Context: an optimization exercise on an open-source flow, tuned for small area. The choices shown serve that exercise and are no tape-out recipe. The RTL was checked by simulation tests, not by an equivalence proof against the original design. Not every run is shown, and edits may drop behaviour that the tests do not exercise.

==> flow/design.v <==
`timescale 1ns / 1ps
module clockrecovery (input  clk,
		      input  reset,
		      input  tos_in,
		      output tos_ce,
		      output tos_data);
   parameter CLK_FREQUENCY = 100000000;
   parameter SAMPLE_RATE = 48000;
   parameter BIT_RATE = SAMPLE_RATE * 32 * 2 * 2;
   parameter CLOCKS_PER_PERIOD = CLK_FREQUENCY / BIT_RATE;
   parameter SAMPLE_AT = CLOCKS_PER_PERIOD / 2;
   reg [5:0] 	     ctr;
   wire 	     ctr_reset;
   always @(posedge clk)
     begin
	if (ctr_reset)
	  ctr <= 0;
	else begin
	   if (ctr == CLOCKS_PER_PERIOD - 1)
	     ctr <= 0;
	   else
	     ctr <= ctr + 1'b1;
	end
     end;
   reg [2:0] shift_reg;
   reg [1:0] clean_reg;
   always @(posedge clk or posedge reset)
     begin
	if (reset)
	  begin
	     shift_reg <= 3'b000;
	     clean_reg <= 2'b00;
	  end
	else
	  begin
	     shift_reg <= { tos_in, shift_reg[2:1] };
	     casez (shift_reg)
	       3'b010:  clean_reg <= 2'b00;
	       3'b101:  clean_reg <= 2'b11;
	       default: clean_reg <= shift_reg[1:0];
	     endcase  
	  end;  
     end;
   wire at_edge = (~clean_reg[0] & clean_reg[1]);
   assign ctr_reset = reset | at_edge;
   reg data;
   reg dce;
   always @(posedge clk or posedge reset)
     begin
	if (reset)
	  begin
	     data <= 1'b0;
	     dce <= 1'b0;
	  end
	else
	  begin
	     dce <= 1'b0;
	     if (ctr == SAMPLE_AT) begin
		data <= clean_reg[0];
		dce <= 1'b1;
	     end
	  end;  
     end;
   assign tos_ce = dce;
   assign tos_data = data;
endmodule
`timescale 1ns / 1ps
module capture(input 		 clock,
	       input 		 reset,
	       input 		 tos_in,
	       input [31:0] 	 frames,
	       input 		 start,
	       output reg [31:0] frames_remaining,
	       output 		 done,
	       output reg 	 sync,
	       input [2:0] 	 cs_word_sel,
	       output reg [31:0] cs_word,
	       output 		 cmd_clk,
	       output reg 	 cmd_en,
	       output reg [2:0]  cmd_instr,
	       output reg [5:0]  cmd_bl,
	       output reg [29:0] cmd_byte_addr,
	       input 		 cmd_empty,
	       input 		 cmd_full,
	       output 		 wr_clk,
	       output reg 	 wr_en,
	       output [3:0] 	 wr_mask,
	       output reg [31:0] wr_data,
	       input 		 wr_full,
	       input 		 wr_empty,
	       input [6:0] 	 wr_count,
	       input 		 wr_underrun,
	       input 		 wr_error,
	       output 		 rd_clk,
	       output 		 rd_en,
	       input [31:0] 	 rd_data,
	       input 		 rd_full,
	       input 		 rd_empty,
	       input [6:0] 	 rd_count,
	       input 		 rd_overflow,
	       input 		 rd_error,
	       output [15:0] 	 debug);
   assign cmd_clk = clock;
   assign wr_clk = clock;
   assign rd_clk = clock;
   assign wr_mask = 0;
   assign rd_en = 0;
   localparam MEM_WRITE    = 3'b000;
   localparam MEM_READ     = 3'b001;
   localparam MEM_WRITE_AP = 3'b010;
   localparam MEM_READ_AP  = 3'b011;
   localparam MEM_REFRESH  = 3'b100;
   reg [29:0] 	  address;
   assign done = frames_remaining == 0;
   wire       tos_ce;
   wire       tos_data;
   clockrecovery cdr(clock, reset, tos_in, tos_ce, tos_data);
   reg [7:0] 	syncword;
   wire 	tos_bsync;
   wire 	tos_msync;
   wire 	tos_wsync;
   always @(posedge clock or posedge reset) begin
      if (reset)
	syncword <= 0;
      else if (tos_ce)
	syncword <= { syncword[6:0], tos_data };
   end;
   assign tos_bsync = (syncword == 8'b11101000
		       || syncword == 8'b00010111);
   assign tos_msync = (syncword == 8'b11100010
		       || syncword == 8'b00011101);
   assign tos_wsync = (syncword == 8'b11100100
		       || syncword == 8'b00011011);
   reg [31:0] word;
   reg        word_complete;
   wire       tos_sync = tos_bsync || tos_msync || tos_wsync;
   reg 	      prev_bm;  
   reg 	      bm_bit;   
   reg [4:0]  bits;     
   reg        parity;   
   wire        decoded_bit = prev_bm ^ tos_data;
   wire        next_parity = parity ^ decoded_bit;
   wire [31:0] next_word = { next_parity, word[29:0], decoded_bit };
   localparam STATE_IDLE          = 3'b000;
   localparam STATE_BEGIN_CAPTURE = 3'b001;
   localparam STATE_WAIT_WORD     = 3'b010;
   localparam STATE_WRITE_WORD    = 3'b011;
   reg [2:0]  state;
   reg [2:0]  next_state;
   always @(posedge clock or posedge reset) begin
      if (reset)
	state <= STATE_IDLE;
      else
	state <= next_state;
   end
   always @(*) begin
      next_state = state;
      case (state)
	STATE_IDLE:
	  if (start)
	    next_state = STATE_BEGIN_CAPTURE;
	STATE_BEGIN_CAPTURE:
	  next_state = STATE_WAIT_WORD;
	STATE_WAIT_WORD:
	  if (frames_remaining == 0)
	    next_state = STATE_IDLE;
	  else if (word_complete)
	    next_state = STATE_WRITE_WORD;
	STATE_WRITE_WORD:
	  next_state = STATE_WAIT_WORD;
      endcase
   end
   integer n;
   always @(posedge clock or posedge reset) begin
      if (reset) begin
	 wr_en <= 1'b0;
	 cmd_en <= 1'b0;
	 frames_remaining <= 0;
      end else begin
	 wr_en <= 1'b0;
	 cmd_en <= 1'b0;
	 case (next_state)
	   STATE_IDLE:
	     ;
	   STATE_BEGIN_CAPTURE:
	     begin
		frames_remaining <= frames;
		address <= 0;
	     end
	   STATE_WAIT_WORD:
	     ;
	   STATE_WRITE_WORD:
	     begin
		for (n = 0; n < 32; n = n + 1) begin
		   wr_data[n] <= word[31 - n];
		end
		wr_en <= 1'b1;
		frames_remaining <= frames_remaining - 1;
		cmd_instr <= MEM_WRITE;
		cmd_byte_addr <= address;
		cmd_bl <= 0;
		cmd_en <= 1'b1;
		address <= address + 29'h4;
	     end
	 endcase  
      end  
   end  
   reg [191:0] channel_status;
   reg [191:0] next_channel_status;
   assign debug[0] = word_complete;
   assign debug[1] = word[1];
   assign debug[2] = tos_bsync;
   assign debug[5:3] = cs_word_sel;
   assign debug[15:6] = 0;
   always @(posedge clock) begin
      if (word_complete)
	 next_channel_status <= { next_channel_status[190:0], word[1] };
      if (tos_bsync)
	channel_status <= next_channel_status;
   end  
   always @(*) begin
      case (cs_word_sel)
	3'd0:
	  cs_word = channel_status[191:160];
	3'd1:
	  cs_word = channel_status[159:128];
	3'd2:
	  cs_word = channel_status[127:96];
	3'd3:
	  cs_word = channel_status[95:64];
	3'd4:
	  cs_word = channel_status[63:32];
	3'd5:
	  cs_word = channel_status[31:0];
	default:
	  cs_word = 0;
      endcase
   end
   always @(posedge clock or posedge reset) begin
      if (reset) begin
	 sync <= 1'b0;
	 word_complete <= 1'b0;
      end else begin
	 word_complete <= 1'b0;
	 if (tos_ce) begin
	    if (tos_sync) begin
	       bm_bit <= 1'b1;
	       if (tos_bsync)
		 word <= 4'b0000;
	       else if (tos_msync)
		 word <= 4'b0010;
	       else if (tos_wsync)
		 word <= 4'b0001;
	       bits <= 4;
	       parity <= 1'b0;
	       sync <= 1'b1;
	    end else if (sync) begin
	       bm_bit <= ~bm_bit;
	       if (bm_bit) begin
		  parity <= next_parity;
		  word <= next_word;
		  bits <= bits + 1'b1;
		  if (bits == 5'b11111) begin
		     word_complete <= 1'b1;
		     sync <= 1'b0;
		  end
	       end
	    end  
	    prev_bm <= tos_data;
	 end  
      end  
   end  
endmodule  
`timescale 1ns / 1ps
module command(input             clock,
	       input 		 reset,
	       output reg [31:0] capture_frames,
	       output reg 	 capture_start,
	       input [31:0] 	 capture_frames_remaining,
	       input 		 capture_done,
	       input 		 capture_sync,
	       output reg [2:0]  cs_word_sel,
	       input [31:0] 	 cs_word,
	       output reg [31:0] tx,
	       output reg 	 tx_en,
	       input 		 tx_ce,
	       input [31:0] 	 rx,
	       output reg 	 rx_en,
	       input 		 rx_ce,
               output 		 cmd_clk,
               output reg 	 cmd_en,
               output reg [2:0]  cmd_instr,
               output reg [5:0]  cmd_bl,
               output reg [29:0] cmd_byte_addr,
               input 		 cmd_empty,
               input 		 cmd_full,
               output 		 wr_clk,
               output reg 	 wr_en,
               output [3:0] 	 wr_mask,
               output reg [31:0] wr_data,
               input 		 wr_full,
               input 		 wr_empty,
               input [6:0] 	 wr_count,
               input 		 wr_underrun,
               input 		 wr_error,
               output 		 rd_clk,
               output reg 	 rd_en,
               input [31:0] 	 rd_data,
               input 		 rd_full,
               input 		 rd_empty,
               input [6:0] 	 rd_count,
               input 		 rd_overflow,
               input 		 rd_error);
   assign cmd_clk = clock;
   assign wr_clk = clock;
   assign rd_clk = clock;
   assign wr_mask = 0;
   localparam CMD_NOP      = 31'd0;
   localparam CMD_READ     = 31'd1;
   localparam CMD_WRITE    = 31'd2;
   localparam CMD_CAPTURE  = 31'd3;
   localparam CMD_STATUS   = 31'd4;
   localparam CMD_CHSTATUS = 31'd5;
   localparam STATE_IDLE             = 4'b0000;
   localparam STATE_CMD              = 4'b0001;
   localparam STATE_ARGS             = 4'b0010;
   localparam STATE_READ             = 4'b0011;
   localparam STATE_READ_BURST       = 4'b0100;
   localparam STATE_READ_BURST_WAIT  = 4'b0101;
   localparam STATE_WRITE            = 4'b0110;
   localparam STATE_WRITE_BURST      = 4'b0111;
   localparam STATE_CAPTURE          = 4'b1000;
   localparam STATE_STATUS           = 4'b1001;
   localparam STATE_STATUS_2         = 4'b1010;
   localparam STATE_STATUS_3         = 4'b1011;
   localparam STATE_CHSTATUS         = 4'b1100;
   localparam STATE_CHSTATUS_2       = 4'b1101;
   localparam STATE_CHSTATUS_3       = 4'b1110;
   localparam MEM_WRITE    = 3'b000;
   localparam MEM_READ     = 3'b001;
   localparam MEM_WRITE_AP = 3'b010;
   localparam MEM_READ_AP  = 3'b011;
   localparam MEM_REFRESH  = 3'b100;
   reg [31:0] command;
   reg [31:0] args[0:7];
   reg [2:0]  nargs;
   reg [2:0]  argndx;
   reg [3:0]  state;
   reg [3:0]  next_state;
   always @(posedge clock or posedge reset) begin
      if (reset)
	state <= STATE_IDLE;
      else
	state <= next_state;
   end
   always @(*) begin
      next_state = state;
      case (state)
	STATE_IDLE:
	  if (rx_ce)
	    next_state = STATE_CMD;
	STATE_CMD:
	  case (command)
	    CMD_NOP:
	      next_state = STATE_IDLE;
	    CMD_STATUS:
	      next_state = STATE_STATUS;
	    CMD_CHSTATUS:
	      next_state = STATE_CHSTATUS;
	    CMD_READ, CMD_WRITE, CMD_CAPTURE:
	      next_state = STATE_ARGS;
	    default:
	      next_state = STATE_IDLE;
	  endcase
	STATE_ARGS:
	  if (nargs == argndx) begin
	     case (command)
	       CMD_READ:
		 next_state = STATE_READ;
	       CMD_WRITE:
		 next_state = STATE_WRITE;
	       CMD_CAPTURE:
		 next_state = STATE_CAPTURE;
	     endcase  
	  end  
	STATE_READ:
	  next_state = STATE_READ_BURST;
	STATE_READ_BURST:
	  if (tx_en)
	    next_state = STATE_READ_BURST_WAIT;
	STATE_READ_BURST_WAIT:
	  if (burst_len == 0) begin
	     if (args[1] == 0)
	       next_state = STATE_IDLE;
	     else
	       next_state = STATE_READ;
	  end else begin
	     next_state = STATE_READ_BURST;
	  end
	STATE_WRITE:
	  next_state = STATE_WRITE_BURST;
	STATE_WRITE_BURST:
	  if (burst_len == 0) begin
	     if (args[1] == 0)
	       next_state = STATE_IDLE;
	     else
	       next_state = STATE_WRITE;
	  end
	STATE_STATUS:
	  if (tx_en)
	    next_state = STATE_STATUS_2;
	STATE_STATUS_2:
	  next_state = STATE_STATUS_3;
	STATE_STATUS_3:
	  if (tx_en)
	    next_state = STATE_IDLE;
	STATE_CHSTATUS:
	  next_state = STATE_CHSTATUS_2;
	STATE_CHSTATUS_2:
	  if (tx_en)
	    next_state = STATE_CHSTATUS_3;
	STATE_CHSTATUS_3:
	  if (cs_word_sel == 3'd6)
	    next_state = STATE_IDLE;
	  else
	    next_state = STATE_CHSTATUS_2;
	default:
	  next_state = STATE_IDLE;
      endcase  
   end
   wire [2:0] next_argndx = argndx + 1'b1;
   wire [5:0] to_do = args[1] > 32 ? 32 : args[1];
   reg [5:0]  burst_len;
   always @(posedge clock or posedge reset) begin
      if (reset) begin
	 capture_start <= 1'b0;
	 tx_en <= 1'b0;
	 rx_en <= 1'b0;
	 rd_en <= 1'b0;
	 wr_en <= 1'b0;
	 cmd_en <= 1'b0;
	 capture_start <= 1'b0;
	 cs_word_sel <= 3'd0;
      end else begin
	 tx_en <= 1'b0;
	 rx_en <= 1'b0;
	 rd_en <= 1'b0;
	 wr_en <= 1'b0;
	 cmd_en <= 1'b0;
	 capture_start <= 1'b0;
	 case (next_state)
	   STATE_IDLE:
	     rx_en <= 1'b1;
	   STATE_CMD:
	     begin
		command <= rx;
		argndx <= 0;
		case (rx)
		  CMD_NOP:
		    nargs <= 0;
		  CMD_READ:
		    begin
		       nargs <= 2;
		       rx_en <= 1'b1;
		    end
		  CMD_WRITE:
		    begin
		       nargs <= 2;
		       rx_en <= 1'b1;
		    end
		  CMD_CAPTURE:
		    begin
		       nargs <= 1;
		       rx_en <= 1'b1;
		    end
		  default:
		    nargs <= 0;
		endcase  
	     end  
	   STATE_ARGS:
	     begin
		if (!rx_ce)
		  rx_en <= 1'b1;
		else begin
		   args[argndx] <= rx;
		   argndx <= next_argndx;
		   rx_en <= next_argndx != nargs;
		end
	     end  
	   STATE_READ:
	     begin
		args[0] <= args[0] + { to_do, 2'b00 };
		args[1] <= args[1] - to_do;
		cmd_instr <= MEM_READ;
		cmd_byte_addr <= { args[0][29:2], 2'b00 };
		cmd_bl <= to_do - 1'b1;
		cmd_en <= 1'b1;
		burst_len <= to_do;
	     end
	   STATE_READ_BURST:
	     begin
		if (!rd_empty && tx_ce) begin
		   tx <= rd_data;
		   tx_en <= 1'b1;
		   rd_en <= 1'b1;
		   burst_len <= burst_len - 1'b1;
		end
	     end
	   STATE_READ_BURST_WAIT:
	     ;
	   STATE_WRITE:
	     begin
		args[0] <= args[0] + { to_do, 2'b00 };
		args[1] <= args[1] - to_do;
		cmd_instr <= MEM_WRITE;
		cmd_byte_addr <= { args[0][29:2], 2'b00 };
		cmd_bl <= to_do - 1'b1;
		burst_len <= to_do;
		rx_en <= !wr_full;
	     end
	   STATE_WRITE_BURST:
	     begin
		if (!wr_full && rx_ce) begin
		   wr_data <= rx;
		   wr_en <= 1'b1;
		   burst_len <= burst_len - 1'b1;
		   if (burst_len == 1)
		     cmd_en <= 1'b1;
		end
		rx_en <= !wr_full;
	     end  
	   STATE_CAPTURE:
	     begin
		if (capture_done) begin
		   capture_frames <= args[0];
		   capture_start <= 1'b1;
		end
	     end
	   STATE_STATUS:
	     begin
		if (tx_ce) begin
		   tx <= { 30'b0, capture_done, capture_sync };
		   tx_en <= 1'b1;
		end
	     end
	   STATE_STATUS_2:
	     ;
	   STATE_STATUS_3:
	     begin
		if (tx_ce) begin
		   tx <= capture_frames_remaining;
		   tx_en <= 1'b1;
		end
	     end
	   STATE_CHSTATUS:
	     cs_word_sel <= 0;
	   STATE_CHSTATUS_2:
	     begin
		if (tx_ce) begin
		   tx <= cs_word;
		   tx_en <= 1'b1;
		   cs_word_sel <= cs_word_sel + 1'b1;
		end
	     end
	   STATE_CHSTATUS_3:
	     ;
	 endcase  
      end
   end
endmodule  
`timescale 1ns / 1ps
module ftdififo(input             clock,
		input 		  reset,
		input [7:0] 	  usb_data_in,
		output [7:0] 	  usb_data_out,
		output 		  usb_data_oe,
		input 		  usb_rxf,
		input 		  usb_txe,
		output reg 	  usb_rd,
		output reg 	  usb_wr,
		output 		  usb_siwua,
		input [31:0] 	  tx,
		input 		  tx_en,
		output reg 	  tx_ce,
		output reg [31:0] rx,
		input 		  rx_en,
		output reg 	  rx_ce);
   assign usb_siwua = 0;
   reg [31:0] 		      tx_data;
   reg [1:0] 		      tx_bytes;
   reg [1:0] 		      rx_bytes;
   localparam STATE_IDLE    = 4'b0000;
   localparam STATE_READ    = 4'b0001;  
   localparam STATE_READ_1  = 4'b0010;  
   localparam STATE_READ_2  = 4'b0011;  
   localparam STATE_READ_3  = 4'b0100;  
   localparam STATE_READ_4  = 4'b0101;  
   localparam STATE_WRITE   = 4'b1000;  
   localparam STATE_WRITE_1 = 4'b1001;  
   localparam STATE_WRITE_2 = 4'b1010;  
   localparam STATE_WRITE_3 = 4'b1011;  
   reg [4:0] 		      state;
   reg [4:0] 		      next_state;
   reg [7:0] 		      usb_out;
   reg 			      usb_oe;
   assign usb_data_out = usb_out;
   assign usb_data_oe = usb_oe;
   reg [1:0] 		      txebuf;
   reg [1:0] 		      rxfbuf;
   always @(posedge clock or posedge reset) begin
      if (reset) begin
	 txebuf <= 2'b11;
	 rxfbuf <= 2'b11;
      end else begin
	 txebuf <= { txebuf[0] | usb_txe, usb_txe };
	 rxfbuf <= { rxfbuf[0] | usb_rxf, usb_rxf };
      end
   end
   wire txe = txebuf[1];
   wire rxf = rxfbuf[1];
   always @(posedge clock or posedge reset) begin
      if (reset)
	state <= STATE_IDLE;
      else
	state <= next_state;
   end
   always @(*) begin
      next_state = state;
      case (state)
	STATE_IDLE:
	  if (rx_en && !rxf)
	    next_state = STATE_READ;
	  else if (!tx_ce && !txe)
	    next_state = STATE_WRITE;
	STATE_READ:
	  next_state = STATE_READ_1;
	STATE_READ_1:
	  next_state = STATE_READ_2;
	STATE_READ_2:
	  next_state = STATE_READ_3;
	STATE_READ_3:
	  next_state = STATE_READ_4;
	STATE_READ_4:
	  next_state = STATE_IDLE;
	STATE_WRITE:
	  next_state = STATE_WRITE_1;
	STATE_WRITE_1:
	  next_state = STATE_WRITE_2;
	STATE_WRITE_2:
	  next_state = STATE_WRITE_3;
	STATE_WRITE_3:
	  next_state = STATE_IDLE;
      endcase  
   end
   always @(posedge clock or posedge reset) begin
      if (reset) begin
	 usb_oe <= 1'b0;
	 usb_rd <= 1'b1;
	 usb_wr <= 1'b1;
	 tx_ce <= 1'b1;
	 rx_ce <= 1'b0;
	 rx_bytes <= 2'b0;
	 tx_bytes <= 2'b0;
      end else begin
	 usb_oe <= 1'b0;
	 usb_rd <= 1'b1;
	 usb_wr <= 1'b1;
	 rx_ce <= 1'b0;
	 case (next_state)
	   STATE_IDLE:
	     if (tx_ce && tx_en) begin
		tx_data <= tx;
		tx_ce <= 1'b0;
	     end
	   STATE_READ:
	     usb_rd <= 1'b0;
	   STATE_READ_1:
	     usb_rd <= 1'b0;
	   STATE_READ_2:
	     begin
		usb_rd <= 1'b0;
		rx <= { rx[23:0], usb_data_in };
	     end
	   STATE_READ_3:
	     begin
		if (rx_bytes == 3)
		  rx_ce <= 1'b1;
		rx_bytes <= rx_bytes + 1'b1;
	     end
	   STATE_READ_4:
	     ;
	   STATE_WRITE:
	     begin
		usb_oe <= 1'b1;
		usb_out <= tx_data[31:24];
	     end
	   STATE_WRITE_1:
	     begin
		usb_oe <= 1'b1;
		usb_wr <= 1'b0;
		tx_data <= { tx_data[23:0], 8'b0 };
	     end
	   STATE_WRITE_2:
	     usb_wr <= 1'b0;
	   STATE_WRITE_3:
	     begin
		usb_wr <= 1'b0;
		if (tx_bytes == 3)
		  tx_ce <= 1'b1;
		tx_bytes <= tx_bytes + 1'b1;
	     end
	 endcase
      end
   end
endmodule  
`timescale 1ns / 1ps
module toslink_core(
    input 	  clock,
    input 	  reset,
    input 	  tos_in,
    input [7:0]   usb_data_in,
    output [7:0]  usb_data_out,
    output 	  usb_data_oe,
    input 	  usb_rxf,
    input 	  usb_txe,
    output 	  usb_rd,
    output 	  usb_wr,
    output 	  usb_siwua,
    output 	  port0_cmd_en,
    output [2:0]  port0_cmd_instr,
    output [5:0]  port0_cmd_bl,
    output [29:0] port0_cmd_byte_addr,
    output 	  port0_wr_en,
    output [31:0] port0_wr_data,
    input 	  port0_wr_full,
    output 	  port0_rd_en,
    input [31:0]  port0_rd_data,
    input 	  port0_rd_empty,
    output 	  port1_cmd_en,
    output [2:0]  port1_cmd_instr,
    output [5:0]  port1_cmd_bl,
    output [29:0] port1_cmd_byte_addr,
    output 	  port1_wr_en,
    output [31:0] port1_wr_data,
    output 	  done_led,
    output 	  sync_led,
    output [15:0] debug);
   wire [31:0] fifo_tx;
   wire        fifo_tx_en;
   wire        fifo_tx_ce;
   wire [31:0] fifo_rx;
   wire        fifo_rx_en;
   wire        fifo_rx_ce;
   wire [31:0] capture_frames;
   wire [31:0] capture_frames_remaining;
   wire        capture_start;
   wire        capture_done;
   wire        capture_sync;
   wire [2:0]  cs_word_sel;
   wire [31:0] cs_word;
   wire        port0_cmd_clk, port0_wr_clk, port0_rd_clk;
   wire [3:0]  port0_wr_mask;
   wire        port1_cmd_clk, port1_wr_clk, port1_rd_clk;
   wire [3:0]  port1_wr_mask;
   wire        port1_rd_en;
   assign done_led = capture_done;
   assign sync_led = capture_sync;
   command command(.clock(clock),
                   .reset(reset),
		   .capture_frames(capture_frames),
		   .capture_start(capture_start),
		   .capture_done(capture_done),
		   .capture_frames_remaining(capture_frames_remaining),
		   .capture_sync(capture_sync),
		   .cs_word_sel(cs_word_sel),
		   .cs_word(cs_word),
                   .rx(fifo_rx),
                   .rx_en(fifo_rx_en),
                   .rx_ce(fifo_rx_ce),
                   .tx(fifo_tx),
                   .tx_en(fifo_tx_en),
                   .tx_ce(fifo_tx_ce),
                   .cmd_clk(port0_cmd_clk),
                   .cmd_en(port0_cmd_en),
                   .cmd_instr(port0_cmd_instr),
                   .cmd_bl(port0_cmd_bl),
                   .cmd_byte_addr(port0_cmd_byte_addr),
                   .cmd_empty(1'b1),
                   .cmd_full(1'b0),
                   .wr_clk(port0_wr_clk),
                   .wr_en(port0_wr_en),
                   .wr_mask(port0_wr_mask),
                   .wr_data(port0_wr_data),
                   .wr_full(port0_wr_full),
                   .wr_empty(1'b1),
                   .wr_count(7'd0),
                   .wr_underrun(1'b0),
                   .wr_error(1'b0),
                   .rd_clk(port0_rd_clk),
                   .rd_en(port0_rd_en),
                   .rd_data(port0_rd_data),
                   .rd_full(1'b0),
                   .rd_empty(port0_rd_empty),
                   .rd_count(7'd0),
                   .rd_overflow(1'b0),
                   .rd_error(1'b0));
   ftdififo fifo(.clock(clock),
                 .reset(reset),
                 .usb_data_in(usb_data_in),
                 .usb_data_out(usb_data_out),
                 .usb_data_oe(usb_data_oe),
                 .usb_rxf(usb_rxf),
                 .usb_txe(usb_txe),
                 .usb_rd(usb_rd),
                 .usb_wr(usb_wr),
                 .usb_siwua(usb_siwua),
                 .tx(fifo_tx),
                 .tx_en(fifo_tx_en),
                 .tx_ce(fifo_tx_ce),
                 .rx(fifo_rx),
                 .rx_en(fifo_rx_en),
                 .rx_ce(fifo_rx_ce));
   capture capture(.clock(clock),
		   .reset(reset),
		   .tos_in(tos_in),
		   .frames(capture_frames),
		   .start(capture_start),
		   .frames_remaining(capture_frames_remaining),
		   .done(capture_done),
		   .sync(capture_sync),
		   .cs_word_sel(cs_word_sel),
		   .cs_word(cs_word),
                   .cmd_clk(port1_cmd_clk),
                   .cmd_en(port1_cmd_en),
                   .cmd_instr(port1_cmd_instr),
                   .cmd_bl(port1_cmd_bl),
                   .cmd_byte_addr(port1_cmd_byte_addr),
                   .cmd_empty(1'b1),
                   .cmd_full(1'b0),
                   .wr_clk(port1_wr_clk),
                   .wr_en(port1_wr_en),
                   .wr_mask(port1_wr_mask),
                   .wr_data(port1_wr_data),
                   .wr_full(1'b0),
                   .wr_empty(1'b1),
                   .wr_count(7'd0),
                   .wr_underrun(1'b0),
                   .wr_error(1'b0),
                   .rd_clk(port1_rd_clk),
                   .rd_en(port1_rd_en),
                   .rd_data(32'd0),
                   .rd_full(1'b0),
                   .rd_empty(1'b1),
                   .rd_count(7'd0),
                   .rd_overflow(1'b0),
                   .rd_error(1'b0),
		   .debug(debug));
endmodule
==> flow/run.sh <==
#!/bin/bash
# synth_recipe.tcl (not shown) runs the flow's synth.tcl, then flattens the netlist and writes it again
# the make line also repeats each setting of config.mk as NAME=value (left out here)
make -C /OpenROAD-flow-scripts/flow DESIGN_CONFIG=/design/flow/config.mk WORK_HOME=/design/flow/orfs CLKGATE_MAP_FILE= SYNTH_SCRIPT=/design/flow/synth_recipe.tcl finish
==> flow/config.mk <==
export PLATFORM = sky130hd
export DESIGN_NAME = toslink_core
export DESIGN_NICKNAME = toslink_core
export VERILOG_FILES = /design/flow/design.v
export SDC_FILE = /design/flow/constraint.sdc
export NUM_CORES = 4
export LEC_CHECK = 0
export CAP_MARGIN = 20
export CORE_MARGIN = 2
export CORE_UTILIZATION = 40
export SLEW_MARGIN = 20
==> flow/constraint.sdc <==
create_clock -name core_clock -period 10.0 [get_ports {clock}]
set_input_delay 2.0000 -clock core_clock [delete_from_list [all_inputs] [get_ports {clock}]]
set_output_delay 2.0000 -clock core_clock [all_outputs]
set_load 0.01 [all_outputs]
run_1/layer_met3.png
Scale: 1.5 px per um.
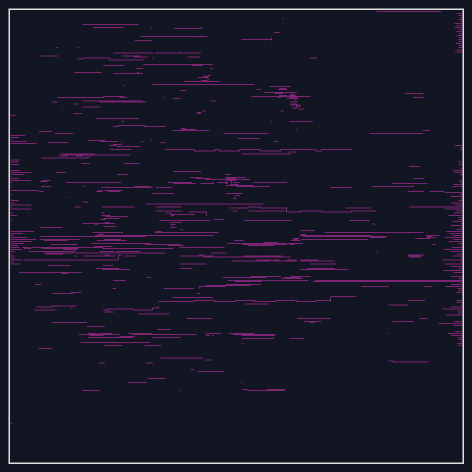
wire length on this layer: 6390 um
share of all routed wire: 8.1%
longest straight run: 98.4 um
nets with wire on the layer: 328
main direction: horizontal
Routed WL: 79100 um
GR Layer Usage met3: 3.70%
vias: 19600

run_1/layer_met4.png
Scale: 2 px per um.
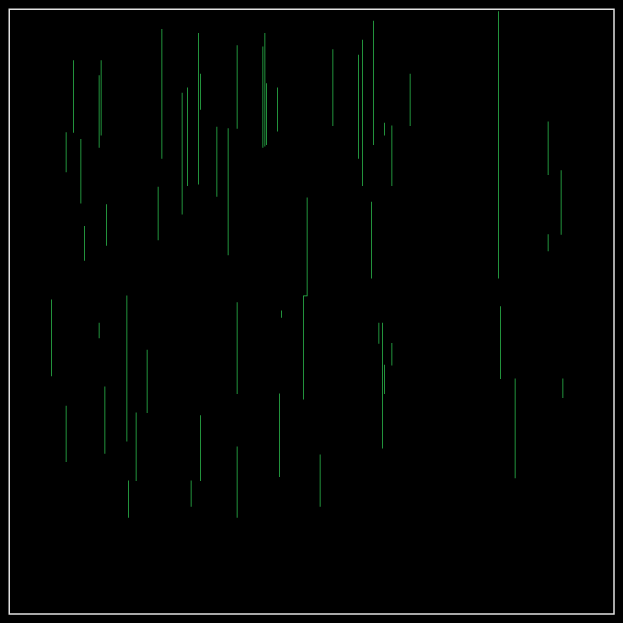
main direction: vertical
share of all routed wire: 2.6%
nets with wire on the layer: 30

run_1/layer_met2.png
Scale: 1 px per um.
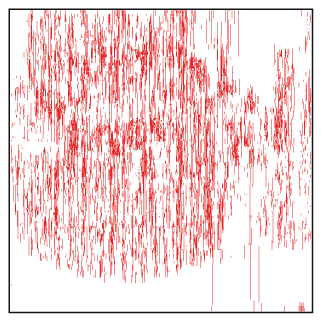
nets with wire on the layer: 2212
main direction: vertical
wire length on this layer: 35.1 mm
longest straight run: 125 um
share of all routed wire: 44%
met2 Track Usage GR: 25.5%

run_1/layer_met1.png
Scale: 2 px per um.
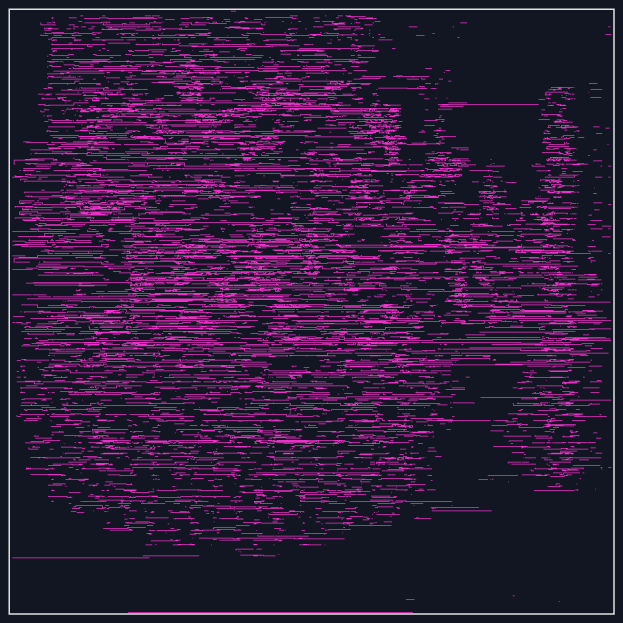
share of all routed wire: 45%
wire length on this layer: 35.6 mm
main direction: horizontal
nets with wire on the layer: 2301
met1 Resource Use GR: 25.5%

==> results.json, run 1 <==
{
  "status": "no timing/DRC/antenna violations",
  "cts_max_path_buffers": 3,
  "hold_viol_final": 0,
  "core_um2": 88100,
  "n_sequential_cell": 912,
  "whs_ns": 0.380,
  "initial_core_util_pct": 40.2,
  "grt_pass1_vias": 19300,
  "worstPathCellList": "or4_1 > or2_2 > or4_1 > inv_1 > clkdlybuf4s50_1",
  "dieArea_um2": 91000,
  "design_area_um2": 41900,
  "fin_ws_ns": 4.53,
  "antenna_found_initial": 3,
  "period_share_pct": 54.7,
  "cp_top_family": "simple AND/OR/NAND/NOR gates",
  "grt_use_total_pct": 17.2,
  "vias_per_cell": 5.37,
  "r2r_end": "command.args[0][24]",
  "synth_xor_area_share_pct": 2.52,
  "cts.sinks": 912,
  "avgRoutedWirePerCell_um": 21.7,
  "tns_ns": 0,
  "end_kind": "output port",
  "multi_input_gates": 1119,
  "synthToLayoutAreaGrowth_pct": 18.3,
  "taps": 1165,
  "hpwl_um": 51500,
  "drt_iter0_markers": 2163,
  "largest_class": "sequential cells",
  "htreeDepth": 3,
  "r2r_setup_slack_ns": 4.74,
  "top_regs": "capture.channel_status x192, capture.next_channel_status x192, command.args x64",
  "grt-busiest-layer": "met1",
  "ys_top_cells_by_count": "edfxtp_1 (822), mux2_2 (129), nor2_1 (119)",
  "rsz0062_at_grt": "false",
  "fin_nets": 2488,
  "io_pins": 224,
  "gp_congestion": 0.850,
  "rr_startpoint": "command.args[1][8]",
  "met2RoutedLength_um": 35100,
  "cts.clk_slew.worst_paths_ns": 0.06,
  "async_flop_share_pct": 9.21,
  "io_buffer_count": 197,
  "yosys.area_share.simple_pct": 7.46,
  "yosys-top-cells-area": "edfxtp_1 (70%), dfrtp_1 (5.4%), mux2_2 (4.1%), xor2_1 (1.3%), nor2_1 (1.3%)",
  "min_path_type": "reg -> reg",
  "fin_crit_ns": 5.47,
  "synth_fa_ha_area_share_pct": 1.04,
  "final_common_cell": "edfxtp_1",
  "gr-total-overflow": 0,
  "drc": 0,
  "die_h_um": 302,
  "yosysTopAreaCellShare_pct": 69.6,
  "worstSetupStartpoint": "capture.frames_remaining[22]",
  "postSynthCellCount": 2183,
  "grt_pass1_wl_um": 119000,
  "max_slew_margin_pct": 23.1,
  "critPathBufInv": 2,
  "crit_arrival_ns": 3.47,
  "drv_cap": 0,
  "clk_latency_ns": 0.66,
  "cts_setup_buffers": 0,
  "multi_input_area_share_pct": 19.0,
  "cts_tree": "done",
  "wl_met1_um": 35600,
  "syn_area_per_cell_um2": 16.2,
  "fmax_ghz": 0.183,
  "clock_area_share_pct": 7.40,
  "final_cells": 3654,
  "critPathMostFrequentCell": "or4_1",
  "drv_slew": 0,
  "postRouteAntennaNets": 0
}
--- run 2 (changed files replaced; the others as in run 1) ---
==> flow/design.v <==
`timescale 1ns / 1ps
module clockrecovery (input  clk,
		      input  reset,
		      input  tos_in,
		      output tos_ce,
		      output tos_data);
   reg [3:0] ctr;
   wire      ctr_reset;
   always @(posedge clk)
     if (ctr_reset)
       ctr <= 4'd0;
     else
       ctr <= ctr + 1'b1;
   reg [2:0] shift_reg;
   reg [1:0] clean_reg;
   always @(posedge clk or posedge reset)
     if (reset) begin
	shift_reg <= 3'b000;
	clean_reg <= 2'b00;
     end else begin
	shift_reg <= { tos_in, shift_reg[2:1] };
	clean_reg <= { (shift_reg[2] & shift_reg[1]) | (shift_reg[2] & shift_reg[0]) |
		       (shift_reg[1] & shift_reg[0]), shift_reg[0] };
     end
   wire at_edge = ~clean_reg[0] & clean_reg[1];
   assign ctr_reset = reset | at_edge;
   reg data;
   reg dce;
   always @(posedge clk or posedge reset)
     if (reset) begin
	data <= 1'b0;
	dce <= 1'b0;
     end else begin
	dce <= ctr == 4'd8;
	if (ctr == 4'd8)
	  data <= clean_reg[0];
     end
   assign tos_ce = dce;
   assign tos_data = data;
endmodule
`timescale 1ns / 1ps
module capture(input 		 clock,
	       input 		 reset,
	       input 		 tos_in,
	       input [31:0] 	 frames,
	       input 		 start,
	       output reg [31:0] frames_remaining,
	       output 		 done,
	       output reg 	 sync,
	       input [2:0] 	 cs_word_sel,
	       output [31:0] 	 cs_word,
	       output 		 cmd_en,
	       output [2:0] 	 cmd_instr,
	       output [5:0] 	 cmd_bl,
	       output [29:0] 	 cmd_byte_addr,
	       output 		 wr_en,
	       output [31:0] 	 wr_data,
	       output [15:0] 	 debug);
   assign done = frames_remaining == 0;
   wire       tos_ce;
   wire       tos_data;
   clockrecovery cdr(clock, reset, tos_in, tos_ce, tos_data);
   reg [7:0] 	syncword;
   always @(posedge clock or posedge reset) begin
      if (reset)
	syncword <= 0;
      else if (tos_ce)
	syncword <= { syncword[6:0], tos_data };
   end
   wire [7:0] sw = syncword[0] ? ~syncword : syncword;
   wire       sw_head = sw[7:4] == 4'b1110;
   wire       tos_bsync = sw_head && sw[3:1] == 3'b100;
   wire       tos_msync = sw_head && sw[3:1] == 3'b001;
   wire       tos_wsync = sw_head && sw[3:1] == 3'b010;
   wire       tos_sync = tos_bsync || tos_msync || tos_wsync;
   reg [31:0] word;
   reg        word_complete;
   reg 	      prev_bm;  
   reg 	      bm_bit;   
   reg [4:0]  bits;     
   wire        decoded_bit = prev_bm ^ tos_data;
   localparam STATE_IDLE          = 2'b00;
   localparam STATE_BEGIN_CAPTURE = 2'b01;
   localparam STATE_WAIT_WORD     = 2'b10;
   localparam STATE_WRITE_WORD    = 2'b11;
   reg [1:0]  state;
   reg [1:0]  next_state;
   always @(posedge clock or posedge reset) begin
      if (reset)
	state <= STATE_IDLE;
      else
	state <= next_state;
   end
   always @(*) begin
      next_state = state;
      case (state)
	STATE_IDLE:
	  if (start)
	    next_state = STATE_BEGIN_CAPTURE;
	STATE_BEGIN_CAPTURE:
	  next_state = STATE_WAIT_WORD;
	STATE_WAIT_WORD:
	  if (done)
	    next_state = STATE_IDLE;
	  else if (word_complete)
	    next_state = STATE_WRITE_WORD;
	STATE_WRITE_WORD:
	  next_state = STATE_WAIT_WORD;
      endcase
   end
   reg [29:2] address;
   always @(posedge clock or posedge reset) begin
      if (reset)
	frames_remaining <= 0;
      else if (next_state == STATE_BEGIN_CAPTURE)
	frames_remaining <= frames;
      else if (next_state == STATE_WRITE_WORD)
	frames_remaining <= frames_remaining - 1;
   end
   always @(posedge clock)
     if (next_state == STATE_BEGIN_CAPTURE)
       address <= 28'hfffffff;
     else if (next_state == STATE_WRITE_WORD)
       address <= address + 1'b1;
   genvar n;
   generate
      for (n = 0; n < 32; n = n + 1) begin : rev
	 assign wr_data[n] = word[31 - n];
      end
   endgenerate
   assign wr_en = state == STATE_WRITE_WORD;
   assign cmd_en = state == STATE_WRITE_WORD;
   assign cmd_instr = 3'b000;
   assign cmd_bl = 6'd0;
   assign cmd_byte_addr = { address, 2'b00 };
   reg [191:0] channel_status;
   reg [191:0] next_channel_status;
   assign debug[0] = word_complete;
   assign debug[1] = word[1];
   assign debug[2] = tos_bsync;
   assign debug[5:3] = cs_word_sel;
   assign debug[15:6] = 0;
   always @(posedge clock) begin
      if (word_complete)
	 next_channel_status <= { next_channel_status[190:0], word[1] };
      if (tos_bsync)
	channel_status <= next_channel_status;
   end
   wire [31:0] cs_lo = cs_word_sel[1] ?
	       (cs_word_sel[0] ? channel_status[95:64] : channel_status[127:96]) :
	       (cs_word_sel[0] ? channel_status[159:128] : channel_status[191:160]);
   wire [31:0] cs_hi = cs_word_sel[0] ? channel_status[31:0] : channel_status[63:32];
   assign cs_word = cs_word_sel[2] ? cs_hi : cs_lo;
   always @(posedge clock or posedge reset) begin
      if (reset) begin
	 sync <= 1'b0;
	 word_complete <= 1'b0;
      end else begin
	 word_complete <= 1'b0;
	 if (tos_ce) begin
	    if (tos_sync)
	      sync <= 1'b1;
	    else if (sync && bm_bit && bits == 5'b11111) begin
	       word_complete <= 1'b1;
	       sync <= 1'b0;
	    end
	 end
      end
   end
   always @(posedge clock) begin
      if (tos_ce) begin
	 if (tos_sync) begin
	    bm_bit <= 1'b1;
	    word[31] <= 1'b0;
	    word[2:0] <= { 1'b0, tos_msync, tos_wsync };
	    bits <= 5'd4;
	 end else if (sync) begin
	    bm_bit <= ~bm_bit;
	    if (bm_bit) begin
	       word <= { word[31] ^ decoded_bit, word[29:0], decoded_bit };
	       bits <= bits + 1'b1;
	    end
	 end
	 prev_bm <= tos_data;
      end
   end
endmodule  
`timescale 1ns / 1ps
module command(input             clock,
	       input 		 reset,
	       output [31:0] 	 capture_frames,
	       output reg 	 capture_start,
	       input [31:0] 	 capture_frames_remaining,
	       input 		 capture_done,
	       input 		 capture_sync,
	       output reg [2:0]  cs_word_sel,
	       input [31:0] 	 cs_word,
	       output reg [31:0] tx,
	       output reg 	 tx_en,
	       input 		 tx_ce,
	       input [31:0] 	 rx,
	       output reg 	 rx_en,
	       input 		 rx_ce,
               output 		 cmd_en,
               output [2:0] 	 cmd_instr,
               output [5:0] 	 cmd_bl,
               output [29:0] 	 cmd_byte_addr,
               output reg 	 wr_en,
               output [31:0] 	 wr_data,
               input 		 wr_full,
               output 		 rd_en,
               input [31:0] 	 rd_data,
               input 		 rd_empty);
   localparam STATE_IDLE             = 4'b0000;
   localparam STATE_CMD              = 4'b0001;
   localparam STATE_ARGS             = 4'b0010;
   localparam STATE_READ             = 4'b0011;
   localparam STATE_READ_BURST       = 4'b0100;
   localparam STATE_READ_BURST_WAIT  = 4'b0101;
   localparam STATE_WRITE            = 4'b0110;
   localparam STATE_WRITE_BURST      = 4'b0111;
   localparam STATE_CAPTURE          = 4'b1000;
   localparam STATE_STATUS           = 4'b1001;
   localparam STATE_STATUS_2         = 4'b1010;
   localparam STATE_STATUS_3         = 4'b1011;
   localparam STATE_CHSTATUS         = 4'b1100;
   localparam STATE_CHSTATUS_2       = 4'b1101;
   localparam STATE_CHSTATUS_3       = 4'b1110;
   wire       rx_small = rx[31:3] == 29'd0;
   wire       is_nop      = rx_small && rx[2:0] == 3'd0;
   wire       is_read     = rx_small && rx[2:0] == 3'd1;
   wire       is_write    = rx_small && rx[2:0] == 3'd2;
   wire       is_capture  = rx_small && rx[2:0] == 3'd3;
   wire       is_status   = rx_small && rx[2:0] == 3'd4;
   wire       is_chstatus = rx_small && rx[2:0] == 3'd5;
   reg [1:0]  kind;
   reg [1:0]  argndx;
   reg [31:0] args0;   
   reg [31:0] args1;   
   reg [3:0]  state;
   reg [3:0]  next_state;
   reg [5:0]  bl;
   reg [5:0]  cnt;
   wire       burst_done = cnt == bl;
   wire       args_done = argndx[1] | (argndx[0] & kind == 2'b11);
   always @(posedge clock or posedge reset) begin
      if (reset)
	state <= STATE_IDLE;
      else
	state <= next_state;
   end
   always @(*) begin
      next_state = state;
      case (state)
	STATE_IDLE:
	  if (rx_ce)
	    next_state = STATE_CMD;
	STATE_CMD:
	  if (is_status)
	    next_state = STATE_STATUS;
	  else if (is_chstatus)
	    next_state = STATE_CHSTATUS;
	  else if (is_read || is_write || is_capture)
	    next_state = STATE_ARGS;
	  else
	    next_state = STATE_IDLE;
	STATE_ARGS:
	  if (args_done) begin
	     case (kind)
	       2'b01:
		 next_state = STATE_READ;
	       2'b10:
		 next_state = STATE_WRITE;
	       default:
		 next_state = STATE_CAPTURE;
	     endcase
	  end
	STATE_READ:
	  next_state = STATE_READ_BURST;
	STATE_READ_BURST:
	  if (tx_en)
	    next_state = STATE_READ_BURST_WAIT;
	STATE_READ_BURST_WAIT:
	  if (burst_done) begin
	     if (args1 == 0)
	       next_state = STATE_IDLE;
	     else
	       next_state = STATE_READ;
	  end else begin
	     next_state = STATE_READ_BURST;
	  end
	STATE_WRITE:
	  next_state = STATE_WRITE_BURST;
	STATE_WRITE_BURST:
	  if (burst_done) begin
	     if (args1 == 0)
	       next_state = STATE_IDLE;
	     else
	       next_state = STATE_WRITE;
	  end
	STATE_STATUS:
	  if (tx_en)
	    next_state = STATE_STATUS_2;
	STATE_STATUS_2:
	  next_state = STATE_STATUS_3;
	STATE_STATUS_3:
	  if (tx_en)
	    next_state = STATE_IDLE;
	STATE_CHSTATUS:
	  next_state = STATE_CHSTATUS_2;
	STATE_CHSTATUS_2:
	  if (tx_en)
	    next_state = STATE_CHSTATUS_3;
	STATE_CHSTATUS_3:
	  if (cs_word_sel == 3'd6)
	    next_state = STATE_IDLE;
	  else
	    next_state = STATE_CHSTATUS_2;
	default:
	  next_state = STATE_IDLE;
      endcase  
   end
   wire       gt32 = (|args1[31:6]) | (args1[5] & (|args1[4:0]));
   wire [5:0] to_do = gt32 ? 6'd32 : args1[5:0];
   wire [31:0] args1_left = gt32 ? { args1[31:5] - 1'b1, args1[4:0] } : 32'd0;
   assign cmd_en = state == STATE_READ ||
		   (state == STATE_WRITE_BURST && burst_done && bl != 6'd63);
   assign cmd_instr = { 2'b00, state == STATE_READ };
   assign cmd_bl = bl;
   assign cmd_byte_addr = { args0[29:2], 2'b00 };
   assign rd_en = state == STATE_READ_BURST && tx_en;
   assign wr_data = rx;
   assign capture_frames = args0;
   wire       advance = state == STATE_READ ||
			(state == STATE_WRITE_BURST && burst_done);
   always @(posedge clock)
     if (advance)
       args0[29:7] <= args0[29:7] + 1'b1;
     else if (next_state == STATE_ARGS && rx_ce && !argndx[0])
       args0 <= rx;
   always @(posedge clock) begin
      case (next_state)
	STATE_CMD:
	  begin
	     kind <= { is_write | is_capture, is_read | is_capture };
	     argndx <= 2'd0;
	  end
	STATE_ARGS:
	  if (rx_ce) begin
	     if (argndx[0])
	       args1 <= rx;
	     argndx <= argndx + 1'b1;
	  end
	STATE_READ, STATE_WRITE:
	  begin
	     args1 <= args1_left;
	     bl <= to_do - 1'b1;
	     cnt <= 6'd63;
	  end
	STATE_READ_BURST:
	  if (!rd_empty && tx_ce) begin
	     tx <= rd_data;
	     cnt <= cnt + 1'b1;
	  end
	STATE_WRITE_BURST:
	  if (!wr_full && rx_ce)
	    cnt <= cnt + 1'b1;
	STATE_STATUS:
	  if (tx_ce)
	    tx <= { 30'b0, capture_done, capture_sync };
	STATE_STATUS_3:
	  if (tx_ce)
	    tx <= capture_frames_remaining;
	STATE_CHSTATUS_2:
	  if (tx_ce)
	    tx <= cs_word;
      endcase
   end
   always @(posedge clock or posedge reset) begin
      if (reset) begin
	 capture_start <= 1'b0;
	 tx_en <= 1'b0;
	 rx_en <= 1'b0;
	 wr_en <= 1'b0;
	 cs_word_sel <= 3'd0;
      end else begin
	 tx_en <= 1'b0;
	 rx_en <= 1'b0;
	 wr_en <= 1'b0;
	 capture_start <= 1'b0;
	 case (next_state)
	   STATE_IDLE:
	     rx_en <= 1'b1;
	   STATE_CMD:
	     rx_en <= is_read | is_write | is_capture;
	   STATE_ARGS:
	     rx_en <= !rx_ce || !(argndx[0] || kind == 2'b11);
	   STATE_READ_BURST:
	     tx_en <= !rd_empty && tx_ce;
	   STATE_WRITE:
	     rx_en <= !wr_full;
	   STATE_WRITE_BURST:
	     begin
		wr_en <= !wr_full && rx_ce;
		rx_en <= !wr_full;
	     end
	   STATE_CAPTURE:
	     capture_start <= capture_done;
	   STATE_STATUS, STATE_STATUS_3:
	     tx_en <= tx_ce;
	   STATE_CHSTATUS:
	     cs_word_sel <= 3'd0;
	   STATE_CHSTATUS_2:
	     if (tx_ce) begin
		tx_en <= 1'b1;
		cs_word_sel <= cs_word_sel + 1'b1;
	     end
	 endcase  
      end
   end
endmodule  
`timescale 1ns / 1ps
module ftdififo(input             clock,
		input 		  reset,
		input [7:0] 	  usb_data_in,
		output [7:0] 	  usb_data_out,
		output 		  usb_data_oe,
		input 		  usb_rxf,
		input 		  usb_txe,
		output 		  usb_rd,
		output 		  usb_wr,
		output 		  usb_siwua,
		input [31:0] 	  tx,
		input 		  tx_en,
		output reg 	  tx_ce,
		output reg [31:0] rx,
		input 		  rx_en,
		output 		  rx_ce);
   assign usb_siwua = 0;
   reg [1:0] 		      tx_bytes;
   reg [1:0] 		      rx_bytes;
   localparam STATE_IDLE    = 4'b0000;
   localparam STATE_READ    = 4'b0001;  
   localparam STATE_READ_1  = 4'b0010;  
   localparam STATE_READ_2  = 4'b0011;  
   localparam STATE_READ_3  = 4'b0100;  
   localparam STATE_READ_4  = 4'b0101;  
   localparam STATE_WRITE   = 4'b1000;  
   localparam STATE_WRITE_1 = 4'b1001;  
   localparam STATE_WRITE_2 = 4'b1010;  
   localparam STATE_WRITE_3 = 4'b1011;  
   reg [3:0] 		      state;
   reg [3:0] 		      next_state;
   reg [1:0] 		      txebuf;
   reg [1:0] 		      rxfbuf;
   always @(posedge clock or posedge reset) begin
      if (reset) begin
	 txebuf <= 2'b11;
	 rxfbuf <= 2'b11;
      end else begin
	 txebuf <= { txebuf[0] | usb_txe, usb_txe };
	 rxfbuf <= { rxfbuf[0] | usb_rxf, usb_rxf };
      end
   end
   wire txe = txebuf[1];
   wire rxf = rxfbuf[1];
   always @(posedge clock or posedge reset) begin
      if (reset)
	state <= STATE_IDLE;
      else
	state <= next_state;
   end
   always @(*) begin
      next_state = state;
      case (state)
	STATE_IDLE:
	  if (rx_en && !rxf)
	    next_state = STATE_READ;
	  else if (!tx_ce && !txe)
	    next_state = STATE_WRITE;
	STATE_READ:
	  next_state = STATE_READ_1;
	STATE_READ_1:
	  next_state = STATE_READ_2;
	STATE_READ_2:
	  next_state = STATE_READ_3;
	STATE_READ_3:
	  next_state = STATE_READ_4;
	STATE_READ_4:
	  next_state = STATE_IDLE;
	STATE_WRITE:
	  next_state = STATE_WRITE_1;
	STATE_WRITE_1:
	  next_state = STATE_WRITE_2;
	STATE_WRITE_2:
	  next_state = STATE_WRITE_3;
	STATE_WRITE_3:
	  next_state = STATE_IDLE;
      endcase  
   end
   assign usb_rd = !(state == STATE_READ || state == STATE_READ_1 ||
		     state == STATE_READ_2);
   assign usb_wr = !(state == STATE_WRITE_1 || state == STATE_WRITE_2 ||
		     state == STATE_WRITE_3);
   assign usb_data_oe = state == STATE_WRITE || state == STATE_WRITE_1;
   assign rx_ce = state == STATE_READ_3 && rx_bytes == 2'd0;
   assign usb_data_out = tx_bytes[1] ? (tx_bytes[0] ? tx[7:0] : tx[15:8])
                                     : (tx_bytes[0] ? tx[23:16] : tx[31:24]);
   always @(posedge clock)
     if (state == STATE_READ_1)
       rx <= { rx[23:0], usb_data_in };
   always @(posedge clock or posedge reset) begin
      if (reset) begin
	 tx_ce <= 1'b1;
	 rx_bytes <= 2'b0;
	 tx_bytes <= 2'b0;
      end else begin
	 if (next_state == STATE_IDLE && tx_ce && tx_en)
	   tx_ce <= 1'b0;
	 if (state == STATE_READ_2)
	   rx_bytes <= rx_bytes + 1'b1;
	 if (state == STATE_WRITE_2) begin
	    if (tx_bytes == 3)
	      tx_ce <= 1'b1;
	    tx_bytes <= tx_bytes + 1'b1;
	 end
      end
   end
endmodule  
`timescale 1ns / 1ps
module toslink_core(
    input 	  clock,
    input 	  reset,
    input 	  tos_in,
    input [7:0]   usb_data_in,
    output [7:0]  usb_data_out,
    output 	  usb_data_oe,
    input 	  usb_rxf,
    input 	  usb_txe,
    output 	  usb_rd,
    output 	  usb_wr,
    output 	  usb_siwua,
    output 	  port0_cmd_en,
    output [2:0]  port0_cmd_instr,
    output [5:0]  port0_cmd_bl,
    output [29:0] port0_cmd_byte_addr,
    output 	  port0_wr_en,
    output [31:0] port0_wr_data,
    input 	  port0_wr_full,
    output 	  port0_rd_en,
    input [31:0]  port0_rd_data,
    input 	  port0_rd_empty,
    output 	  port1_cmd_en,
    output [2:0]  port1_cmd_instr,
    output [5:0]  port1_cmd_bl,
    output [29:0] port1_cmd_byte_addr,
    output 	  port1_wr_en,
    output [31:0] port1_wr_data,
    output 	  done_led,
    output 	  sync_led,
    output [15:0] debug);
   wire [31:0] fifo_tx;
   wire        fifo_tx_en;
   wire        fifo_tx_ce;
   wire [31:0] fifo_rx;
   wire        fifo_rx_en;
   wire        fifo_rx_ce;
   wire [31:0] capture_frames;
   wire [31:0] capture_frames_remaining;
   wire        capture_start;
   wire        capture_done;
   wire        capture_sync;
   wire [2:0]  cs_word_sel;
   wire [31:0] cs_word;
   assign done_led = capture_done;
   assign sync_led = capture_sync;
   command command(.clock(clock),
                   .reset(reset),
		   .capture_frames(capture_frames),
		   .capture_start(capture_start),
		   .capture_done(capture_done),
		   .capture_frames_remaining(capture_frames_remaining),
		   .capture_sync(capture_sync),
		   .cs_word_sel(cs_word_sel),
		   .cs_word(cs_word),
                   .rx(fifo_rx),
                   .rx_en(fifo_rx_en),
                   .rx_ce(fifo_rx_ce),
                   .tx(fifo_tx),
                   .tx_en(fifo_tx_en),
                   .tx_ce(fifo_tx_ce),
                   .cmd_en(port0_cmd_en),
                   .cmd_instr(port0_cmd_instr),
                   .cmd_bl(port0_cmd_bl),
                   .cmd_byte_addr(port0_cmd_byte_addr),
                   .wr_en(port0_wr_en),
                   .wr_data(port0_wr_data),
                   .wr_full(port0_wr_full),
                   .rd_en(port0_rd_en),
                   .rd_data(port0_rd_data),
                   .rd_empty(port0_rd_empty));
   ftdififo fifo(.clock(clock),
                 .reset(reset),
                 .usb_data_in(usb_data_in),
                 .usb_data_out(usb_data_out),
                 .usb_data_oe(usb_data_oe),
                 .usb_rxf(usb_rxf),
                 .usb_txe(usb_txe),
                 .usb_rd(usb_rd),
                 .usb_wr(usb_wr),
                 .usb_siwua(usb_siwua),
                 .tx(fifo_tx),
                 .tx_en(fifo_tx_en),
                 .tx_ce(fifo_tx_ce),
                 .rx(fifo_rx),
                 .rx_en(fifo_rx_en),
                 .rx_ce(fifo_rx_ce));
   capture capture(.clock(clock),
		   .reset(reset),
		   .tos_in(tos_in),
		   .frames(capture_frames),
		   .start(capture_start),
		   .frames_remaining(capture_frames_remaining),
		   .done(capture_done),
		   .sync(capture_sync),
		   .cs_word_sel(cs_word_sel),
		   .cs_word(cs_word),
                   .cmd_en(port1_cmd_en),
                   .cmd_instr(port1_cmd_instr),
                   .cmd_bl(port1_cmd_bl),
                   .cmd_byte_addr(port1_cmd_byte_addr),
                   .wr_en(port1_wr_en),
                   .wr_data(port1_wr_data),
		   .debug(debug));
endmodule
==> flow/config.mk <==
export PLATFORM = sky130hd
export DESIGN_NAME = toslink_core
export DESIGN_NICKNAME = toslink_core
export VERILOG_FILES = /design/flow/design.v
export SDC_FILE = /design/flow/constraint.sdc
export NUM_CORES = 4
export LEC_CHECK = 0
export CAP_MARGIN = 20
export CORE_MARGIN = 2
export CORE_UTILIZATION = 40
export CTS_BUF_LIST = sky130_fd_sc_hd__clkbuf_8 sky130_fd_sc_hd__clkbuf_16
export CTS_CLUSTER_SIZE = 16
export SLEW_MARGIN = 20
run_2/layer_met4.png
Scale: 2 px per um.
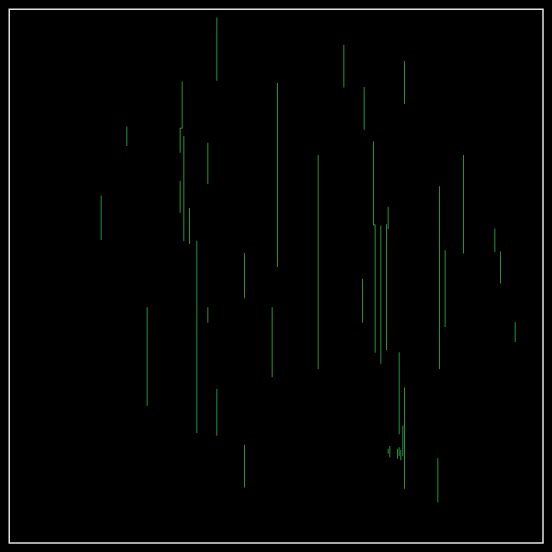
nets with wire on the layer: 26
longest straight run: 107 um
wire length on this layer: 1350 um
vias: 15900
Routed WL: 63100 um

run_2/layer_met3.png
Scale: 2 px per um.
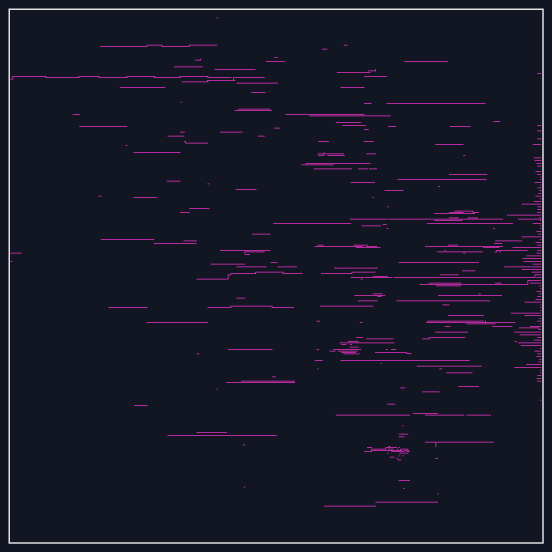
nets with wire on the layer: 206
longest straight run: 70.4 um
wire length on this layer: 3250 um
main direction: horizontal
GR Layer Usage met3: 2.87%

==> results.json, run 2 <==
{
  "multi_input_area_share_pct": 21.8,
  "multi_input_gates": 1022,
  "top_regs": "capture.channel_status x192, capture.next_channel_status x192",
  "drv_slew": 0,
  "status": "no timing/DRC/antenna violations",
  "avgRoutedWirePerCell_um": 21.2,
  "htreeDepth": 3,
  "fin_nets": 2098,
  "grt_pass1_vias": 15700,
  "clk_latency_ns": 0.64,
  "drc": 0,
  "initial_core_util_pct": 40.2,
  "grt_use_total_pct": 17.8,
  "grt-busiest-layer": "met2",
  "r2r_end": "command.args1[4]",
  "synth_fa_ha_area_share_pct": 0.856,
  "tns_ns": 0,
  "postSynthCellCount": 1852,
  "final_common_cell": "edfxtp_1",
  "use_met1_pct": 24.4,
  "gr-usage-met2_pct": 29.3,
  "critPathBufInv": 1,
  "gp_congestion": 0.875,
  "synthToLayoutAreaGrowth_pct": 18.7,
  "rr_startpoint": "fifo.rx[15]",
  "dieArea_um2": 70800,
  "synth_xor_area_share_pct": 3.09,
  "period_share_pct": 56.0,
  "postRouteAntennaNets": 0,
  "syn_area_per_cell_um2": 14.8,
  "cts_tree": "done",
  "clock_area_share_pct": 7.68,
  "max_slew_margin_pct": 27.5,
  "critPathMostFrequentCell": "or4_4",
  "grt_pass1_wl_um": 96400,
  "cts.clk_slew.worst_paths_ns": 0.06,
  "die_h_um": 266,
  "worstPathCellList": "or4_4 > or4_4 > or3b_4 > nor3_2 > clkdlybuf4s50_1",
  "end_kind": "output port"
}
--- run 3 (diff from run 2) ---
--- a/flow/config.mk
+++ b/flow/config.mk
@@ -9,5 +9,3 @@
 export CORE_MARGIN = 2
 export CORE_UTILIZATION = 40
-export CTS_BUF_LIST = sky130_fd_sc_hd__clkbuf_8 sky130_fd_sc_hd__clkbuf_16
-export CTS_CLUSTER_SIZE = 16
 export SLEW_MARGIN = 20
run_3/layer_met4.png
Scale: 2 px per um.
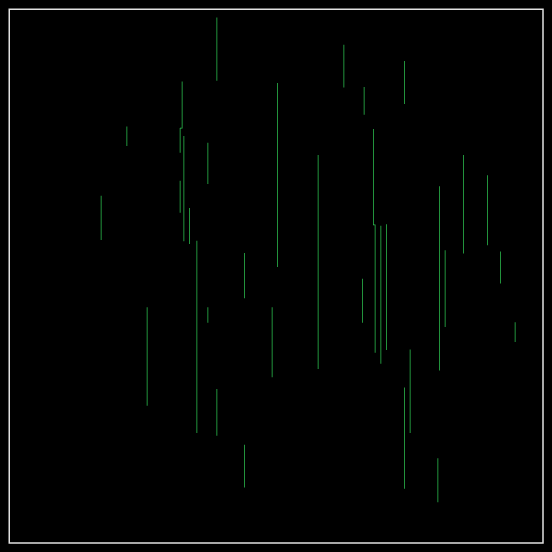
longest straight run: 107 um
main direction: vertical
share of all routed wire: 2.1%
nets with wire on the layer: 19
vias: 15800
Routed WL: 63000 um

run_3/congestion.png
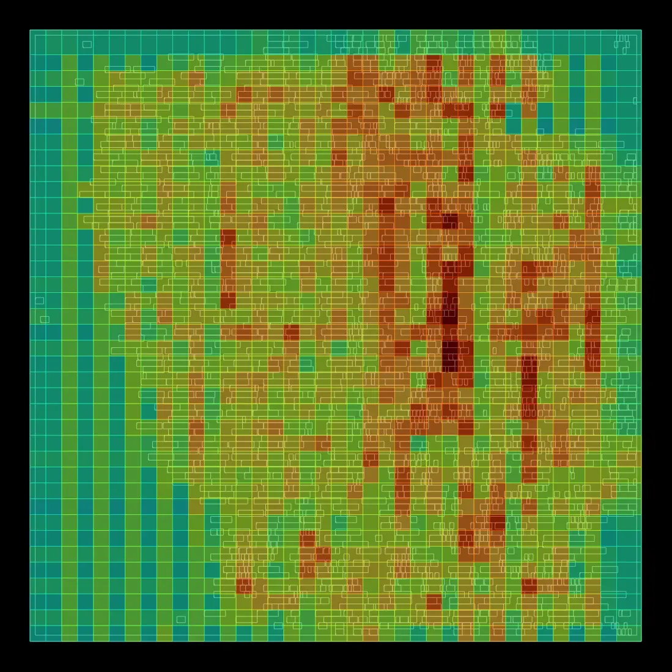
gr usage total: 17.8%
met2 Track Usage GR: 29.3%
met1 Resource Use GR: 24.4%
Core Util, Final: 47.7%
routed wire length per instance: 21.2 um

==> results.json, run 3 <==
{
  "min_path_type": "reg -> reg",
  "end_kind": "output port",
  "gr-total-overflow": 0,
  "yosysTopAreaCellShare_pct": 62.0,
  "antenna_found_initial": 2,
  "fin_nets": 2098,
  "use_met3_pct": 2.87,
  "period_share_pct": 56.1,
  "cts_tree": "done",
  "wl_met1_um": 27700,
  "design_area_um2": 32600,
  "yosys-top-cells-area": "edfxtp_1 (62%), dfrtp_1 (6.4%), mux4_2 (3.3%), dfxtp_1 (2.3%), nand2_1 (2.3%)",
  "fin_ws_ns": 4.39,
  "worstPathCellList": "or4_4 > or4_4 > or3b_4 > nor3_2 > clkdlybuf4s50_1",
  "n_sequential_cell": 674,
  "cp_top_family": "simple AND/OR/NAND/NOR gates",
  "r2r_setup_slack_ns": 5.37,
  "status": "no timing/DRC/antenna violations",
  "vias_per_cell": 5.33,
  "core_um2": 68300,
  "rsz0062_at_grt": "false",
  "async_flop_share_pct": 11.1,
  "drc": 0,
  "drv_cap": 0,
  "grt-busiest-layer": "met2",
  "multi_input_gates": 1022,
  "met2RoutedLength_um": 30800,
  "synth_xor_area_share_pct": 3.09,
  "grt_pass1_wl_um": 96400,
  "io_pins": 224,
  "fmax_ghz": 0.178,
  "postRouteAntennaNets": 0,
  "grt_pass1_vias": 15700,
  "synthToLayoutAreaGrowth_pct": 18.7,
  "largest_class": "sequential cells",
  "clk_latency_ns": 0.64,
  "die_h_um": 266,
  "drt_iter0_markers": 1477,
  "syn_area_per_cell_um2": 14.8,
  "yosys.area_share.simple_pct": 9.13,
  "cts_setup_buffers": 0
}
--- run 4 (diff from run 3) ---
==> flow/flow/run.sh (new file) <==
#!/bin/bash
# The standard layout, with buf_1 port buffers and a clock tree without
# dummy loads.  Each tool's output goes to the ORFS logs; make's to standard.log.
set -e
cat >> config.mk <<'EOC'
export BUFFER_PORTS_ARGS = -buffer_cell sky130_fd_sc_hd__buf_1
export CTS_ARGS = -sink_clustering_enable -repair_clock_nets -dont_use_dummy_load -buf_list sky130_fd_sc_hd__clkbuf_8 -sink_clustering_size 20
EOC
bash standard.sh > standard.log 2>&1
==> flow/standard.sh (new file) <==
#!/bin/bash
# synth_recipe.tcl (not shown) runs the flow's synth.tcl, then flattens the netlist and writes it again
# the make line also repeats each setting of config.mk as NAME=value (left out here)
make -C /OpenROAD-flow-scripts/flow DESIGN_CONFIG=/design/flow/config.mk WORK_HOME=/design/flow/orfs CLKGATE_MAP_FILE= SYNTH_SCRIPT=/design/flow/synth_recipe.tcl "${@:-finish}"
--- a/flow/config.mk
+++ b/flow/config.mk
@@ -10,2 +10,4 @@
 export CORE_UTILIZATION = 40
 export SLEW_MARGIN = 20
+export BUFFER_PORTS_ARGS = -buffer_cell sky130_fd_sc_hd__buf_1
+export CTS_ARGS = -sink_clustering_enable -repair_clock_nets -dont_use_dummy_load -buf_list sky130_fd_sc_hd__clkbuf_8 -sink_clustering_size 20
removed: flow/run.sh
run_4/layer_met3.png
Scale: 2 px per um.
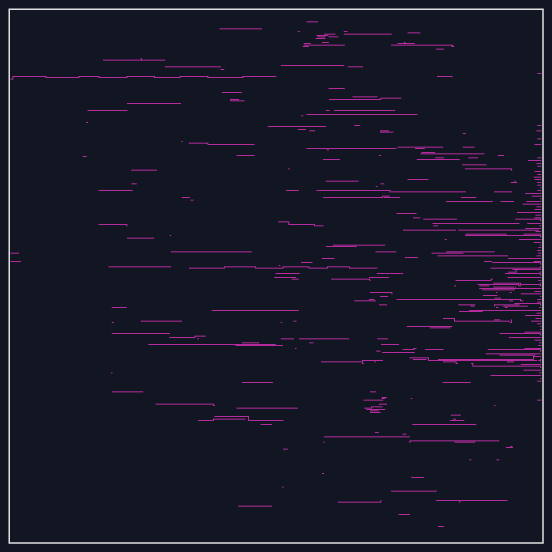
nets with wire on the layer: 208
wire length on this layer: 3670 um
share of all routed wire: 5.8%
longest straight run: 63.5 um
main direction: horizontal
Routed WL: 63700 um
GR Layer Usage met3: 3.55%

run_4/layer_met1.png
Scale: 2 px per um.
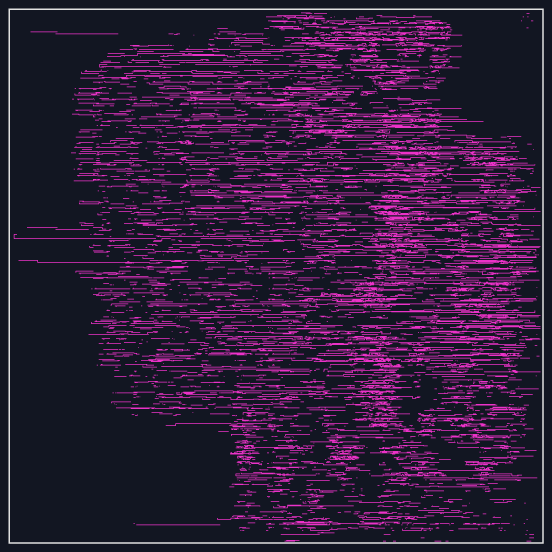
share of all routed wire: 42%
nets with wire on the layer: 1993

==> results.json, run 4 <==
{
  "status": "no timing/DRC/antenna violations",
  "drv_cap": 0,
  "core_um2": 68300,
  "gr-usage-met2_pct": 29.6,
  "clock_area_share_pct": 4.77,
  "cts.sinks": 674,
  "drc": 0,
  "final_common_cell": "edfxtp_1",
  "io_buffer_count": 197,
  "nFillCells": 6047,
  "met2RoutedLength_um": 31500,
  "synth_xor_area_share_pct": 3.09,
  "synth_area_um2": 27500,
  "worstPathCellList": "or4_4 > or4_4 > or3b_4 > nor3_2 > buf_1",
  "htreeDepth": 3,
  "worstSetupStartpoint": "capture.frames_remaining[19]",
  "postRouteAntennaNets": 0,
  "end_kind": "output port",
  "initial_core_util_pct": 40.2,
  "yosysTopAreaCellShare_pct": 62.0,
  "fin_ws_ns": 4.66,
  "wl_met1_um": 27000,
  "cp_top_family": "simple AND/OR/NAND/NOR gates",
  "yosysUniqueCellTypes": 87,
  "cts.clk_slew.worst_paths_ns": 0.06,
  "place_area_um2": 28900,
  "io_pins": 224,
  "r2r_setup_slack_ns": 5.23,
  "grt-busiest-layer": "met2",
  "avgRoutedWirePerCell_um": 21.6,
  "multi_input_gates": 1022,
  "yosys.area_share.simple_pct": 9.13,
  "utilization_pct": 44.3,
  "design_area_um2": 30300,
  "yosysMostFrequentCell": "edfxtp_1",
  "hold_path_end": "capture.cdr.clean_reg[0]",
  "synth_top_family_by_area": "simple AND/OR/NAND/NOR gates",
  "yosysWarnings": 4,
  "critPathMostFrequentCell": "or4_4",
  "dieArea_um2": 70800,
  "fin_nets": 2128,
  "die_h_um": 266,
  "fmax_ghz": 0.187,
  "multi_input_area_um2": 7110,
  "cts_tree": "done",
  "grt_use_total_pct": 17.9,
  "fin_crit_ns": 5.34,
  "tns_ns": 0,
  "largest_class": "sequential cells",
  "whs_ns": 0.374,
  "postSynthCellCount": 1852,
  "grt_pass1_wl_um": 96400,
  "ys_top_cells_by_count": "edfxtp_1 (567), nand2_1 (169), o21ai_0 (100)",
  "multi_input_area_share_pct": 23.5,
  "cts_buffers": 105,
  "hold_viol_final": 0,
  "cts_setup_buffers": 0,
  "drt_iter0_markers": 1559,
  "synth_fa_ha_area_share_pct": 0.856,
  "async_flop_share_pct": 11.1,
  "synthToLayoutAreaGrowth_pct": 10.3,
  "n_sequential_cell": 674,
  "gr-total-overflow": 0,
  "r2r_end": "command.args1[0]",
  "vias_per_cell": 5.39,
  "period_share_pct": 53.4,
  "gp_congestion": 0.886,
  "num_vias": 15900,
  "top_regs": "capture.channel_status x192, capture.next_channel_status x192",
  "critPathBufInv": 1,
  "min_path_type": "reg -> reg",
  "clk_latency_ns": 0.71,
  "cts_max_path_buffers": 3,
  "rr_startpoint": "command.bl[5]",
  "grt_pass1_vias": 15700,
  "taps": 882,
  "max_slew_margin_pct": 30.5,
  "use_met1_pct": 23.7,
  "syn_area_per_cell_um2": 14.8,
  "yosys-top-cells-area": "edfxtp_1 (62%), dfrtp_1 (6.4%), mux4_2 (3.3%), dfxtp_1 (2.3%), nand2_1 (2.3%)",
  "drv_slew": 0,
  "antenna_found_initial": 4,
  "crit_arrival_ns": 3.34
}
run_4/congestion.png
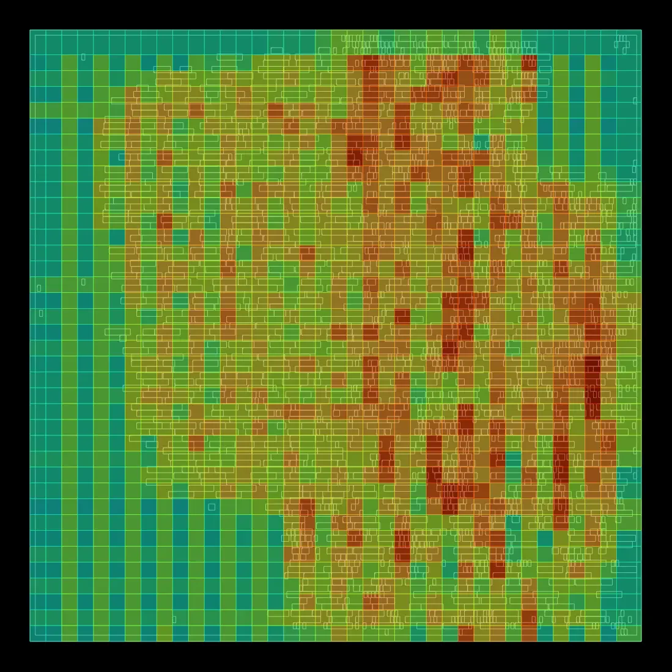

--- run 5 (diff from run 4) ---
==> flow/flow/run.sh (replaced) <==
#!/bin/bash
# The standard layout, with buf_1 port buffers and a clock tree without
# dummy loads.  Each tool's output goes to the ORFS logs; make's to standard.log.
set -e
cat >> config.mk <<'EOC'
export BUFFER_PORTS_ARGS = -buffer_cell sky130_fd_sc_hd__buf_1
export CTS_ARGS = -sink_clustering_enable -repair_clock_nets -dont_use_dummy_load -buf_list sky130_fd_sc_hd__clkbuf_4 -sink_clustering_size 12
EOC
bash standard.sh > standard.log 2>&1
--- a/flow/config.mk
+++ b/flow/config.mk
@@ -11,3 +11,3 @@
 export SLEW_MARGIN = 20
 export BUFFER_PORTS_ARGS = -buffer_cell sky130_fd_sc_hd__buf_1
-export CTS_ARGS = -sink_clustering_enable -repair_clock_nets -dont_use_dummy_load -buf_list sky130_fd_sc_hd__clkbuf_8 -sink_clustering_size 20
+export CTS_ARGS = -sink_clustering_enable -repair_clock_nets -dont_use_dummy_load -buf_list sky130_fd_sc_hd__clkbuf_4 -sink_clustering_size 12
run_5/congestion.png
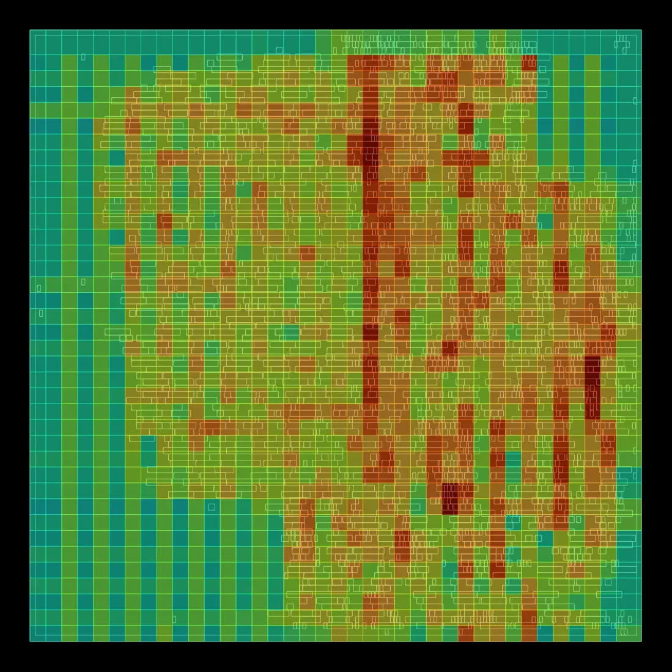
met1 Resource Use GR: 23.3%
busiest metal layer after global routing: met2

==> results.json, run 5 <==
{
  "drv_slew": 0,
  "cts_setup_buffers": 0,
  "grt_use_total_pct": 18.1,
  "status": "no timing/DRC/antenna violations",
  "io_buffer_count": 197,
  "final_cells": 3010,
  "die_h_um": 266,
  "postRouteAntennaNets": 0,
  "vias_per_cell": 5.42,
  "rsz0062_at_grt": "false",
  "n_sequential_cell": 674,
  "fin_crit_ns": 5.60,
  "gp_congestion": 0.886,
  "synth_fa_ha_area_share_pct": 0.856,
  "taps": 882,
  "htreeDepth": 4,
  "synth_top_family_by_area": "simple AND/OR/NAND/NOR gates",
  "syn_area_per_cell_um2": 14.8,
  "r2r_end": "command.args1[0]",
  "postSynthCellCount": 1852,
  "yosysUniqueCellTypes": 87,
  "clk_latency_ns": 0.98,
  "whs_ns": 0.376,
  "gr-total-overflow": 0,
  "top_regs": "capture.channel_status x192, capture.next_channel_status x192",
  "fin_nets": 2193,
  "yosys-top-cells-area": "edfxtp_1 (62%), dfrtp_1 (6.4%), mux4_2 (3.3%), dfxtp_1 (2.3%), nand2_1 (2.3%)",
  "gr-usage-met2_pct": 29.4,
  "end_kind": "output port",
  "final_common_cell": "edfxtp_1",
  "multi_input_area_um2": 7110,
  "met2RoutedLength_um": 31700,
  "use_met3_pct": 5.06,
  "grt_pass1_vias": 16200,
  "utilization_pct": 44.1,
  "tns_ns": 0,
  "worstSetupStartpoint": "capture.frames_remaining[19]",
  "io_pins": 224,
  "hold_viol_final": 0,
  "design_area_um2": 30100,
  "antenna_found_initial": 5,
  "min_path_type": "reg -> reg",
  "critPathMostFrequentCell": "or4_4",
  "cts.clk_slew.worst_paths_ns": 0.05,
  "cp_top_family": "simple AND/OR/NAND/NOR gates",
  "largest_class": "sequential cells",
  "nFillCells": 6105,
  "r2r_setup_slack_ns": 5.23,
  "fmax_ghz": 0.178,
  "hpwl_um": 43900
}
run_5/layer_met1.png
Scale: 2 px per um.
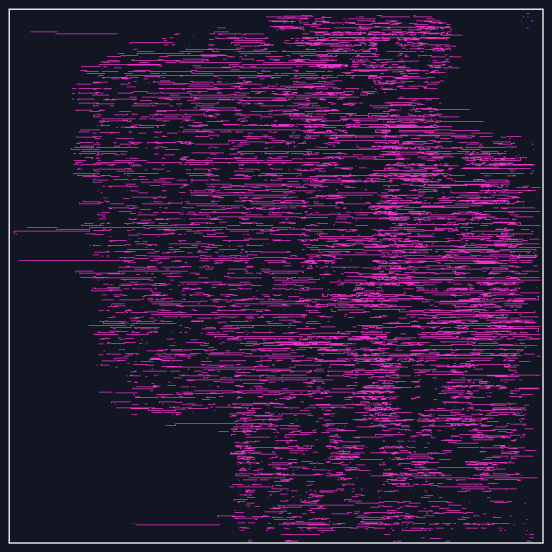
main direction: horizontal
longest straight run: 71.3 um
vias: 16300
Routed WL: 64200 um

--- run 6 (diff from run 5) ---
--- a/flow/design.v
+++ b/flow/design.v
@@ -76,5 +76,5 @@
    reg [31:0] word;
    reg        word_complete;
-   reg 	      prev_bm;  
+   wire       prev_bm = syncword[0];
    reg 	      bm_bit;   
    reg [4:0]  bits;     
@@ -182,5 +182,4 @@
 	    end
 	 end
-	 prev_bm <= tos_data;
       end
    end
==> flow/flow/run.sh (replaced) <==
#!/bin/bash
# The standard layout, with buf_1 port buffers and a clock tree without
# dummy loads.  Each tool's output goes to the ORFS logs; make's to standard.log.
set -e
cat >> config.mk <<'EOC'
export BUFFER_PORTS_ARGS = -buffer_cell sky130_fd_sc_hd__buf_1
export CTS_ARGS = -sink_clustering_enable -repair_clock_nets -dont_use_dummy_load -buf_list sky130_fd_sc_hd__clkbuf_8 -sink_clustering_size 20 -sink_clustering_max_diameter 50
EOC
bash standard.sh > standard.log 2>&1
==> flow/config.mk (replaced) <==
export PLATFORM = sky130hd
export DESIGN_NAME = toslink_core
export DESIGN_NICKNAME = toslink_core
export VERILOG_FILES = /design/flow/design.v
export SDC_FILE = /design/flow/constraint.sdc
export NUM_CORES = 4
export LEC_CHECK = 0
export CAP_MARGIN = 20
export CORE_MARGIN = 2
export CORE_UTILIZATION = 65
export SLEW_MARGIN = 20
export BUFFER_PORTS_ARGS = -buffer_cell sky130_fd_sc_hd__buf_1
export CTS_ARGS = -sink_clustering_enable -repair_clock_nets -dont_use_dummy_load -buf_list sky130_fd_sc_hd__clkbuf_8 -sink_clustering_size 20 -sink_clustering_max_diameter 50
run_6/layer_met2.png
Scale: 2 px per um.
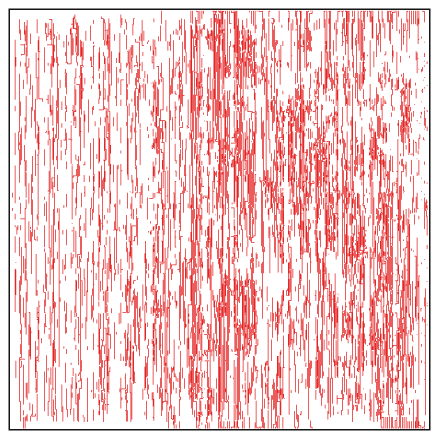
wire length on this layer: 28.1 mm
main direction: vertical
longest straight run: 79.2 um
nets with wire on the layer: 1826

run_6/congestion.png
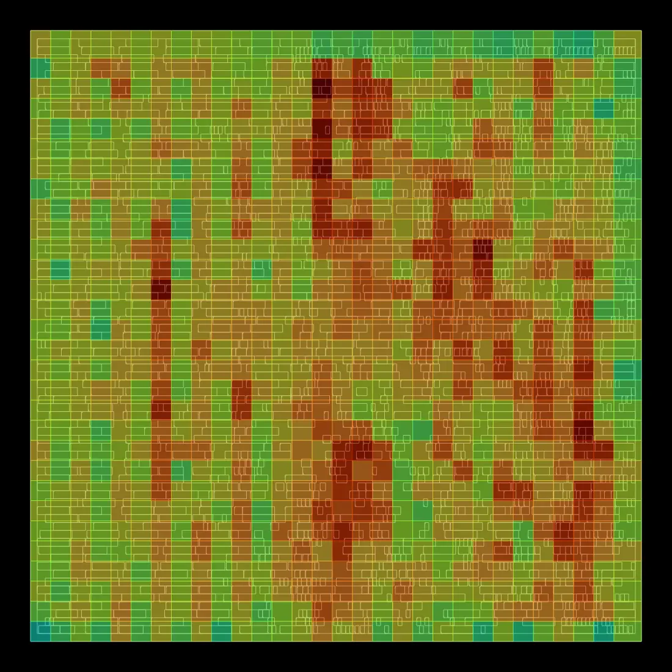
GR Layer Usage met3: 3.25%
met1 Resource Use GR: 38.4%
gr usage total: 26.6%

==> results.json, run 6 <==
{
  "avgRoutedWirePerCell_um": 22.8,
  "n_sequential_cell": 673,
  "postSynthCellCount": 1842,
  "drc": 0,
  "gp_congestion": 0.873,
  "cts.clk_slew.worst_paths_ns": 0.10,
  "r2r_setup_slack_ns": 5.57,
  "synth_top_family_by_area": "simple AND/OR/NAND/NOR gates",
  "final_common_cell": "edfxtp_1",
  "yosysMostFrequentCell": "edfxtp_1",
  "io_pins": 224,
  "postRouteAntennaNets": 0,
  "yosys-top-cells-area": "edfxtp_1 (62%), dfrtp_1 (6.4%), mux4_2 (3.3%), dfxtp_1 (2.3%), nor2_1 (2.2%)",
  "tns_ns": 0,
  "vias_per_cell": 6.15,
  "num_vias": 15700,
  "clk_latency_ns": 0.66,
  "grt_pass1_wl_um": 88200,
  "synth_area_um2": 27500,
  "rsz0062_at_grt": "false",
  "hold_path_end": "capture.cdr.shift_reg[1]",
  "dieArea_um2": 43900,
  "initial_core_util_pct": 65.6,
  "multi_input_area_um2": 7200,
  "cts_max_path_buffers": 3,
  "yosysWarnings": 4,
  "r2r_end": "command.args1[1]",
  "synth_xor_area_share_pct": 2.87,
  "yosys.area_share.simple_pct": 8.88,
  "critPathBufInv": 3,
  "met2RoutedLength_um": 28100,
  "worstPathCellList": "xor2_1 > nor4_1 > and2_1 > a21o_1 > buf_4 > inv_1 > nor2_1 > buf_1",
  "synthToLayoutAreaGrowth_pct": 6.37,
  "largest_class": "sequential cells",
  "grt-busiest-layer": "met2",
  "cts.sinks": 673,
  "worstSetupStartpoint": "command.bl[0]",
  "ys_top_cells_by_count": "edfxtp_1 (566), nor2_1 (163), nand2_1 (96)",
  "whs_ns": 0.388,
  "multi_input_area_share_pct": 24.6,
  "hpwl_um": 39600,
  "crit_arrival_ns": 3.19,
  "taps": 539,
  "status": "no timing/DRC/antenna violations",
  "async_flop_share_pct": 11.1
}
run_6/layer_met3.png
Scale: 2 px per um.
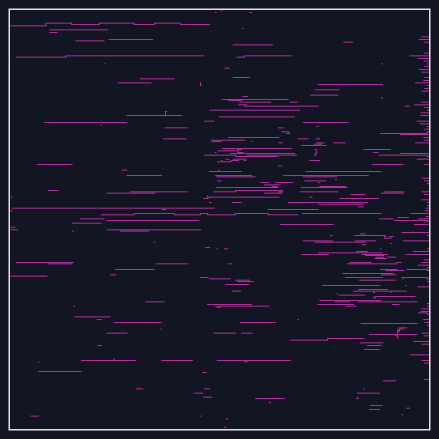

--- run 7 (diff from run 6) ---
--- a/flow/config.mk
+++ b/flow/config.mk
@@ -8,5 +8,5 @@
 export CAP_MARGIN = 20
 export CORE_MARGIN = 2
-export CORE_UTILIZATION = 65
+export CORE_UTILIZATION = 40
 export SLEW_MARGIN = 20
 export BUFFER_PORTS_ARGS = -buffer_cell sky130_fd_sc_hd__buf_1
run_7/layer_met3.png
Scale: 2 px per um.
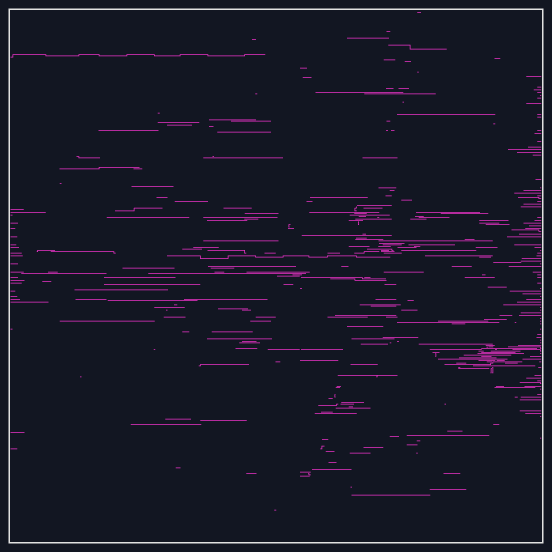
main direction: horizontal
nets with wire on the layer: 253
wire length on this layer: 4260 um
vias: 16000
GR Layer Usage met3: 2.94%
Routed WL: 64100 um

==> results.json, run 7 <==
{
  "status": "no timing/DRC/antenna violations",
  "cts.sinks": 673,
  "place_area_um2": 28900,
  "die_h_um": 266,
  "postRouteAntennaNets": 0,
  "cts_setup_buffers": 0,
  "met2RoutedLength_um": 30000,
  "synth_xor_area_share_pct": 2.87,
  "design_area_um2": 30000,
  "cts_max_path_buffers": 3,
  "fmax_ghz": 0.194,
  "rsz0062_at_grt": "false",
  "max_slew_margin_pct": 28.5,
  "async_flop_share_pct": 11.1,
  "postSynthCellCount": 1842,
  "fin_nets": 2100,
  "drt_iter0_markers": 1630,
  "fin_crit_ns": 5.16,
  "hold_path_end": "capture.cdr.shift_reg[0]",
  "hpwl_um": 44000,
  "yosysTopAreaCellShare_pct": 61.9,
  "grt_pass1_vias": 15500,
  "cp_top_family": "simple AND/OR/NAND/NOR gates",
  "yosysWarnings": 4,
  "synthToLayoutAreaGrowth_pct": 9.21,
  "htreeDepth": 3,
  "yosysMostFrequentCell": "edfxtp_1",
  "crit_arrival_ns": 3.16,
  "synth_area_um2": 27500,
  "multi_input_gates": 1015,
  "hold_viol_final": 0,
  "taps": 882,
  "ys_top_cells_by_count": "edfxtp_1 (566), nor2_1 (163), nand2_1 (96)",
  "io_buffer_count": 197,
  "synth_top_family_by_area": "simple AND/OR/NAND/NOR gates",
  "avgRoutedWirePerCell_um": 22.0,
  "cts_buffers": 75,
  "final_cells": 2915,
  "r2r_end": "command.args0[10]",
  "end_kind": "output port",
  "min_path_type": "reg -> reg",
  "rr_startpoint": "command.args1[8]",
  "top_regs": "capture.channel_status x192, capture.next_channel_status x192",
  "vias_per_cell": 5.48,
  "multi_input_area_share_pct": 24.0,
  "n_sequential_cell": 673,
  "worstPathCellList": "xor2_1 > nor4_1 > and2_1 > a21o_1 > buf_4 > inv_1 > nor2_1 > buf_1",
  "clk_latency_ns": 0.71,
  "fin_ws_ns": 4.84,
  "yosys.area_share.simple_pct": 8.88,
  "final_common_cell": "edfxtp_1",
  "nFillCells": 6080,
  "synth_fa_ha_area_share_pct": 0.856,
  "use_met1_pct": 25.8
}
run_7/congestion.png
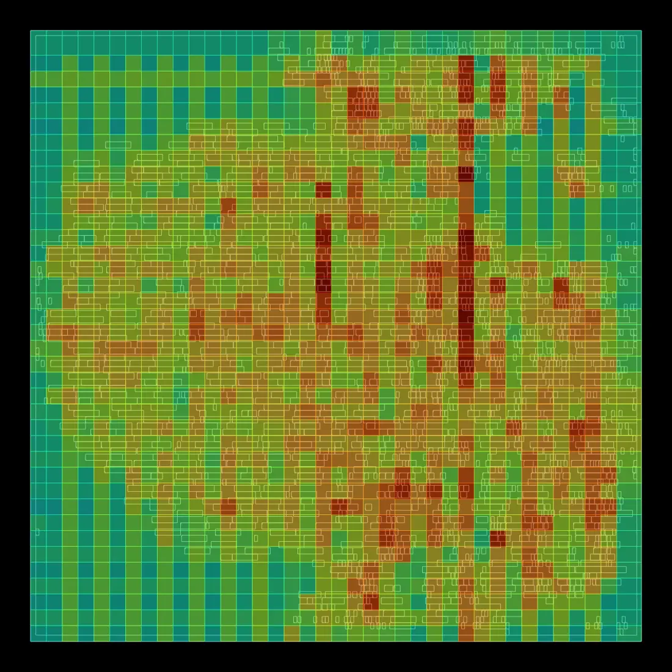
Core Util, Final: 43.9%
gr usage total: 17.9%

run_7/layer_met2.png
Scale: 1.5 px per um.
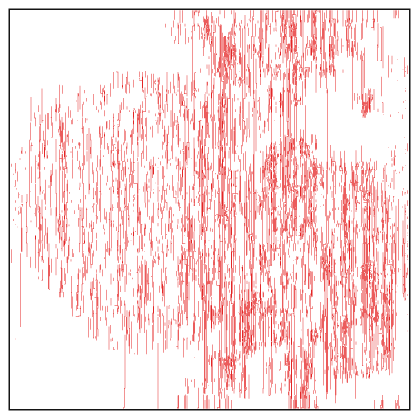

--- run 8 (diff from run 7) ---
==> flow/flow/run.sh (replaced) <==
#!/bin/bash
# The standard layout, with buf_1 port buffers and a clock tree without
# dummy loads.  Each tool's output goes to the ORFS logs; make's to standard.log.
set -e
cat >> config.mk <<'EOC'
export BUFFER_PORTS_ARGS = -buffer_cell sky130_fd_sc_hd__buf_1
export CTS_ARGS = -sink_clustering_enable -repair_clock_nets -dont_use_dummy_load -buf_list sky130_fd_sc_hd__clkbuf_4 -sink_clustering_size 10 -sink_clustering_max_diameter 40
EOC
bash standard.sh > standard.log 2>&1
--- a/flow/config.mk
+++ b/flow/config.mk
@@ -11,3 +11,3 @@
 export SLEW_MARGIN = 20
 export BUFFER_PORTS_ARGS = -buffer_cell sky130_fd_sc_hd__buf_1
-export CTS_ARGS = -sink_clustering_enable -repair_clock_nets -dont_use_dummy_load -buf_list sky130_fd_sc_hd__clkbuf_8 -sink_clustering_size 20 -sink_clustering_max_diameter 50
+export CTS_ARGS = -sink_clustering_enable -repair_clock_nets -dont_use_dummy_load -buf_list sky130_fd_sc_hd__clkbuf_4 -sink_clustering_size 10 -sink_clustering_max_diameter 40
run_8/layer_met2.png
Scale: 1.5 px per um.
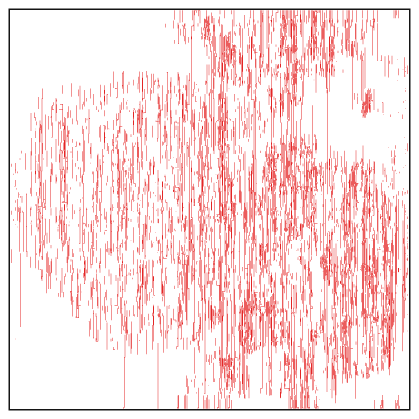
wire length on this layer: 29.3 mm
share of all routed wire: 46%
longest straight run: 94.0 um
main direction: vertical
nets with wire on the layer: 1874
Routed WL: 64400 um
met2 Track Usage GR: 27.4%
vias: 16200

run_8/layer_met4.png
Scale: 2 px per um.
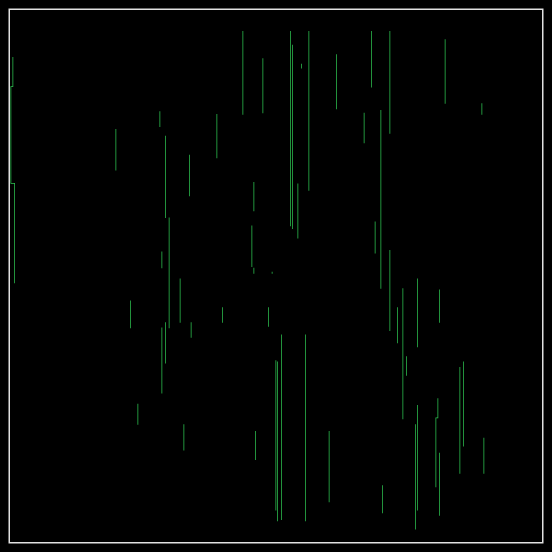
share of all routed wire: 3.1%
main direction: vertical
wire length on this layer: 1970 um
nets with wire on the layer: 28
longest straight run: 97.2 um

==> results.json, run 8 <==
{
  "yosys.area_share.simple_pct": 8.88,
  "io_pins": 224,
  "use_met1_pct": 25.5,
  "grt_use_total_pct": 18.0,
  "drt_iter0_markers": 1816,
  "avgRoutedWirePerCell_um": 21.9,
  "critPathKind": "reg -> out",
  "hold_viol_final": 0,
  "yosysUniqueCellTypes": 81,
  "die_h_um": 266,
  "worstPathCellList": "xor2_1 > nor4_1 > and2_1 > a21o_1 > buf_4 > inv_1 > nor2_1 > buf_1",
  "whs_ns": 0.368,
  "end_kind": "output port",
  "postSynthCellCount": 1842,
  "cp_top_family": "simple AND/OR/NAND/NOR gates",
  "max_slew_margin_pct": 27.1,
  "synth_fa_ha_area_share_pct": 0.856,
  "crit_arrival_ns": 3.33,
  "r2r_setup_slack_ns": 5.32,
  "critPathBufInv": 3,
  "gr-total-overflow": 0,
  "synth_area_um2": 27500,
  "cts_buffers": 104,
  "dieArea_um2": 70800,
  "yosysWarnings": 4,
  "r2r_end": "command.args0[14]",
  "taps": 882,
  "core_um2": 68300,
  "async_flop_share_pct": 11.1,
  "worstSetupStartpoint": "command.bl[0]",
  "place_area_um2": 28900,
  "hpwl_um": 44000,
  "fin_nets": 2129,
  "grt_pass1_vias": 15800,
  "status": "no timing/DRC/antenna violations",
  "cts.clk_slew.worst_paths_ns": 0.09,
  "largest_class": "sequential cells",
  "fmax_ghz": 0.188,
  "postRouteAntennaNets": 0,
  "cts.sinks": 673,
  "final_common_cell": "edfxtp_1",
  "rsz0062_at_grt": "false",
  "wl_met1_um": 28200,
  "cp-start-kind": "flop",
  "hold_path_end": "capture.channel_status[63]",
  "grt-busiest-layer": "met2",
  "synth_top_family_by_area": "simple AND/OR/NAND/NOR gates",
  "design_area_um2": 29700,
  "multi_input_area_um2": 7200,
  "synthToLayoutAreaGrowth_pct": 8.31,
  "yosys-top-cells-area": "edfxtp_1 (62%), dfrtp_1 (6.4%), mux4_2 (3.3%), dfxtp_1 (2.3%), nor2_1 (2.2%)",
  "cts_setup_buffers": 0,
  "htreeDepth": 3,
  "ys_top_cells_by_count": "edfxtp_1 (566), nor2_1 (163), nand2_1 (96)",
  "post_cts_resized": 0,
  "final_cells": 2946,
  "place_ws_ns": 5.22,
  "syn_area_per_cell_um2": 14.9,
  "rr_startpoint": "command.args1[8]",
  "clock_area_share_pct": 2.62,
  "drv_slew": 0,
  "io_buffer_count": 197,
  "hp-start": "capture.next_channel_status[63]",
  "period_share_pct": 53.3,
  "met2RoutedLength_um": 29300,
  "utilization_pct": 43.5,
  "use_met3_pct": 3.57,
  "antenna_found_initial": 5,
  "synth_xor_area_share_pct": 2.87,
  "nFillCells": 6152,
  "drc": 0,
  "top_layer": "met5",
  "cpPeakStageDelay_ns": 0.47,
  "crit_slowest_cell": "nor4_1",
  "drv_cap": 0,
  "cts_tree": "done",
  "fin_ws_ns": 4.67,
  "multi_input_gates": 1015,
  "top_regs": "capture.channel_status x192, capture.next_channel_status x192",
  "tns_ns": 0,
  "n_sequential_cell": 673,
  "nonClkBufAreaFrac_pct": 3.20,
  "clk_latency_ns": 0.91,
  "yosysMostFrequentCell": "edfxtp_1",
  "vias_per_cell": 5.49,
  "initial_core_util_pct": 40.2,
  "min_path_type": "reg -> reg",
  "gp_congestion": 0.866,
  "grt_pass1_wl_um": 96500,
  "cts_max_path_buffers": 3,
  "multi_input_area_share_pct": 24.2,
  "fin_crit_ns": 5.33,
  "yosysTopAreaCellShare_pct": 61.9
}
--- run 9 (diff from run 8) ---
--- a/flow/design.v
+++ b/flow/design.v
@@ -28,12 +28,11 @@
    reg dce;
    always @(posedge clk or posedge reset)
-     if (reset) begin
-	data <= 1'b0;
-	dce <= 1'b0;
-     end else begin
-	dce <= ctr == 4'd8;
-	if (ctr == 4'd8)
-	  data <= clean_reg[0];
-     end
+     if (reset)
+       dce <= 1'b0;
+     else
+       dce <= ctr == 4'd8;
+   always @(posedge clk)
+     if (ctr == 4'd8)
+       data <= clean_reg[0];
    assign tos_ce = dce;
    assign tos_data = data;
--- a/flow/config.mk
+++ b/flow/config.mk
@@ -8,5 +8,5 @@
 export CAP_MARGIN = 20
 export CORE_MARGIN = 2
-export CORE_UTILIZATION = 40
+export CORE_UTILIZATION = 65
 export SLEW_MARGIN = 20
 export BUFFER_PORTS_ARGS = -buffer_cell sky130_fd_sc_hd__buf_1
run_9/layer_met3.png
Scale: 2 px per um.
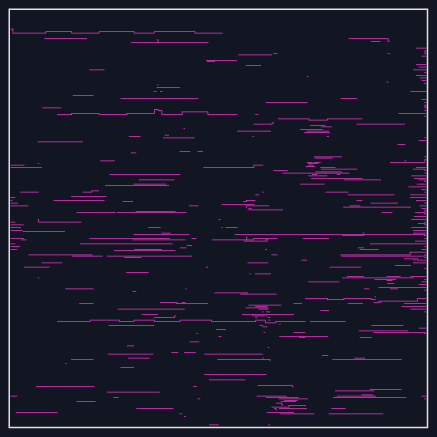
wire length on this layer: 3660 um
main direction: horizontal
GR Layer Usage met3: 4.74%
vias: 15600
Routed WL: 56300 um

==> results.json, run 9 <==
{
  "worstSetupStartpoint": "capture.frames_remaining[2]",
  "postSynthCellCount": 1805,
  "final_common_cell": "edfxtp_1",
  "grt_pass1_vias": 15000,
  "critPathKind": "reg -> out",
  "async_flop_share_pct": 11.0,
  "grt_use_total_pct": 26.2,
  "cpPeakStageDelay_ns": 0.87,
  "taps": 532,
  "ys_top_cells_by_count": "edfxtp_1 (567), nor2_1 (123), nand2_1 (117)",
  "fin_ws_ns": 4.69,
  "grt_pass1_wl_um": 86500,
  "htreeDepth": 3,
  "avgRoutedWirePerCell_um": 22.2,
  "grt-busiest-layer": "met2",
  "io_buffer_count": 197,
  "cp-start-kind": "flop",
  "cts_setup_buffers": 0,
  "clock_area_share_pct": 2.21,
  "clk_latency_ns": 0.87,
  "cts_max_path_buffers": 3,
  "gr-total-overflow": 0,
  "final_cells": 2531,
  "vias_per_cell": 6.15,
  "dieArea_um2": 43400,
  "synth_fa_ha_area_share_pct": 0.866,
  "status": "no timing/DRC/antenna violations",
  "gp_congestion": 0.862,
  "critPathBufInv": 1,
  "multi_input_gates": 986,
  "synthToLayoutAreaGrowth_pct": 6.17,
  "tns_ns": 0,
  "yosysTopAreaCellShare_pct": 62.7,
  "place_area_um2": 28200,
  "yosys-top-cells-area": "edfxtp_1 (63%), dfrtp_1 (6.4%), mux4_2 (3.3%), dfxtp_1 (2.4%), o21ai_0 (2.0%)",
  "worstPathCellList": "nor4_1 > nand4_1 > nor3_1 > buf_1",
  "postRouteAntennaNets": 0,
  "gr-usage-met2_pct": 42.2,
  "core_um2": 41000,
  "drc": 0,
  "cts.sinks": 673,
  "rr_startpoint": "command.args1[8]",
  "hold_viol_final": 0,
  "use_met1_pct": 37.4,
  "yosysWarnings": 4,
  "top_regs": "capture.channel_status x192, capture.next_channel_status x192",
  "rsz0062_at_grt": "false",
  "multi_input_area_um2": 6950,
  "fin_nets": 2063,
  "multi_input_area_share_pct": 24.1,
  "yosys.area_share.simple_pct": 8.35,
  "nFillCells": 2831,
  "hp-start": "capture.cdr.shift_reg[1]",
  "yosysMostFrequentCell": "edfxtp_1",
  "drv_slew": 0,
  "met2RoutedLength_um": 27100,
  "end_kind": "output port",
  "r2r_setup_slack_ns": 5.17,
  "hpwl_um": 38100,
  "synth_area_um2": 27200,
  "min_path_type": "reg -> reg",
  "synth_top_family_by_area": "simple AND/OR/NAND/NOR gates",
  "yosysUniqueCellTypes": 77,
  "drt_iter0_markers": 1525,
  "io_pins": 224,
  "cts_buffers": 85,
  "initial_core_util_pct": 66.2,
  "crit_slowest_cell": "nor4_1",
  "whs_ns": 0.379,
  "period_share_pct": 53.1,
  "cts.clk_slew.worst_paths_ns": 0.10,
  "top_layer": "met4",
  "synth_xor_area_share_pct": 3.12,
  "place_ws_ns": 5.19,
  "antenna_found_initial": 2,
  "utilization_pct": 70.3,
  "syn_area_per_cell_um2": 15.0,
  "design_area_um2": 28800
}
run_9/layer_met4.png
Scale: 3 px per um.
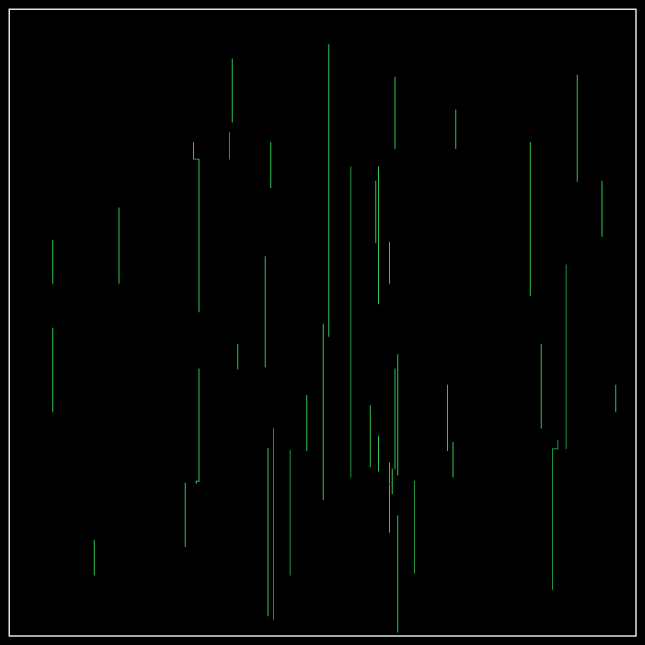
nets with wire on the layer: 21
longest straight run: 103 um

--- run 10 (diff from run 9) ---
==> flow/flow/run.sh (replaced) <==
#!/bin/bash
# The standard layout, with three changes:
#  - ABC maps the combinational logic for area (amap) instead of speed; the
#    rest of the synthesis is synth_recipe.tcl's (same flip-flops and names);
#  - buf_1 port buffers;
#  - a clock tree of clkbuf_4 without dummy loads.
# make's output goes to standard.log; each tool's to the ORFS logs.
set -e
here=$PWD
cat > my_synth.tcl <<EOS
proc abc {args} {
  set i [lsearch \$args -script]
  set args [lreplace \$args \$i [expr {\$i+1}] -script $here/flow/abc_area.script]
  yosys abc {*}\$args
}
EOS
cat synth_recipe.tcl >> my_synth.tcl
cat >> config.mk <<'EOC'
export BUFFER_PORTS_ARGS = -buffer_cell sky130_fd_sc_hd__buf_1
export CTS_ARGS = -sink_clustering_enable -repair_clock_nets -dont_use_dummy_load -buf_list sky130_fd_sc_hd__clkbuf_4 -sink_clustering_size 10 -sink_clustering_max_diameter 40
EOC
bash standard.sh SYNTH_SCRIPT=$here/my_synth.tcl finish > standard.log 2>&1
==> flow/flow/abc_area.script (new file) <==
strash
dch
amap
topo
==> results.json, run 10 <==
{
  "status": "no timing/DRC/antenna violations",
  "r2r_setup_slack_ns": 3.41,
  "synth_top_family_by_area": "compound AO/OA/AOI/OAI gates",
  "cp_top_family": "compound AO/OA/AOI/OAI gates",
  "rsz0062_at_grt": "false",
  "hold_viol_final": 0,
  "grt_use_total_pct": 28.6,
  "top_layer": "met4",
  "nFillCells": 2844,
  "clk_latency_ns": 0.83,
  "fin_crit_ns": 7.22,
  "yosysUniqueCellTypes": 50,
  "period_share_pct": 72.2,
  "synth_fa_ha_area_share_pct": 0.847,
  "gr-usage-met2_pct": 43.9,
  "met2RoutedLength_um": 27900,
  "max_slew_margin_pct": 25.3,
  "yosys.area_share.simple_pct": 7.78,
  "worstSetupStartpoint": "command.cnt[3]",
  "die_h_um": 206,
  "rr_startpoint": "command.args1[7]",
  "num_vias": 17100,
  "utilization_pct": 70.3,
  "top_regs": "capture.channel_status x192, capture.next_channel_status x192",
  "crit_slowest_cell": "clkinv_1",
  "grt-busiest-layer": "met2",
  "synth_area_um2": 26600,
  "cts_buffers": 86,
  "critPathKind": "reg -> out",
  "critPathMostFrequentCell": "clkinv_1",
  "syn_area_per_cell_um2": 13.9,
  "multi_input_area_um2": 5970,
  "vias_per_cell": 6.27,
  "drt_iter0_markers": 1769,
  "cts.sinks": 673,
  "clock_area_share_pct": 2.26,
  "grt_pass1_vias": 16100,
  "cts_setup_buffers": 0,
  "place_area_um2": 27900,
  "io_buffer_count": 197,
  "n_sequential_cell": 673,
  "htreeDepth": 3,
  "final_common_cell": "edfxtp_1",
  "yosys-top-cells-area": "edfxtp_1 (64%), dfrtp_1 (6.5%), clkinv_1 (3.1%), o221ai_1 (2.7%), dfxtp_1 (2.4%)",
  "wl_um": 60300,
  "hp-start": "capture.cdr.shift_reg[1]",
  "min_path_type": "reg -> reg",
  "whs_ns": 0.388,
  "tns_ns": 0,
  "antenna_found_initial": 2,
  "hold_path_end": "capture.cdr.shift_reg[0]",
  "postSynthCellCount": 1919,
  "post_cts_resized": 0,
  "grt_pass1_wl_um": 91300,
  "fin_ws_ns": 2.78,
  "drv_slew": 0,
  "gr-total-overflow": 0,
  "cts.clk_slew.worst_paths_ns": 0.09,
  "gp_congestion": 0.926,
  "largest_class": "sequential cells",
  "drc": 0,
  "design_area_um2": 28600,
  "cts_tree": "done",
  "fin_nets": 2260,
  "final_cells": 2728
}
run_10/congestion.png
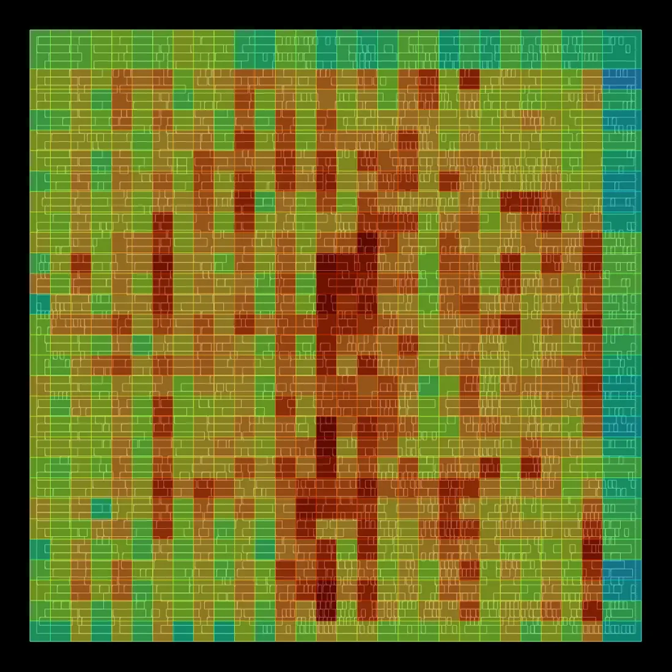
routed wire length per instance: 22.1 um
met1 Resource Use GR: 40.9%

run_10/layer_met3.png
Scale: 2 px per um.
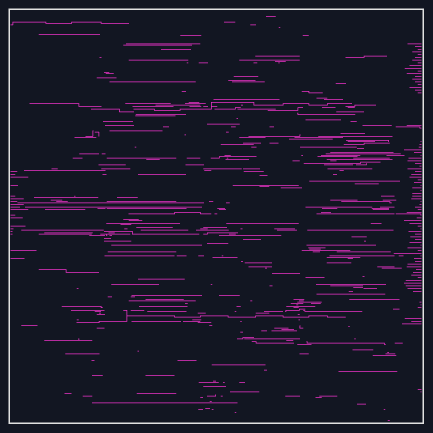
nets with wire on the layer: 290
share of all routed wire: 8.2%
wire length on this layer: 4950 um
longest straight run: 92.9 um
main direction: horizontal

--- run 11 (diff from run 10) ---
--- a/flow/flow/run.sh
+++ b/flow/flow/run.sh
@@ -1,5 +1,5 @@
 #!/bin/bash
 # The standard layout, with three changes:
-#  - ABC maps the combinational logic for area (amap) instead of speed; the
+#  - ABC maps the combinational logic for area (dc2, dch, amap) instead of speed; the
 #    rest of the synthesis is synth_recipe.tcl's (same flip-flops and names);
 #  - buf_1 port buffers;
==> flow/flow/abc_area.script (replaced) <==
strash
ifraig
dc2
dch -f
amap
topo
run_11/congestion.png
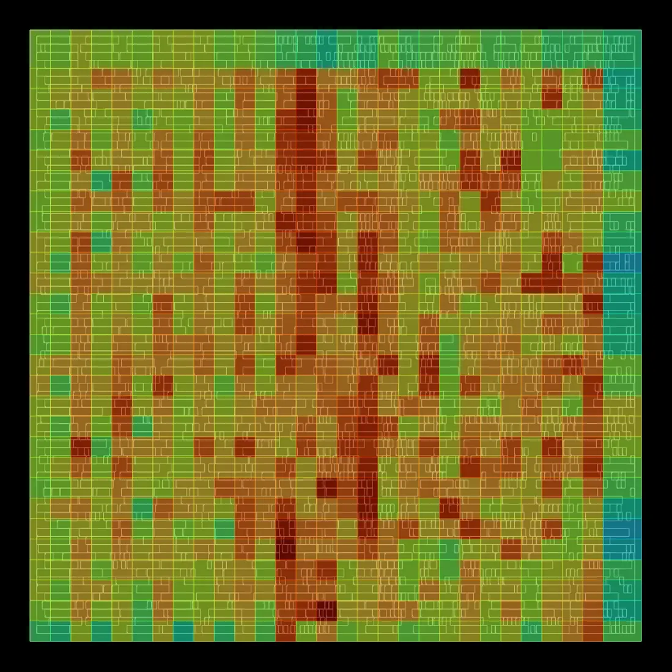
met1 Resource Use GR: 40.6%
routed wire length per instance: 22.1 um
gr usage total: 28.9%
Core Util, Final: 70.5%

run_11/layer_met3.png
Scale: 2 px per um.
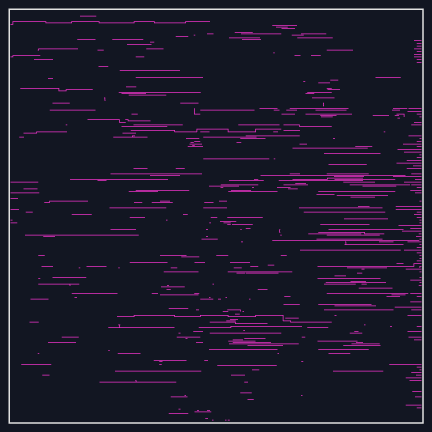
longest straight run: 73.1 um
wire length on this layer: 4510 um
main direction: horizontal
nets with wire on the layer: 271

==> results.json, run 11 <==
{
  "grt-busiest-layer": "met2",
  "critPathBufInv": 4,
  "yosysMostFrequentCell": "edfxtp_1",
  "io_pins": 224,
  "use_met3_pct": 5.27,
  "wl_um": 61000,
  "cts_tree": "done",
  "worstPathCellList": "or2_0 > or3_1 > or4_1 > nor4_1 > and3_1 > nor3_1 > nor2_1 > o21ai_0 > or4_1 > a2111oi_1 > buf_4 > nand2_1 > o32ai_2 > buf_4 > clkinv_1 > nor2_1 > clkinv_1 > o21ai_0",
  "drv_slew": 0,
  "fmax_ghz": 0.153,
  "syn_area_per_cell_um2": 13.7,
  "synth_top_family_by_area": "compound AO/OA/AOI/OAI gates",
  "status": "no timing/DRC/antenna violations",
  "r2r_setup_slack_ns": 3.45,
  "clk_latency_ns": 0.85,
  "synthToLayoutAreaGrowth_pct": 7.75,
  "drc": 0,
  "postSynthCellCount": 1938,
  "hold_path_end": "capture.cdr.shift_reg[1]",
  "crit_slowest_cell": "clkinv_1",
  "io_buffer_count": 197,
  "htreeDepth": 3,
  "cts_setup_buffers": 0,
  "cp-start-kind": "flop",
  "cts_buffers": 90,
  "place_area_um2": 27900,
  "top_layer": "met4",
  "multi_input_gates": 1066,
  "largest_class": "sequential cells",
  "async_flop_share_pct": 11.0,
  "ys_top_cells_by_count": "edfxtp_1 (567), nor2_1 (201), clkinv_1 (165)",
  "taps": 532,
  "wl_met1_um": 25100,
  "design_area_um2": 28600,
  "yosys.area_share.simple_pct": 9.14,
  "nonClkBufAreaFrac_pct": 3.37,
  "grt_pass1_vias": 16200,
  "drt_iter0_markers": 1555,
  "gr-total-overflow": 0,
  "hpwl_um": 41300,
  "hold_viol_final": 0,
  "final_cells": 2758,
  "tns_ns": 0,
  "min_path_type": "reg -> reg",
  "post_cts_resized": 0,
  "fin_ws_ns": 3.45,
  "n_sequential_cell": 673,
  "fin_crit_ns": 6.55,
  "gp_congestion": 0.894,
  "met2RoutedLength_um": 29300,
  "antenna_found_initial": 2,
  "final_common_cell": "edfxtp_1",
  "end_kind": "flop",
  "critPathKind": "reg -> reg",
  "multi_input_area_share_pct": 21.4,
  "hp-start": "capture.cdr.shift_reg[2]",
  "postRouteAntennaNets": 0,
  "dieArea_um2": 42500
}
--- run 12 (diff from run 11) ---
--- a/flow/flow/run.sh
+++ b/flow/flow/run.sh
@@ -1,5 +1,5 @@
 #!/bin/bash
 # The standard layout, with three changes:
-#  - ABC maps the combinational logic for area (dc2, dch, amap) instead of speed; the
+#  - ABC maps the combinational logic for area (dc2, then dch and amap five times) instead of speed; the
 #    rest of the synthesis is synth_recipe.tcl's (same flip-flops and names);
 #  - buf_1 port buffers;
==> flow/flow/abc_area.script (replaced) <==
strash
ifraig
dc2
dch -f
amap
strash
dch -f
amap
strash
dch -f
amap
strash
dch -f
amap
strash
dch -f
amap
topo
run_12/layer_met3.png
Scale: 2 px per um.
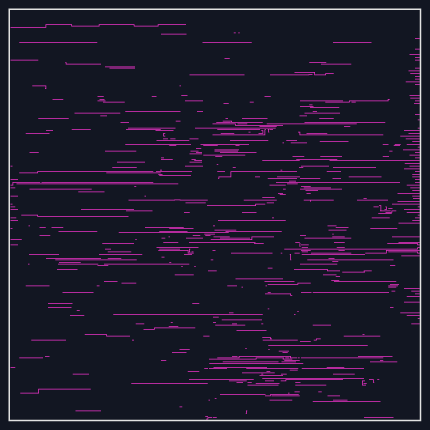
nets with wire on the layer: 314
longest straight run: 80.5 um
GR Layer Usage met3: 5.55%
vias: 16900
Routed WL: 59700 um

==> results.json, run 12 <==
{
  "core_um2": 39800,
  "hp-start": "capture.cdr.shift_reg[2]",
  "rr_startpoint": "command.bl[1]",
  "yosys-top-cells-area": "edfxtp_1 (65%), dfrtp_1 (6.6%), o22ai_1 (4.1%), clkinv_1 (2.6%), dfxtp_1 (2.4%)",
  "grt_pass1_vias": 16000,
  "fin_ws_ns": 2.60,
  "tns_ns": 0,
  "dieArea_um2": 42000,
  "grt-busiest-layer": "met2",
  "cts_buffers": 89,
  "place_area_um2": 27500,
  "cpPeakStageDelay_ns": 1.03,
  "met2RoutedLength_um": 28800,
  "io_pins": 224,
  "crit_arrival_ns": 5.40,
  "postSynthCellCount": 1874,
  "drv_cap": 0,
  "synth_xor_area_share_pct": 0,
  "vias_per_cell": 6.31,
  "cp-start-kind": "flop",
  "fmax_ghz": 0.135,
  "nFillCells": 2836,
  "gp_congestion": 0.954,
  "r2r_end": "command.args1[6]",
  "place_ws_ns": 3.55,
  "synth_top_family_by_area": "compound AO/OA/AOI/OAI gates",
  "antenna_found_initial": 2,
  "hpwl_um": 40600,
  "yosysUniqueCellTypes": 45,
  "design_area_um2": 28200,
  "n_sequential_cell": 673,
  "worstPathCellList": "nor2_1 > a21oi_1 > a221oi_1 > nand2_1 > a2111oi_0 > clkinv_1 > o22ai_2 > clkinv_1 > a31oi_1 > buf_1",
  "status": "no timing/DRC/antenna violations",
  "top_layer": "met4",
  "cts_setup_buffers": 0,
  "yosysWarnings": 4,
  "critPathBufInv": 3,
  "drc": 0,
  "max_slew_margin_pct": 27.7,
  "htreeDepth": 3,
  "io_buffer_count": 197,
  "cts.sinks": 673,
  "postRouteAntennaNets": 0,
  "wl_met1_um": 23800,
  "synth_area_um2": 26200,
  "end_kind": "output port",
  "use_met1_pct": 39.9
}
run_12/layer_met4.png
Scale: 3 px per um.
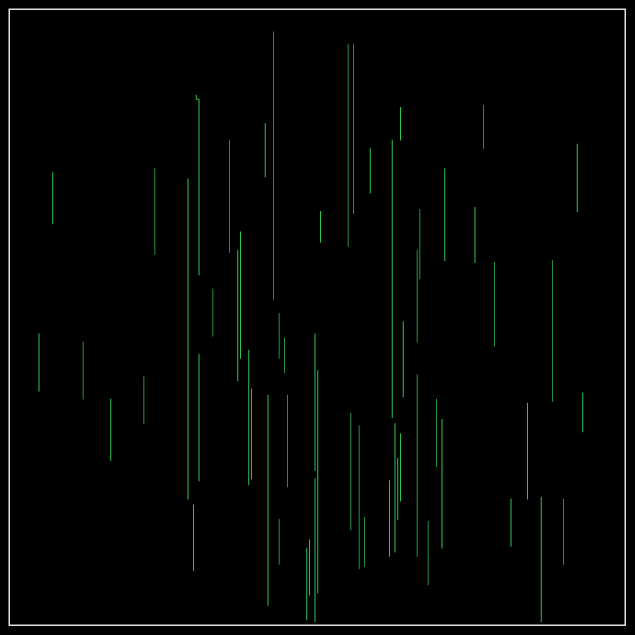
nets with wire on the layer: 42
share of all routed wire: 3.4%
main direction: vertical
wire length on this layer: 2000 um

run_12/layer_met1.png
Scale: 3 px per um.
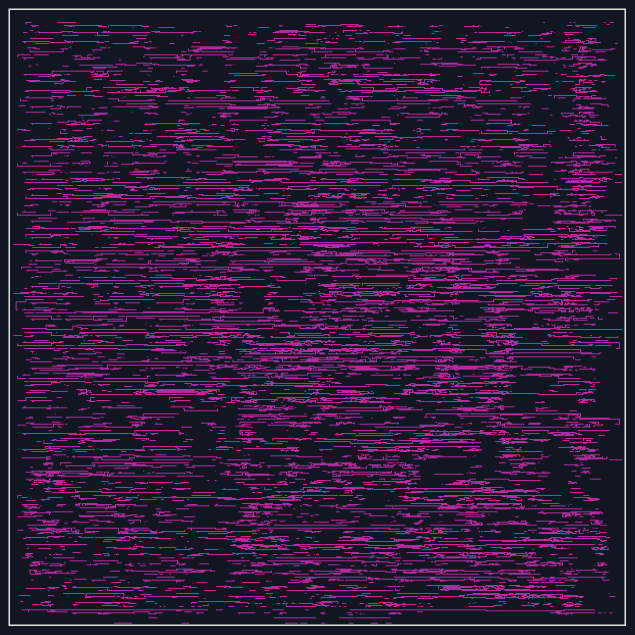

--- run 13 (diff from run 12) ---
--- a/flow/design.v
+++ b/flow/design.v
@@ -146,9 +146,13 @@
 	channel_status <= next_channel_status;
    end
-   wire [31:0] cs_lo = cs_word_sel[1] ?
-	       (cs_word_sel[0] ? channel_status[95:64] : channel_status[127:96]) :
-	       (cs_word_sel[0] ? channel_status[159:128] : channel_status[191:160]);
-   wire [31:0] cs_hi = cs_word_sel[0] ? channel_status[31:0] : channel_status[63:32];
-   assign cs_word = cs_word_sel[2] ? cs_hi : cs_lo;
+   genvar k;
+   generate
+      for (k = 0; k < 6; k = k + 1) begin : cs_sel
+	 wire [31:0] w = channel_status[191 - 32 * k -: 32] &
+			 {32{cs_word_sel == k}};
+      end
+   endgenerate
+   assign cs_word = cs_sel[0].w | cs_sel[1].w | cs_sel[2].w |
+		    cs_sel[3].w | cs_sel[4].w | cs_sel[5].w;
    always @(posedge clock or posedge reset) begin
       if (reset) begin
@@ -337,4 +341,13 @@
      else if (next_state == STATE_ARGS && rx_ce && !argndx[0])
        args0 <= rx;
+   wire        ld_read = next_state == STATE_READ_BURST && !rd_empty;
+   wire        ld_status = next_state == STATE_STATUS;
+   wire        ld_frames = next_state == STATE_STATUS_3;
+   wire        ld_cs = next_state == STATE_CHSTATUS_2;
+   wire        tx_load = tx_ce && (ld_read || ld_status || ld_frames || ld_cs);
+   wire [31:0] tx_next = (rd_data & {32{ld_read}}) |
+			 (capture_frames_remaining & {32{ld_frames}}) |
+			 ({ 30'b0, capture_done, capture_sync } & {32{ld_status}}) |
+			 (cs_word & {32{ld_cs}});
    always @(posedge clock) begin
       case (next_state)
@@ -357,21 +370,12 @@
 	  end
 	STATE_READ_BURST:
-	  if (!rd_empty && tx_ce) begin
-	     tx <= rd_data;
-	     cnt <= cnt + 1'b1;
-	  end
+	  if (!rd_empty && tx_ce)
+	    cnt <= cnt + 1'b1;
 	STATE_WRITE_BURST:
 	  if (!wr_full && rx_ce)
 	    cnt <= cnt + 1'b1;
-	STATE_STATUS:
-	  if (tx_ce)
-	    tx <= { 30'b0, capture_done, capture_sync };
-	STATE_STATUS_3:
-	  if (tx_ce)
-	    tx <= capture_frames_remaining;
-	STATE_CHSTATUS_2:
-	  if (tx_ce)
-	    tx <= cs_word;
       endcase
+      if (tx_load)
+	tx <= tx_next;
    end
    always @(posedge clock or posedge reset) begin
--- a/flow/config.mk
+++ b/flow/config.mk
@@ -6,8 +6,8 @@
 export NUM_CORES = 4
 export LEC_CHECK = 0
-export CAP_MARGIN = 20
+export CAP_MARGIN = 5
 export CORE_MARGIN = 2
 export CORE_UTILIZATION = 65
-export SLEW_MARGIN = 20
+export SLEW_MARGIN = 5
 export BUFFER_PORTS_ARGS = -buffer_cell sky130_fd_sc_hd__buf_1
 export CTS_ARGS = -sink_clustering_enable -repair_clock_nets -dont_use_dummy_load -buf_list sky130_fd_sc_hd__clkbuf_4 -sink_clustering_size 10 -sink_clustering_max_diameter 40
run_13/layer_met1.png
Scale: 3 px per um.
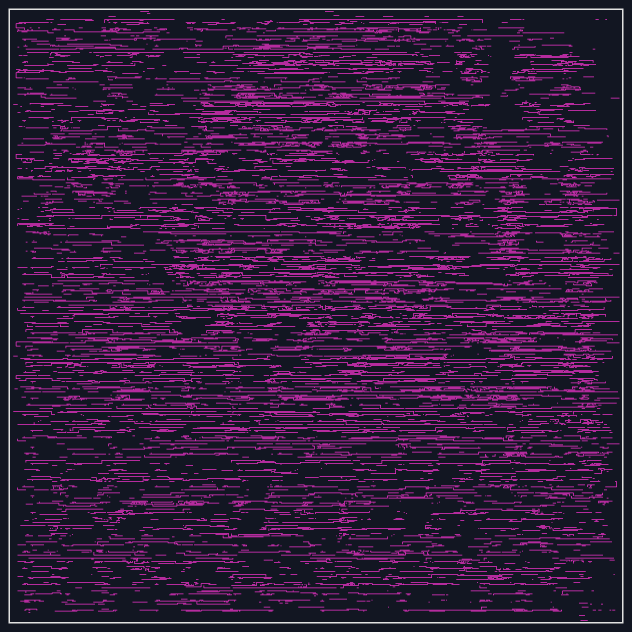
share of all routed wire: 41%
longest straight run: 61.2 um
wire length on this layer: 24.2 mm
main direction: horizontal
nets with wire on the layer: 2052
Routed WL: 58900 um
vias: 16500
met1 Resource Use GR: 41.8%

run_13/layer_met4.png
Scale: 3 px per um.
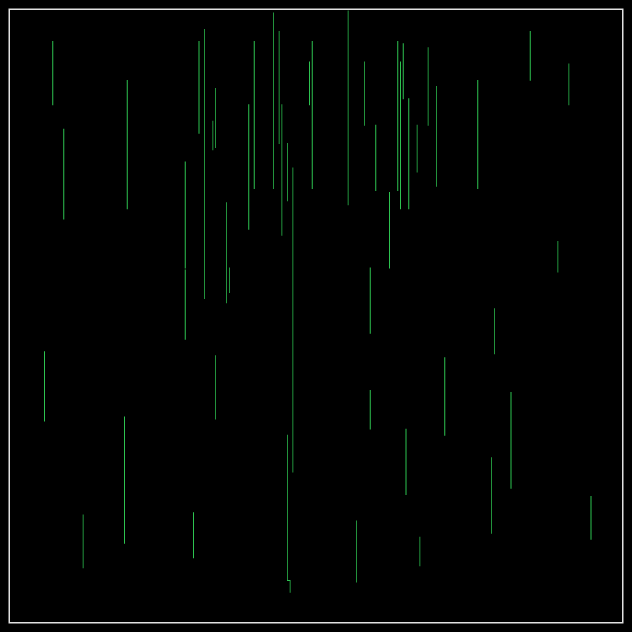
share of all routed wire: 2.7%
wire length on this layer: 1560 um
main direction: vertical
nets with wire on the layer: 27
longest straight run: 101 um

==> results.json, run 13 <==
{
  "status": "no timing/DRC/antenna violations",
  "use_met3_pct": 5.25,
  "design_area_um2": 28000,
  "taps": 525,
  "cts_buffers": 87,
  "multi_input_gates": 951,
  "postSynthCellCount": 1844,
  "crit_path_end": "capture.frames_remaining[29]",
  "post_cts_resized": 0,
  "grt_use_total_pct": 28.6,
  "hpwl_um": 39300,
  "cts_tree": "done",
  "drt_iter0_markers": 1963,
  "cp-start-kind": "flop",
  "utilization_pct": 70.6,
  "met2RoutedLength_um": 28000,
  "yosysWarnings": 4,
  "min_path_type": "reg -> reg",
  "clk_latency_ns": 0.82,
  "crit_arrival_ns": 6.70,
  "rr_startpoint": "capture.frames_remaining[21]",
  "dieArea_um2": 41600,
  "tns_ns": 0,
  "async_flop_share_pct": 11.0,
  "grt_pass1_vias": 15700,
  "multi_input_area_um2": 5500,
  "syn_area_per_cell_um2": 14.1,
  "core_um2": 39600,
  "hp-start": "capture.cdr.shift_reg[2]",
  "crit_slowest_cell": "nor2_1",
  "final_common_cell": "edfxtp_1",
  "n_sequential_cell": 673,
  "yosysUniqueCellTypes": 46,
  "yosysMostFrequentCell": "edfxtp_1",
  "critPathMostFrequentCell": "clkinv_1",
  "synth_top_family_by_area": "compound AO/OA/AOI/OAI gates",
  "synth_xor_area_share_pct": 0,
  "cp_top_family": "simple AND/OR/NAND/NOR gates",
  "ys_top_cells_by_count": "edfxtp_1 (567), clkinv_1 (186), nor2_1 (139)",
  "die_h_um": 204,
  "worstSetupStartpoint": "capture.frames_remaining[21]",
  "drc": 0,
  "gr-total-overflow": 0,
  "io_pins": 224,
  "fin_nets": 2187,
  "largest_class": "sequential cells",
  "place_area_um2": 27300,
  "grt-busiest-layer": "met2",
  "io_buffer_count": 197,
  "hold_path_end": "capture.cdr.shift_reg[1]",
  "yosysTopAreaCellShare_pct": 65.5,
  "drv_slew": 0,
  "cts_setup_buffers": 0,
  "top_regs": "capture.channel_status x192, capture.next_channel_status x192",
  "fin_ws_ns": 4.01,
  "fin_crit_ns": 5.99,
  "whs_ns": 0.388,
  "r2r_end": "capture.frames_remaining[29]",
  "final_cells": 2645,
  "end_kind": "flop",
  "r2r_setup_slack_ns": 4.01,
  "yosys.area_share.simple_pct": 7.67,
  "top_layer": "met4",
  "yosys-top-cells-area": "edfxtp_1 (65%), dfrtp_1 (6.6%), clkinv_1 (2.7%), dfxtp_1 (2.5%), o21ai_0 (2.2%)",
  "rsz0062_at_grt": "false",
  "critPathBufInv": 5,
  "grt_pass1_wl_um": 89700,
  "fmax_ghz": 0.167,
  "synth_compound_area_share_pct": 11.8,
  "cts.clk_slew.worst_paths_ns": 0.09,
  "period_share_pct": 59.9,
  "clock_area_share_pct": 2.33,
  "avgRoutedWirePerCell_um": 22.3,
  "vias_per_cell": 6.22,
  "hold_viol_final": 0,
  "wl_met1_um": 24200,
  "antenna_found_initial": 4,
  "multi_input_area_share_pct": 19.6,
  "gp_congestion": 0.903,
  "place_ws_ns": 4.24
}

-- static timing again, ports no longer ideal --
Ports are ideal in the flow. The routed layouts listed here were re-timed in OpenROAD.
Step 1: set_driving_cell puts a clkbuf_16 on clock and a buf_2 on each other input, an assumption about the parent block.
Step 2 moves the port delays by t, midway between the first and last clock arrival at a register: inputs arrive t later, outputs are due t later. That takes back most of the time a late clock gives input paths.
Three values: ideal ports, drivers, drivers and shift; two values: the first two.
run	t (ns)	setup WS [ns]	worst setup path after step 2	clock arrival spread, ns	worst register clock-pin slew, ns
run 1	0.708	4.532 / 4.467 / 4.744	register to register	0.038 / 0.038	0.07 / 0.07
run 2	0.680	4.397 / 4.335 / 5.016	register to output	0.044 / 0.043	0.06 / 0.06
run 3	0.680	4.393 / 4.331 / 5.012	register to output	0.043 / 0.043	0.06 / 0.06
run 4	0.725	4.661 / 4.603 / 5.234	register to register	0.084 / 0.084	0.07 / 0.07
run 5	0.989	4.397 / 4.336 / 5.230	register to register	0.103 / 0.102	0.07 / 0.07
run 6	0.686	4.808 / 4.755 / 5.442	register to output	0.078 / 0.077	0.12 / 0.12
run 7	0.709	4.840 / 4.786 / 5.388	register to register	0.100 / 0.101	0.11 / 0.11
run 8	0.885	4.674 / 4.618 / 5.317	register to register	0.163 / 0.163	0.11 / 0.11
run 9	0.870	4.694 / 4.641 / 5.171	register to register	0.115 / 0.114	0.11 / 0.11
run 10	0.852	2.775 / 2.719 / 3.408	register to register	0.092 / 0.092	0.11 / 0.11
run 11	0.855	3.452 / 3.452 / 3.452	register to register	0.097 / 0.097	0.12 / 0.12
run 12	0.848	2.596 / 2.541 / 3.389	register to output	0.073 / 0.074	0.11 / 0.11
run 13	0.817	4.009 / 4.009 / 4.009	register to register	0.110 / 0.110	0.12 / 0.12
After both steps setup and hold are still met in every run listed.
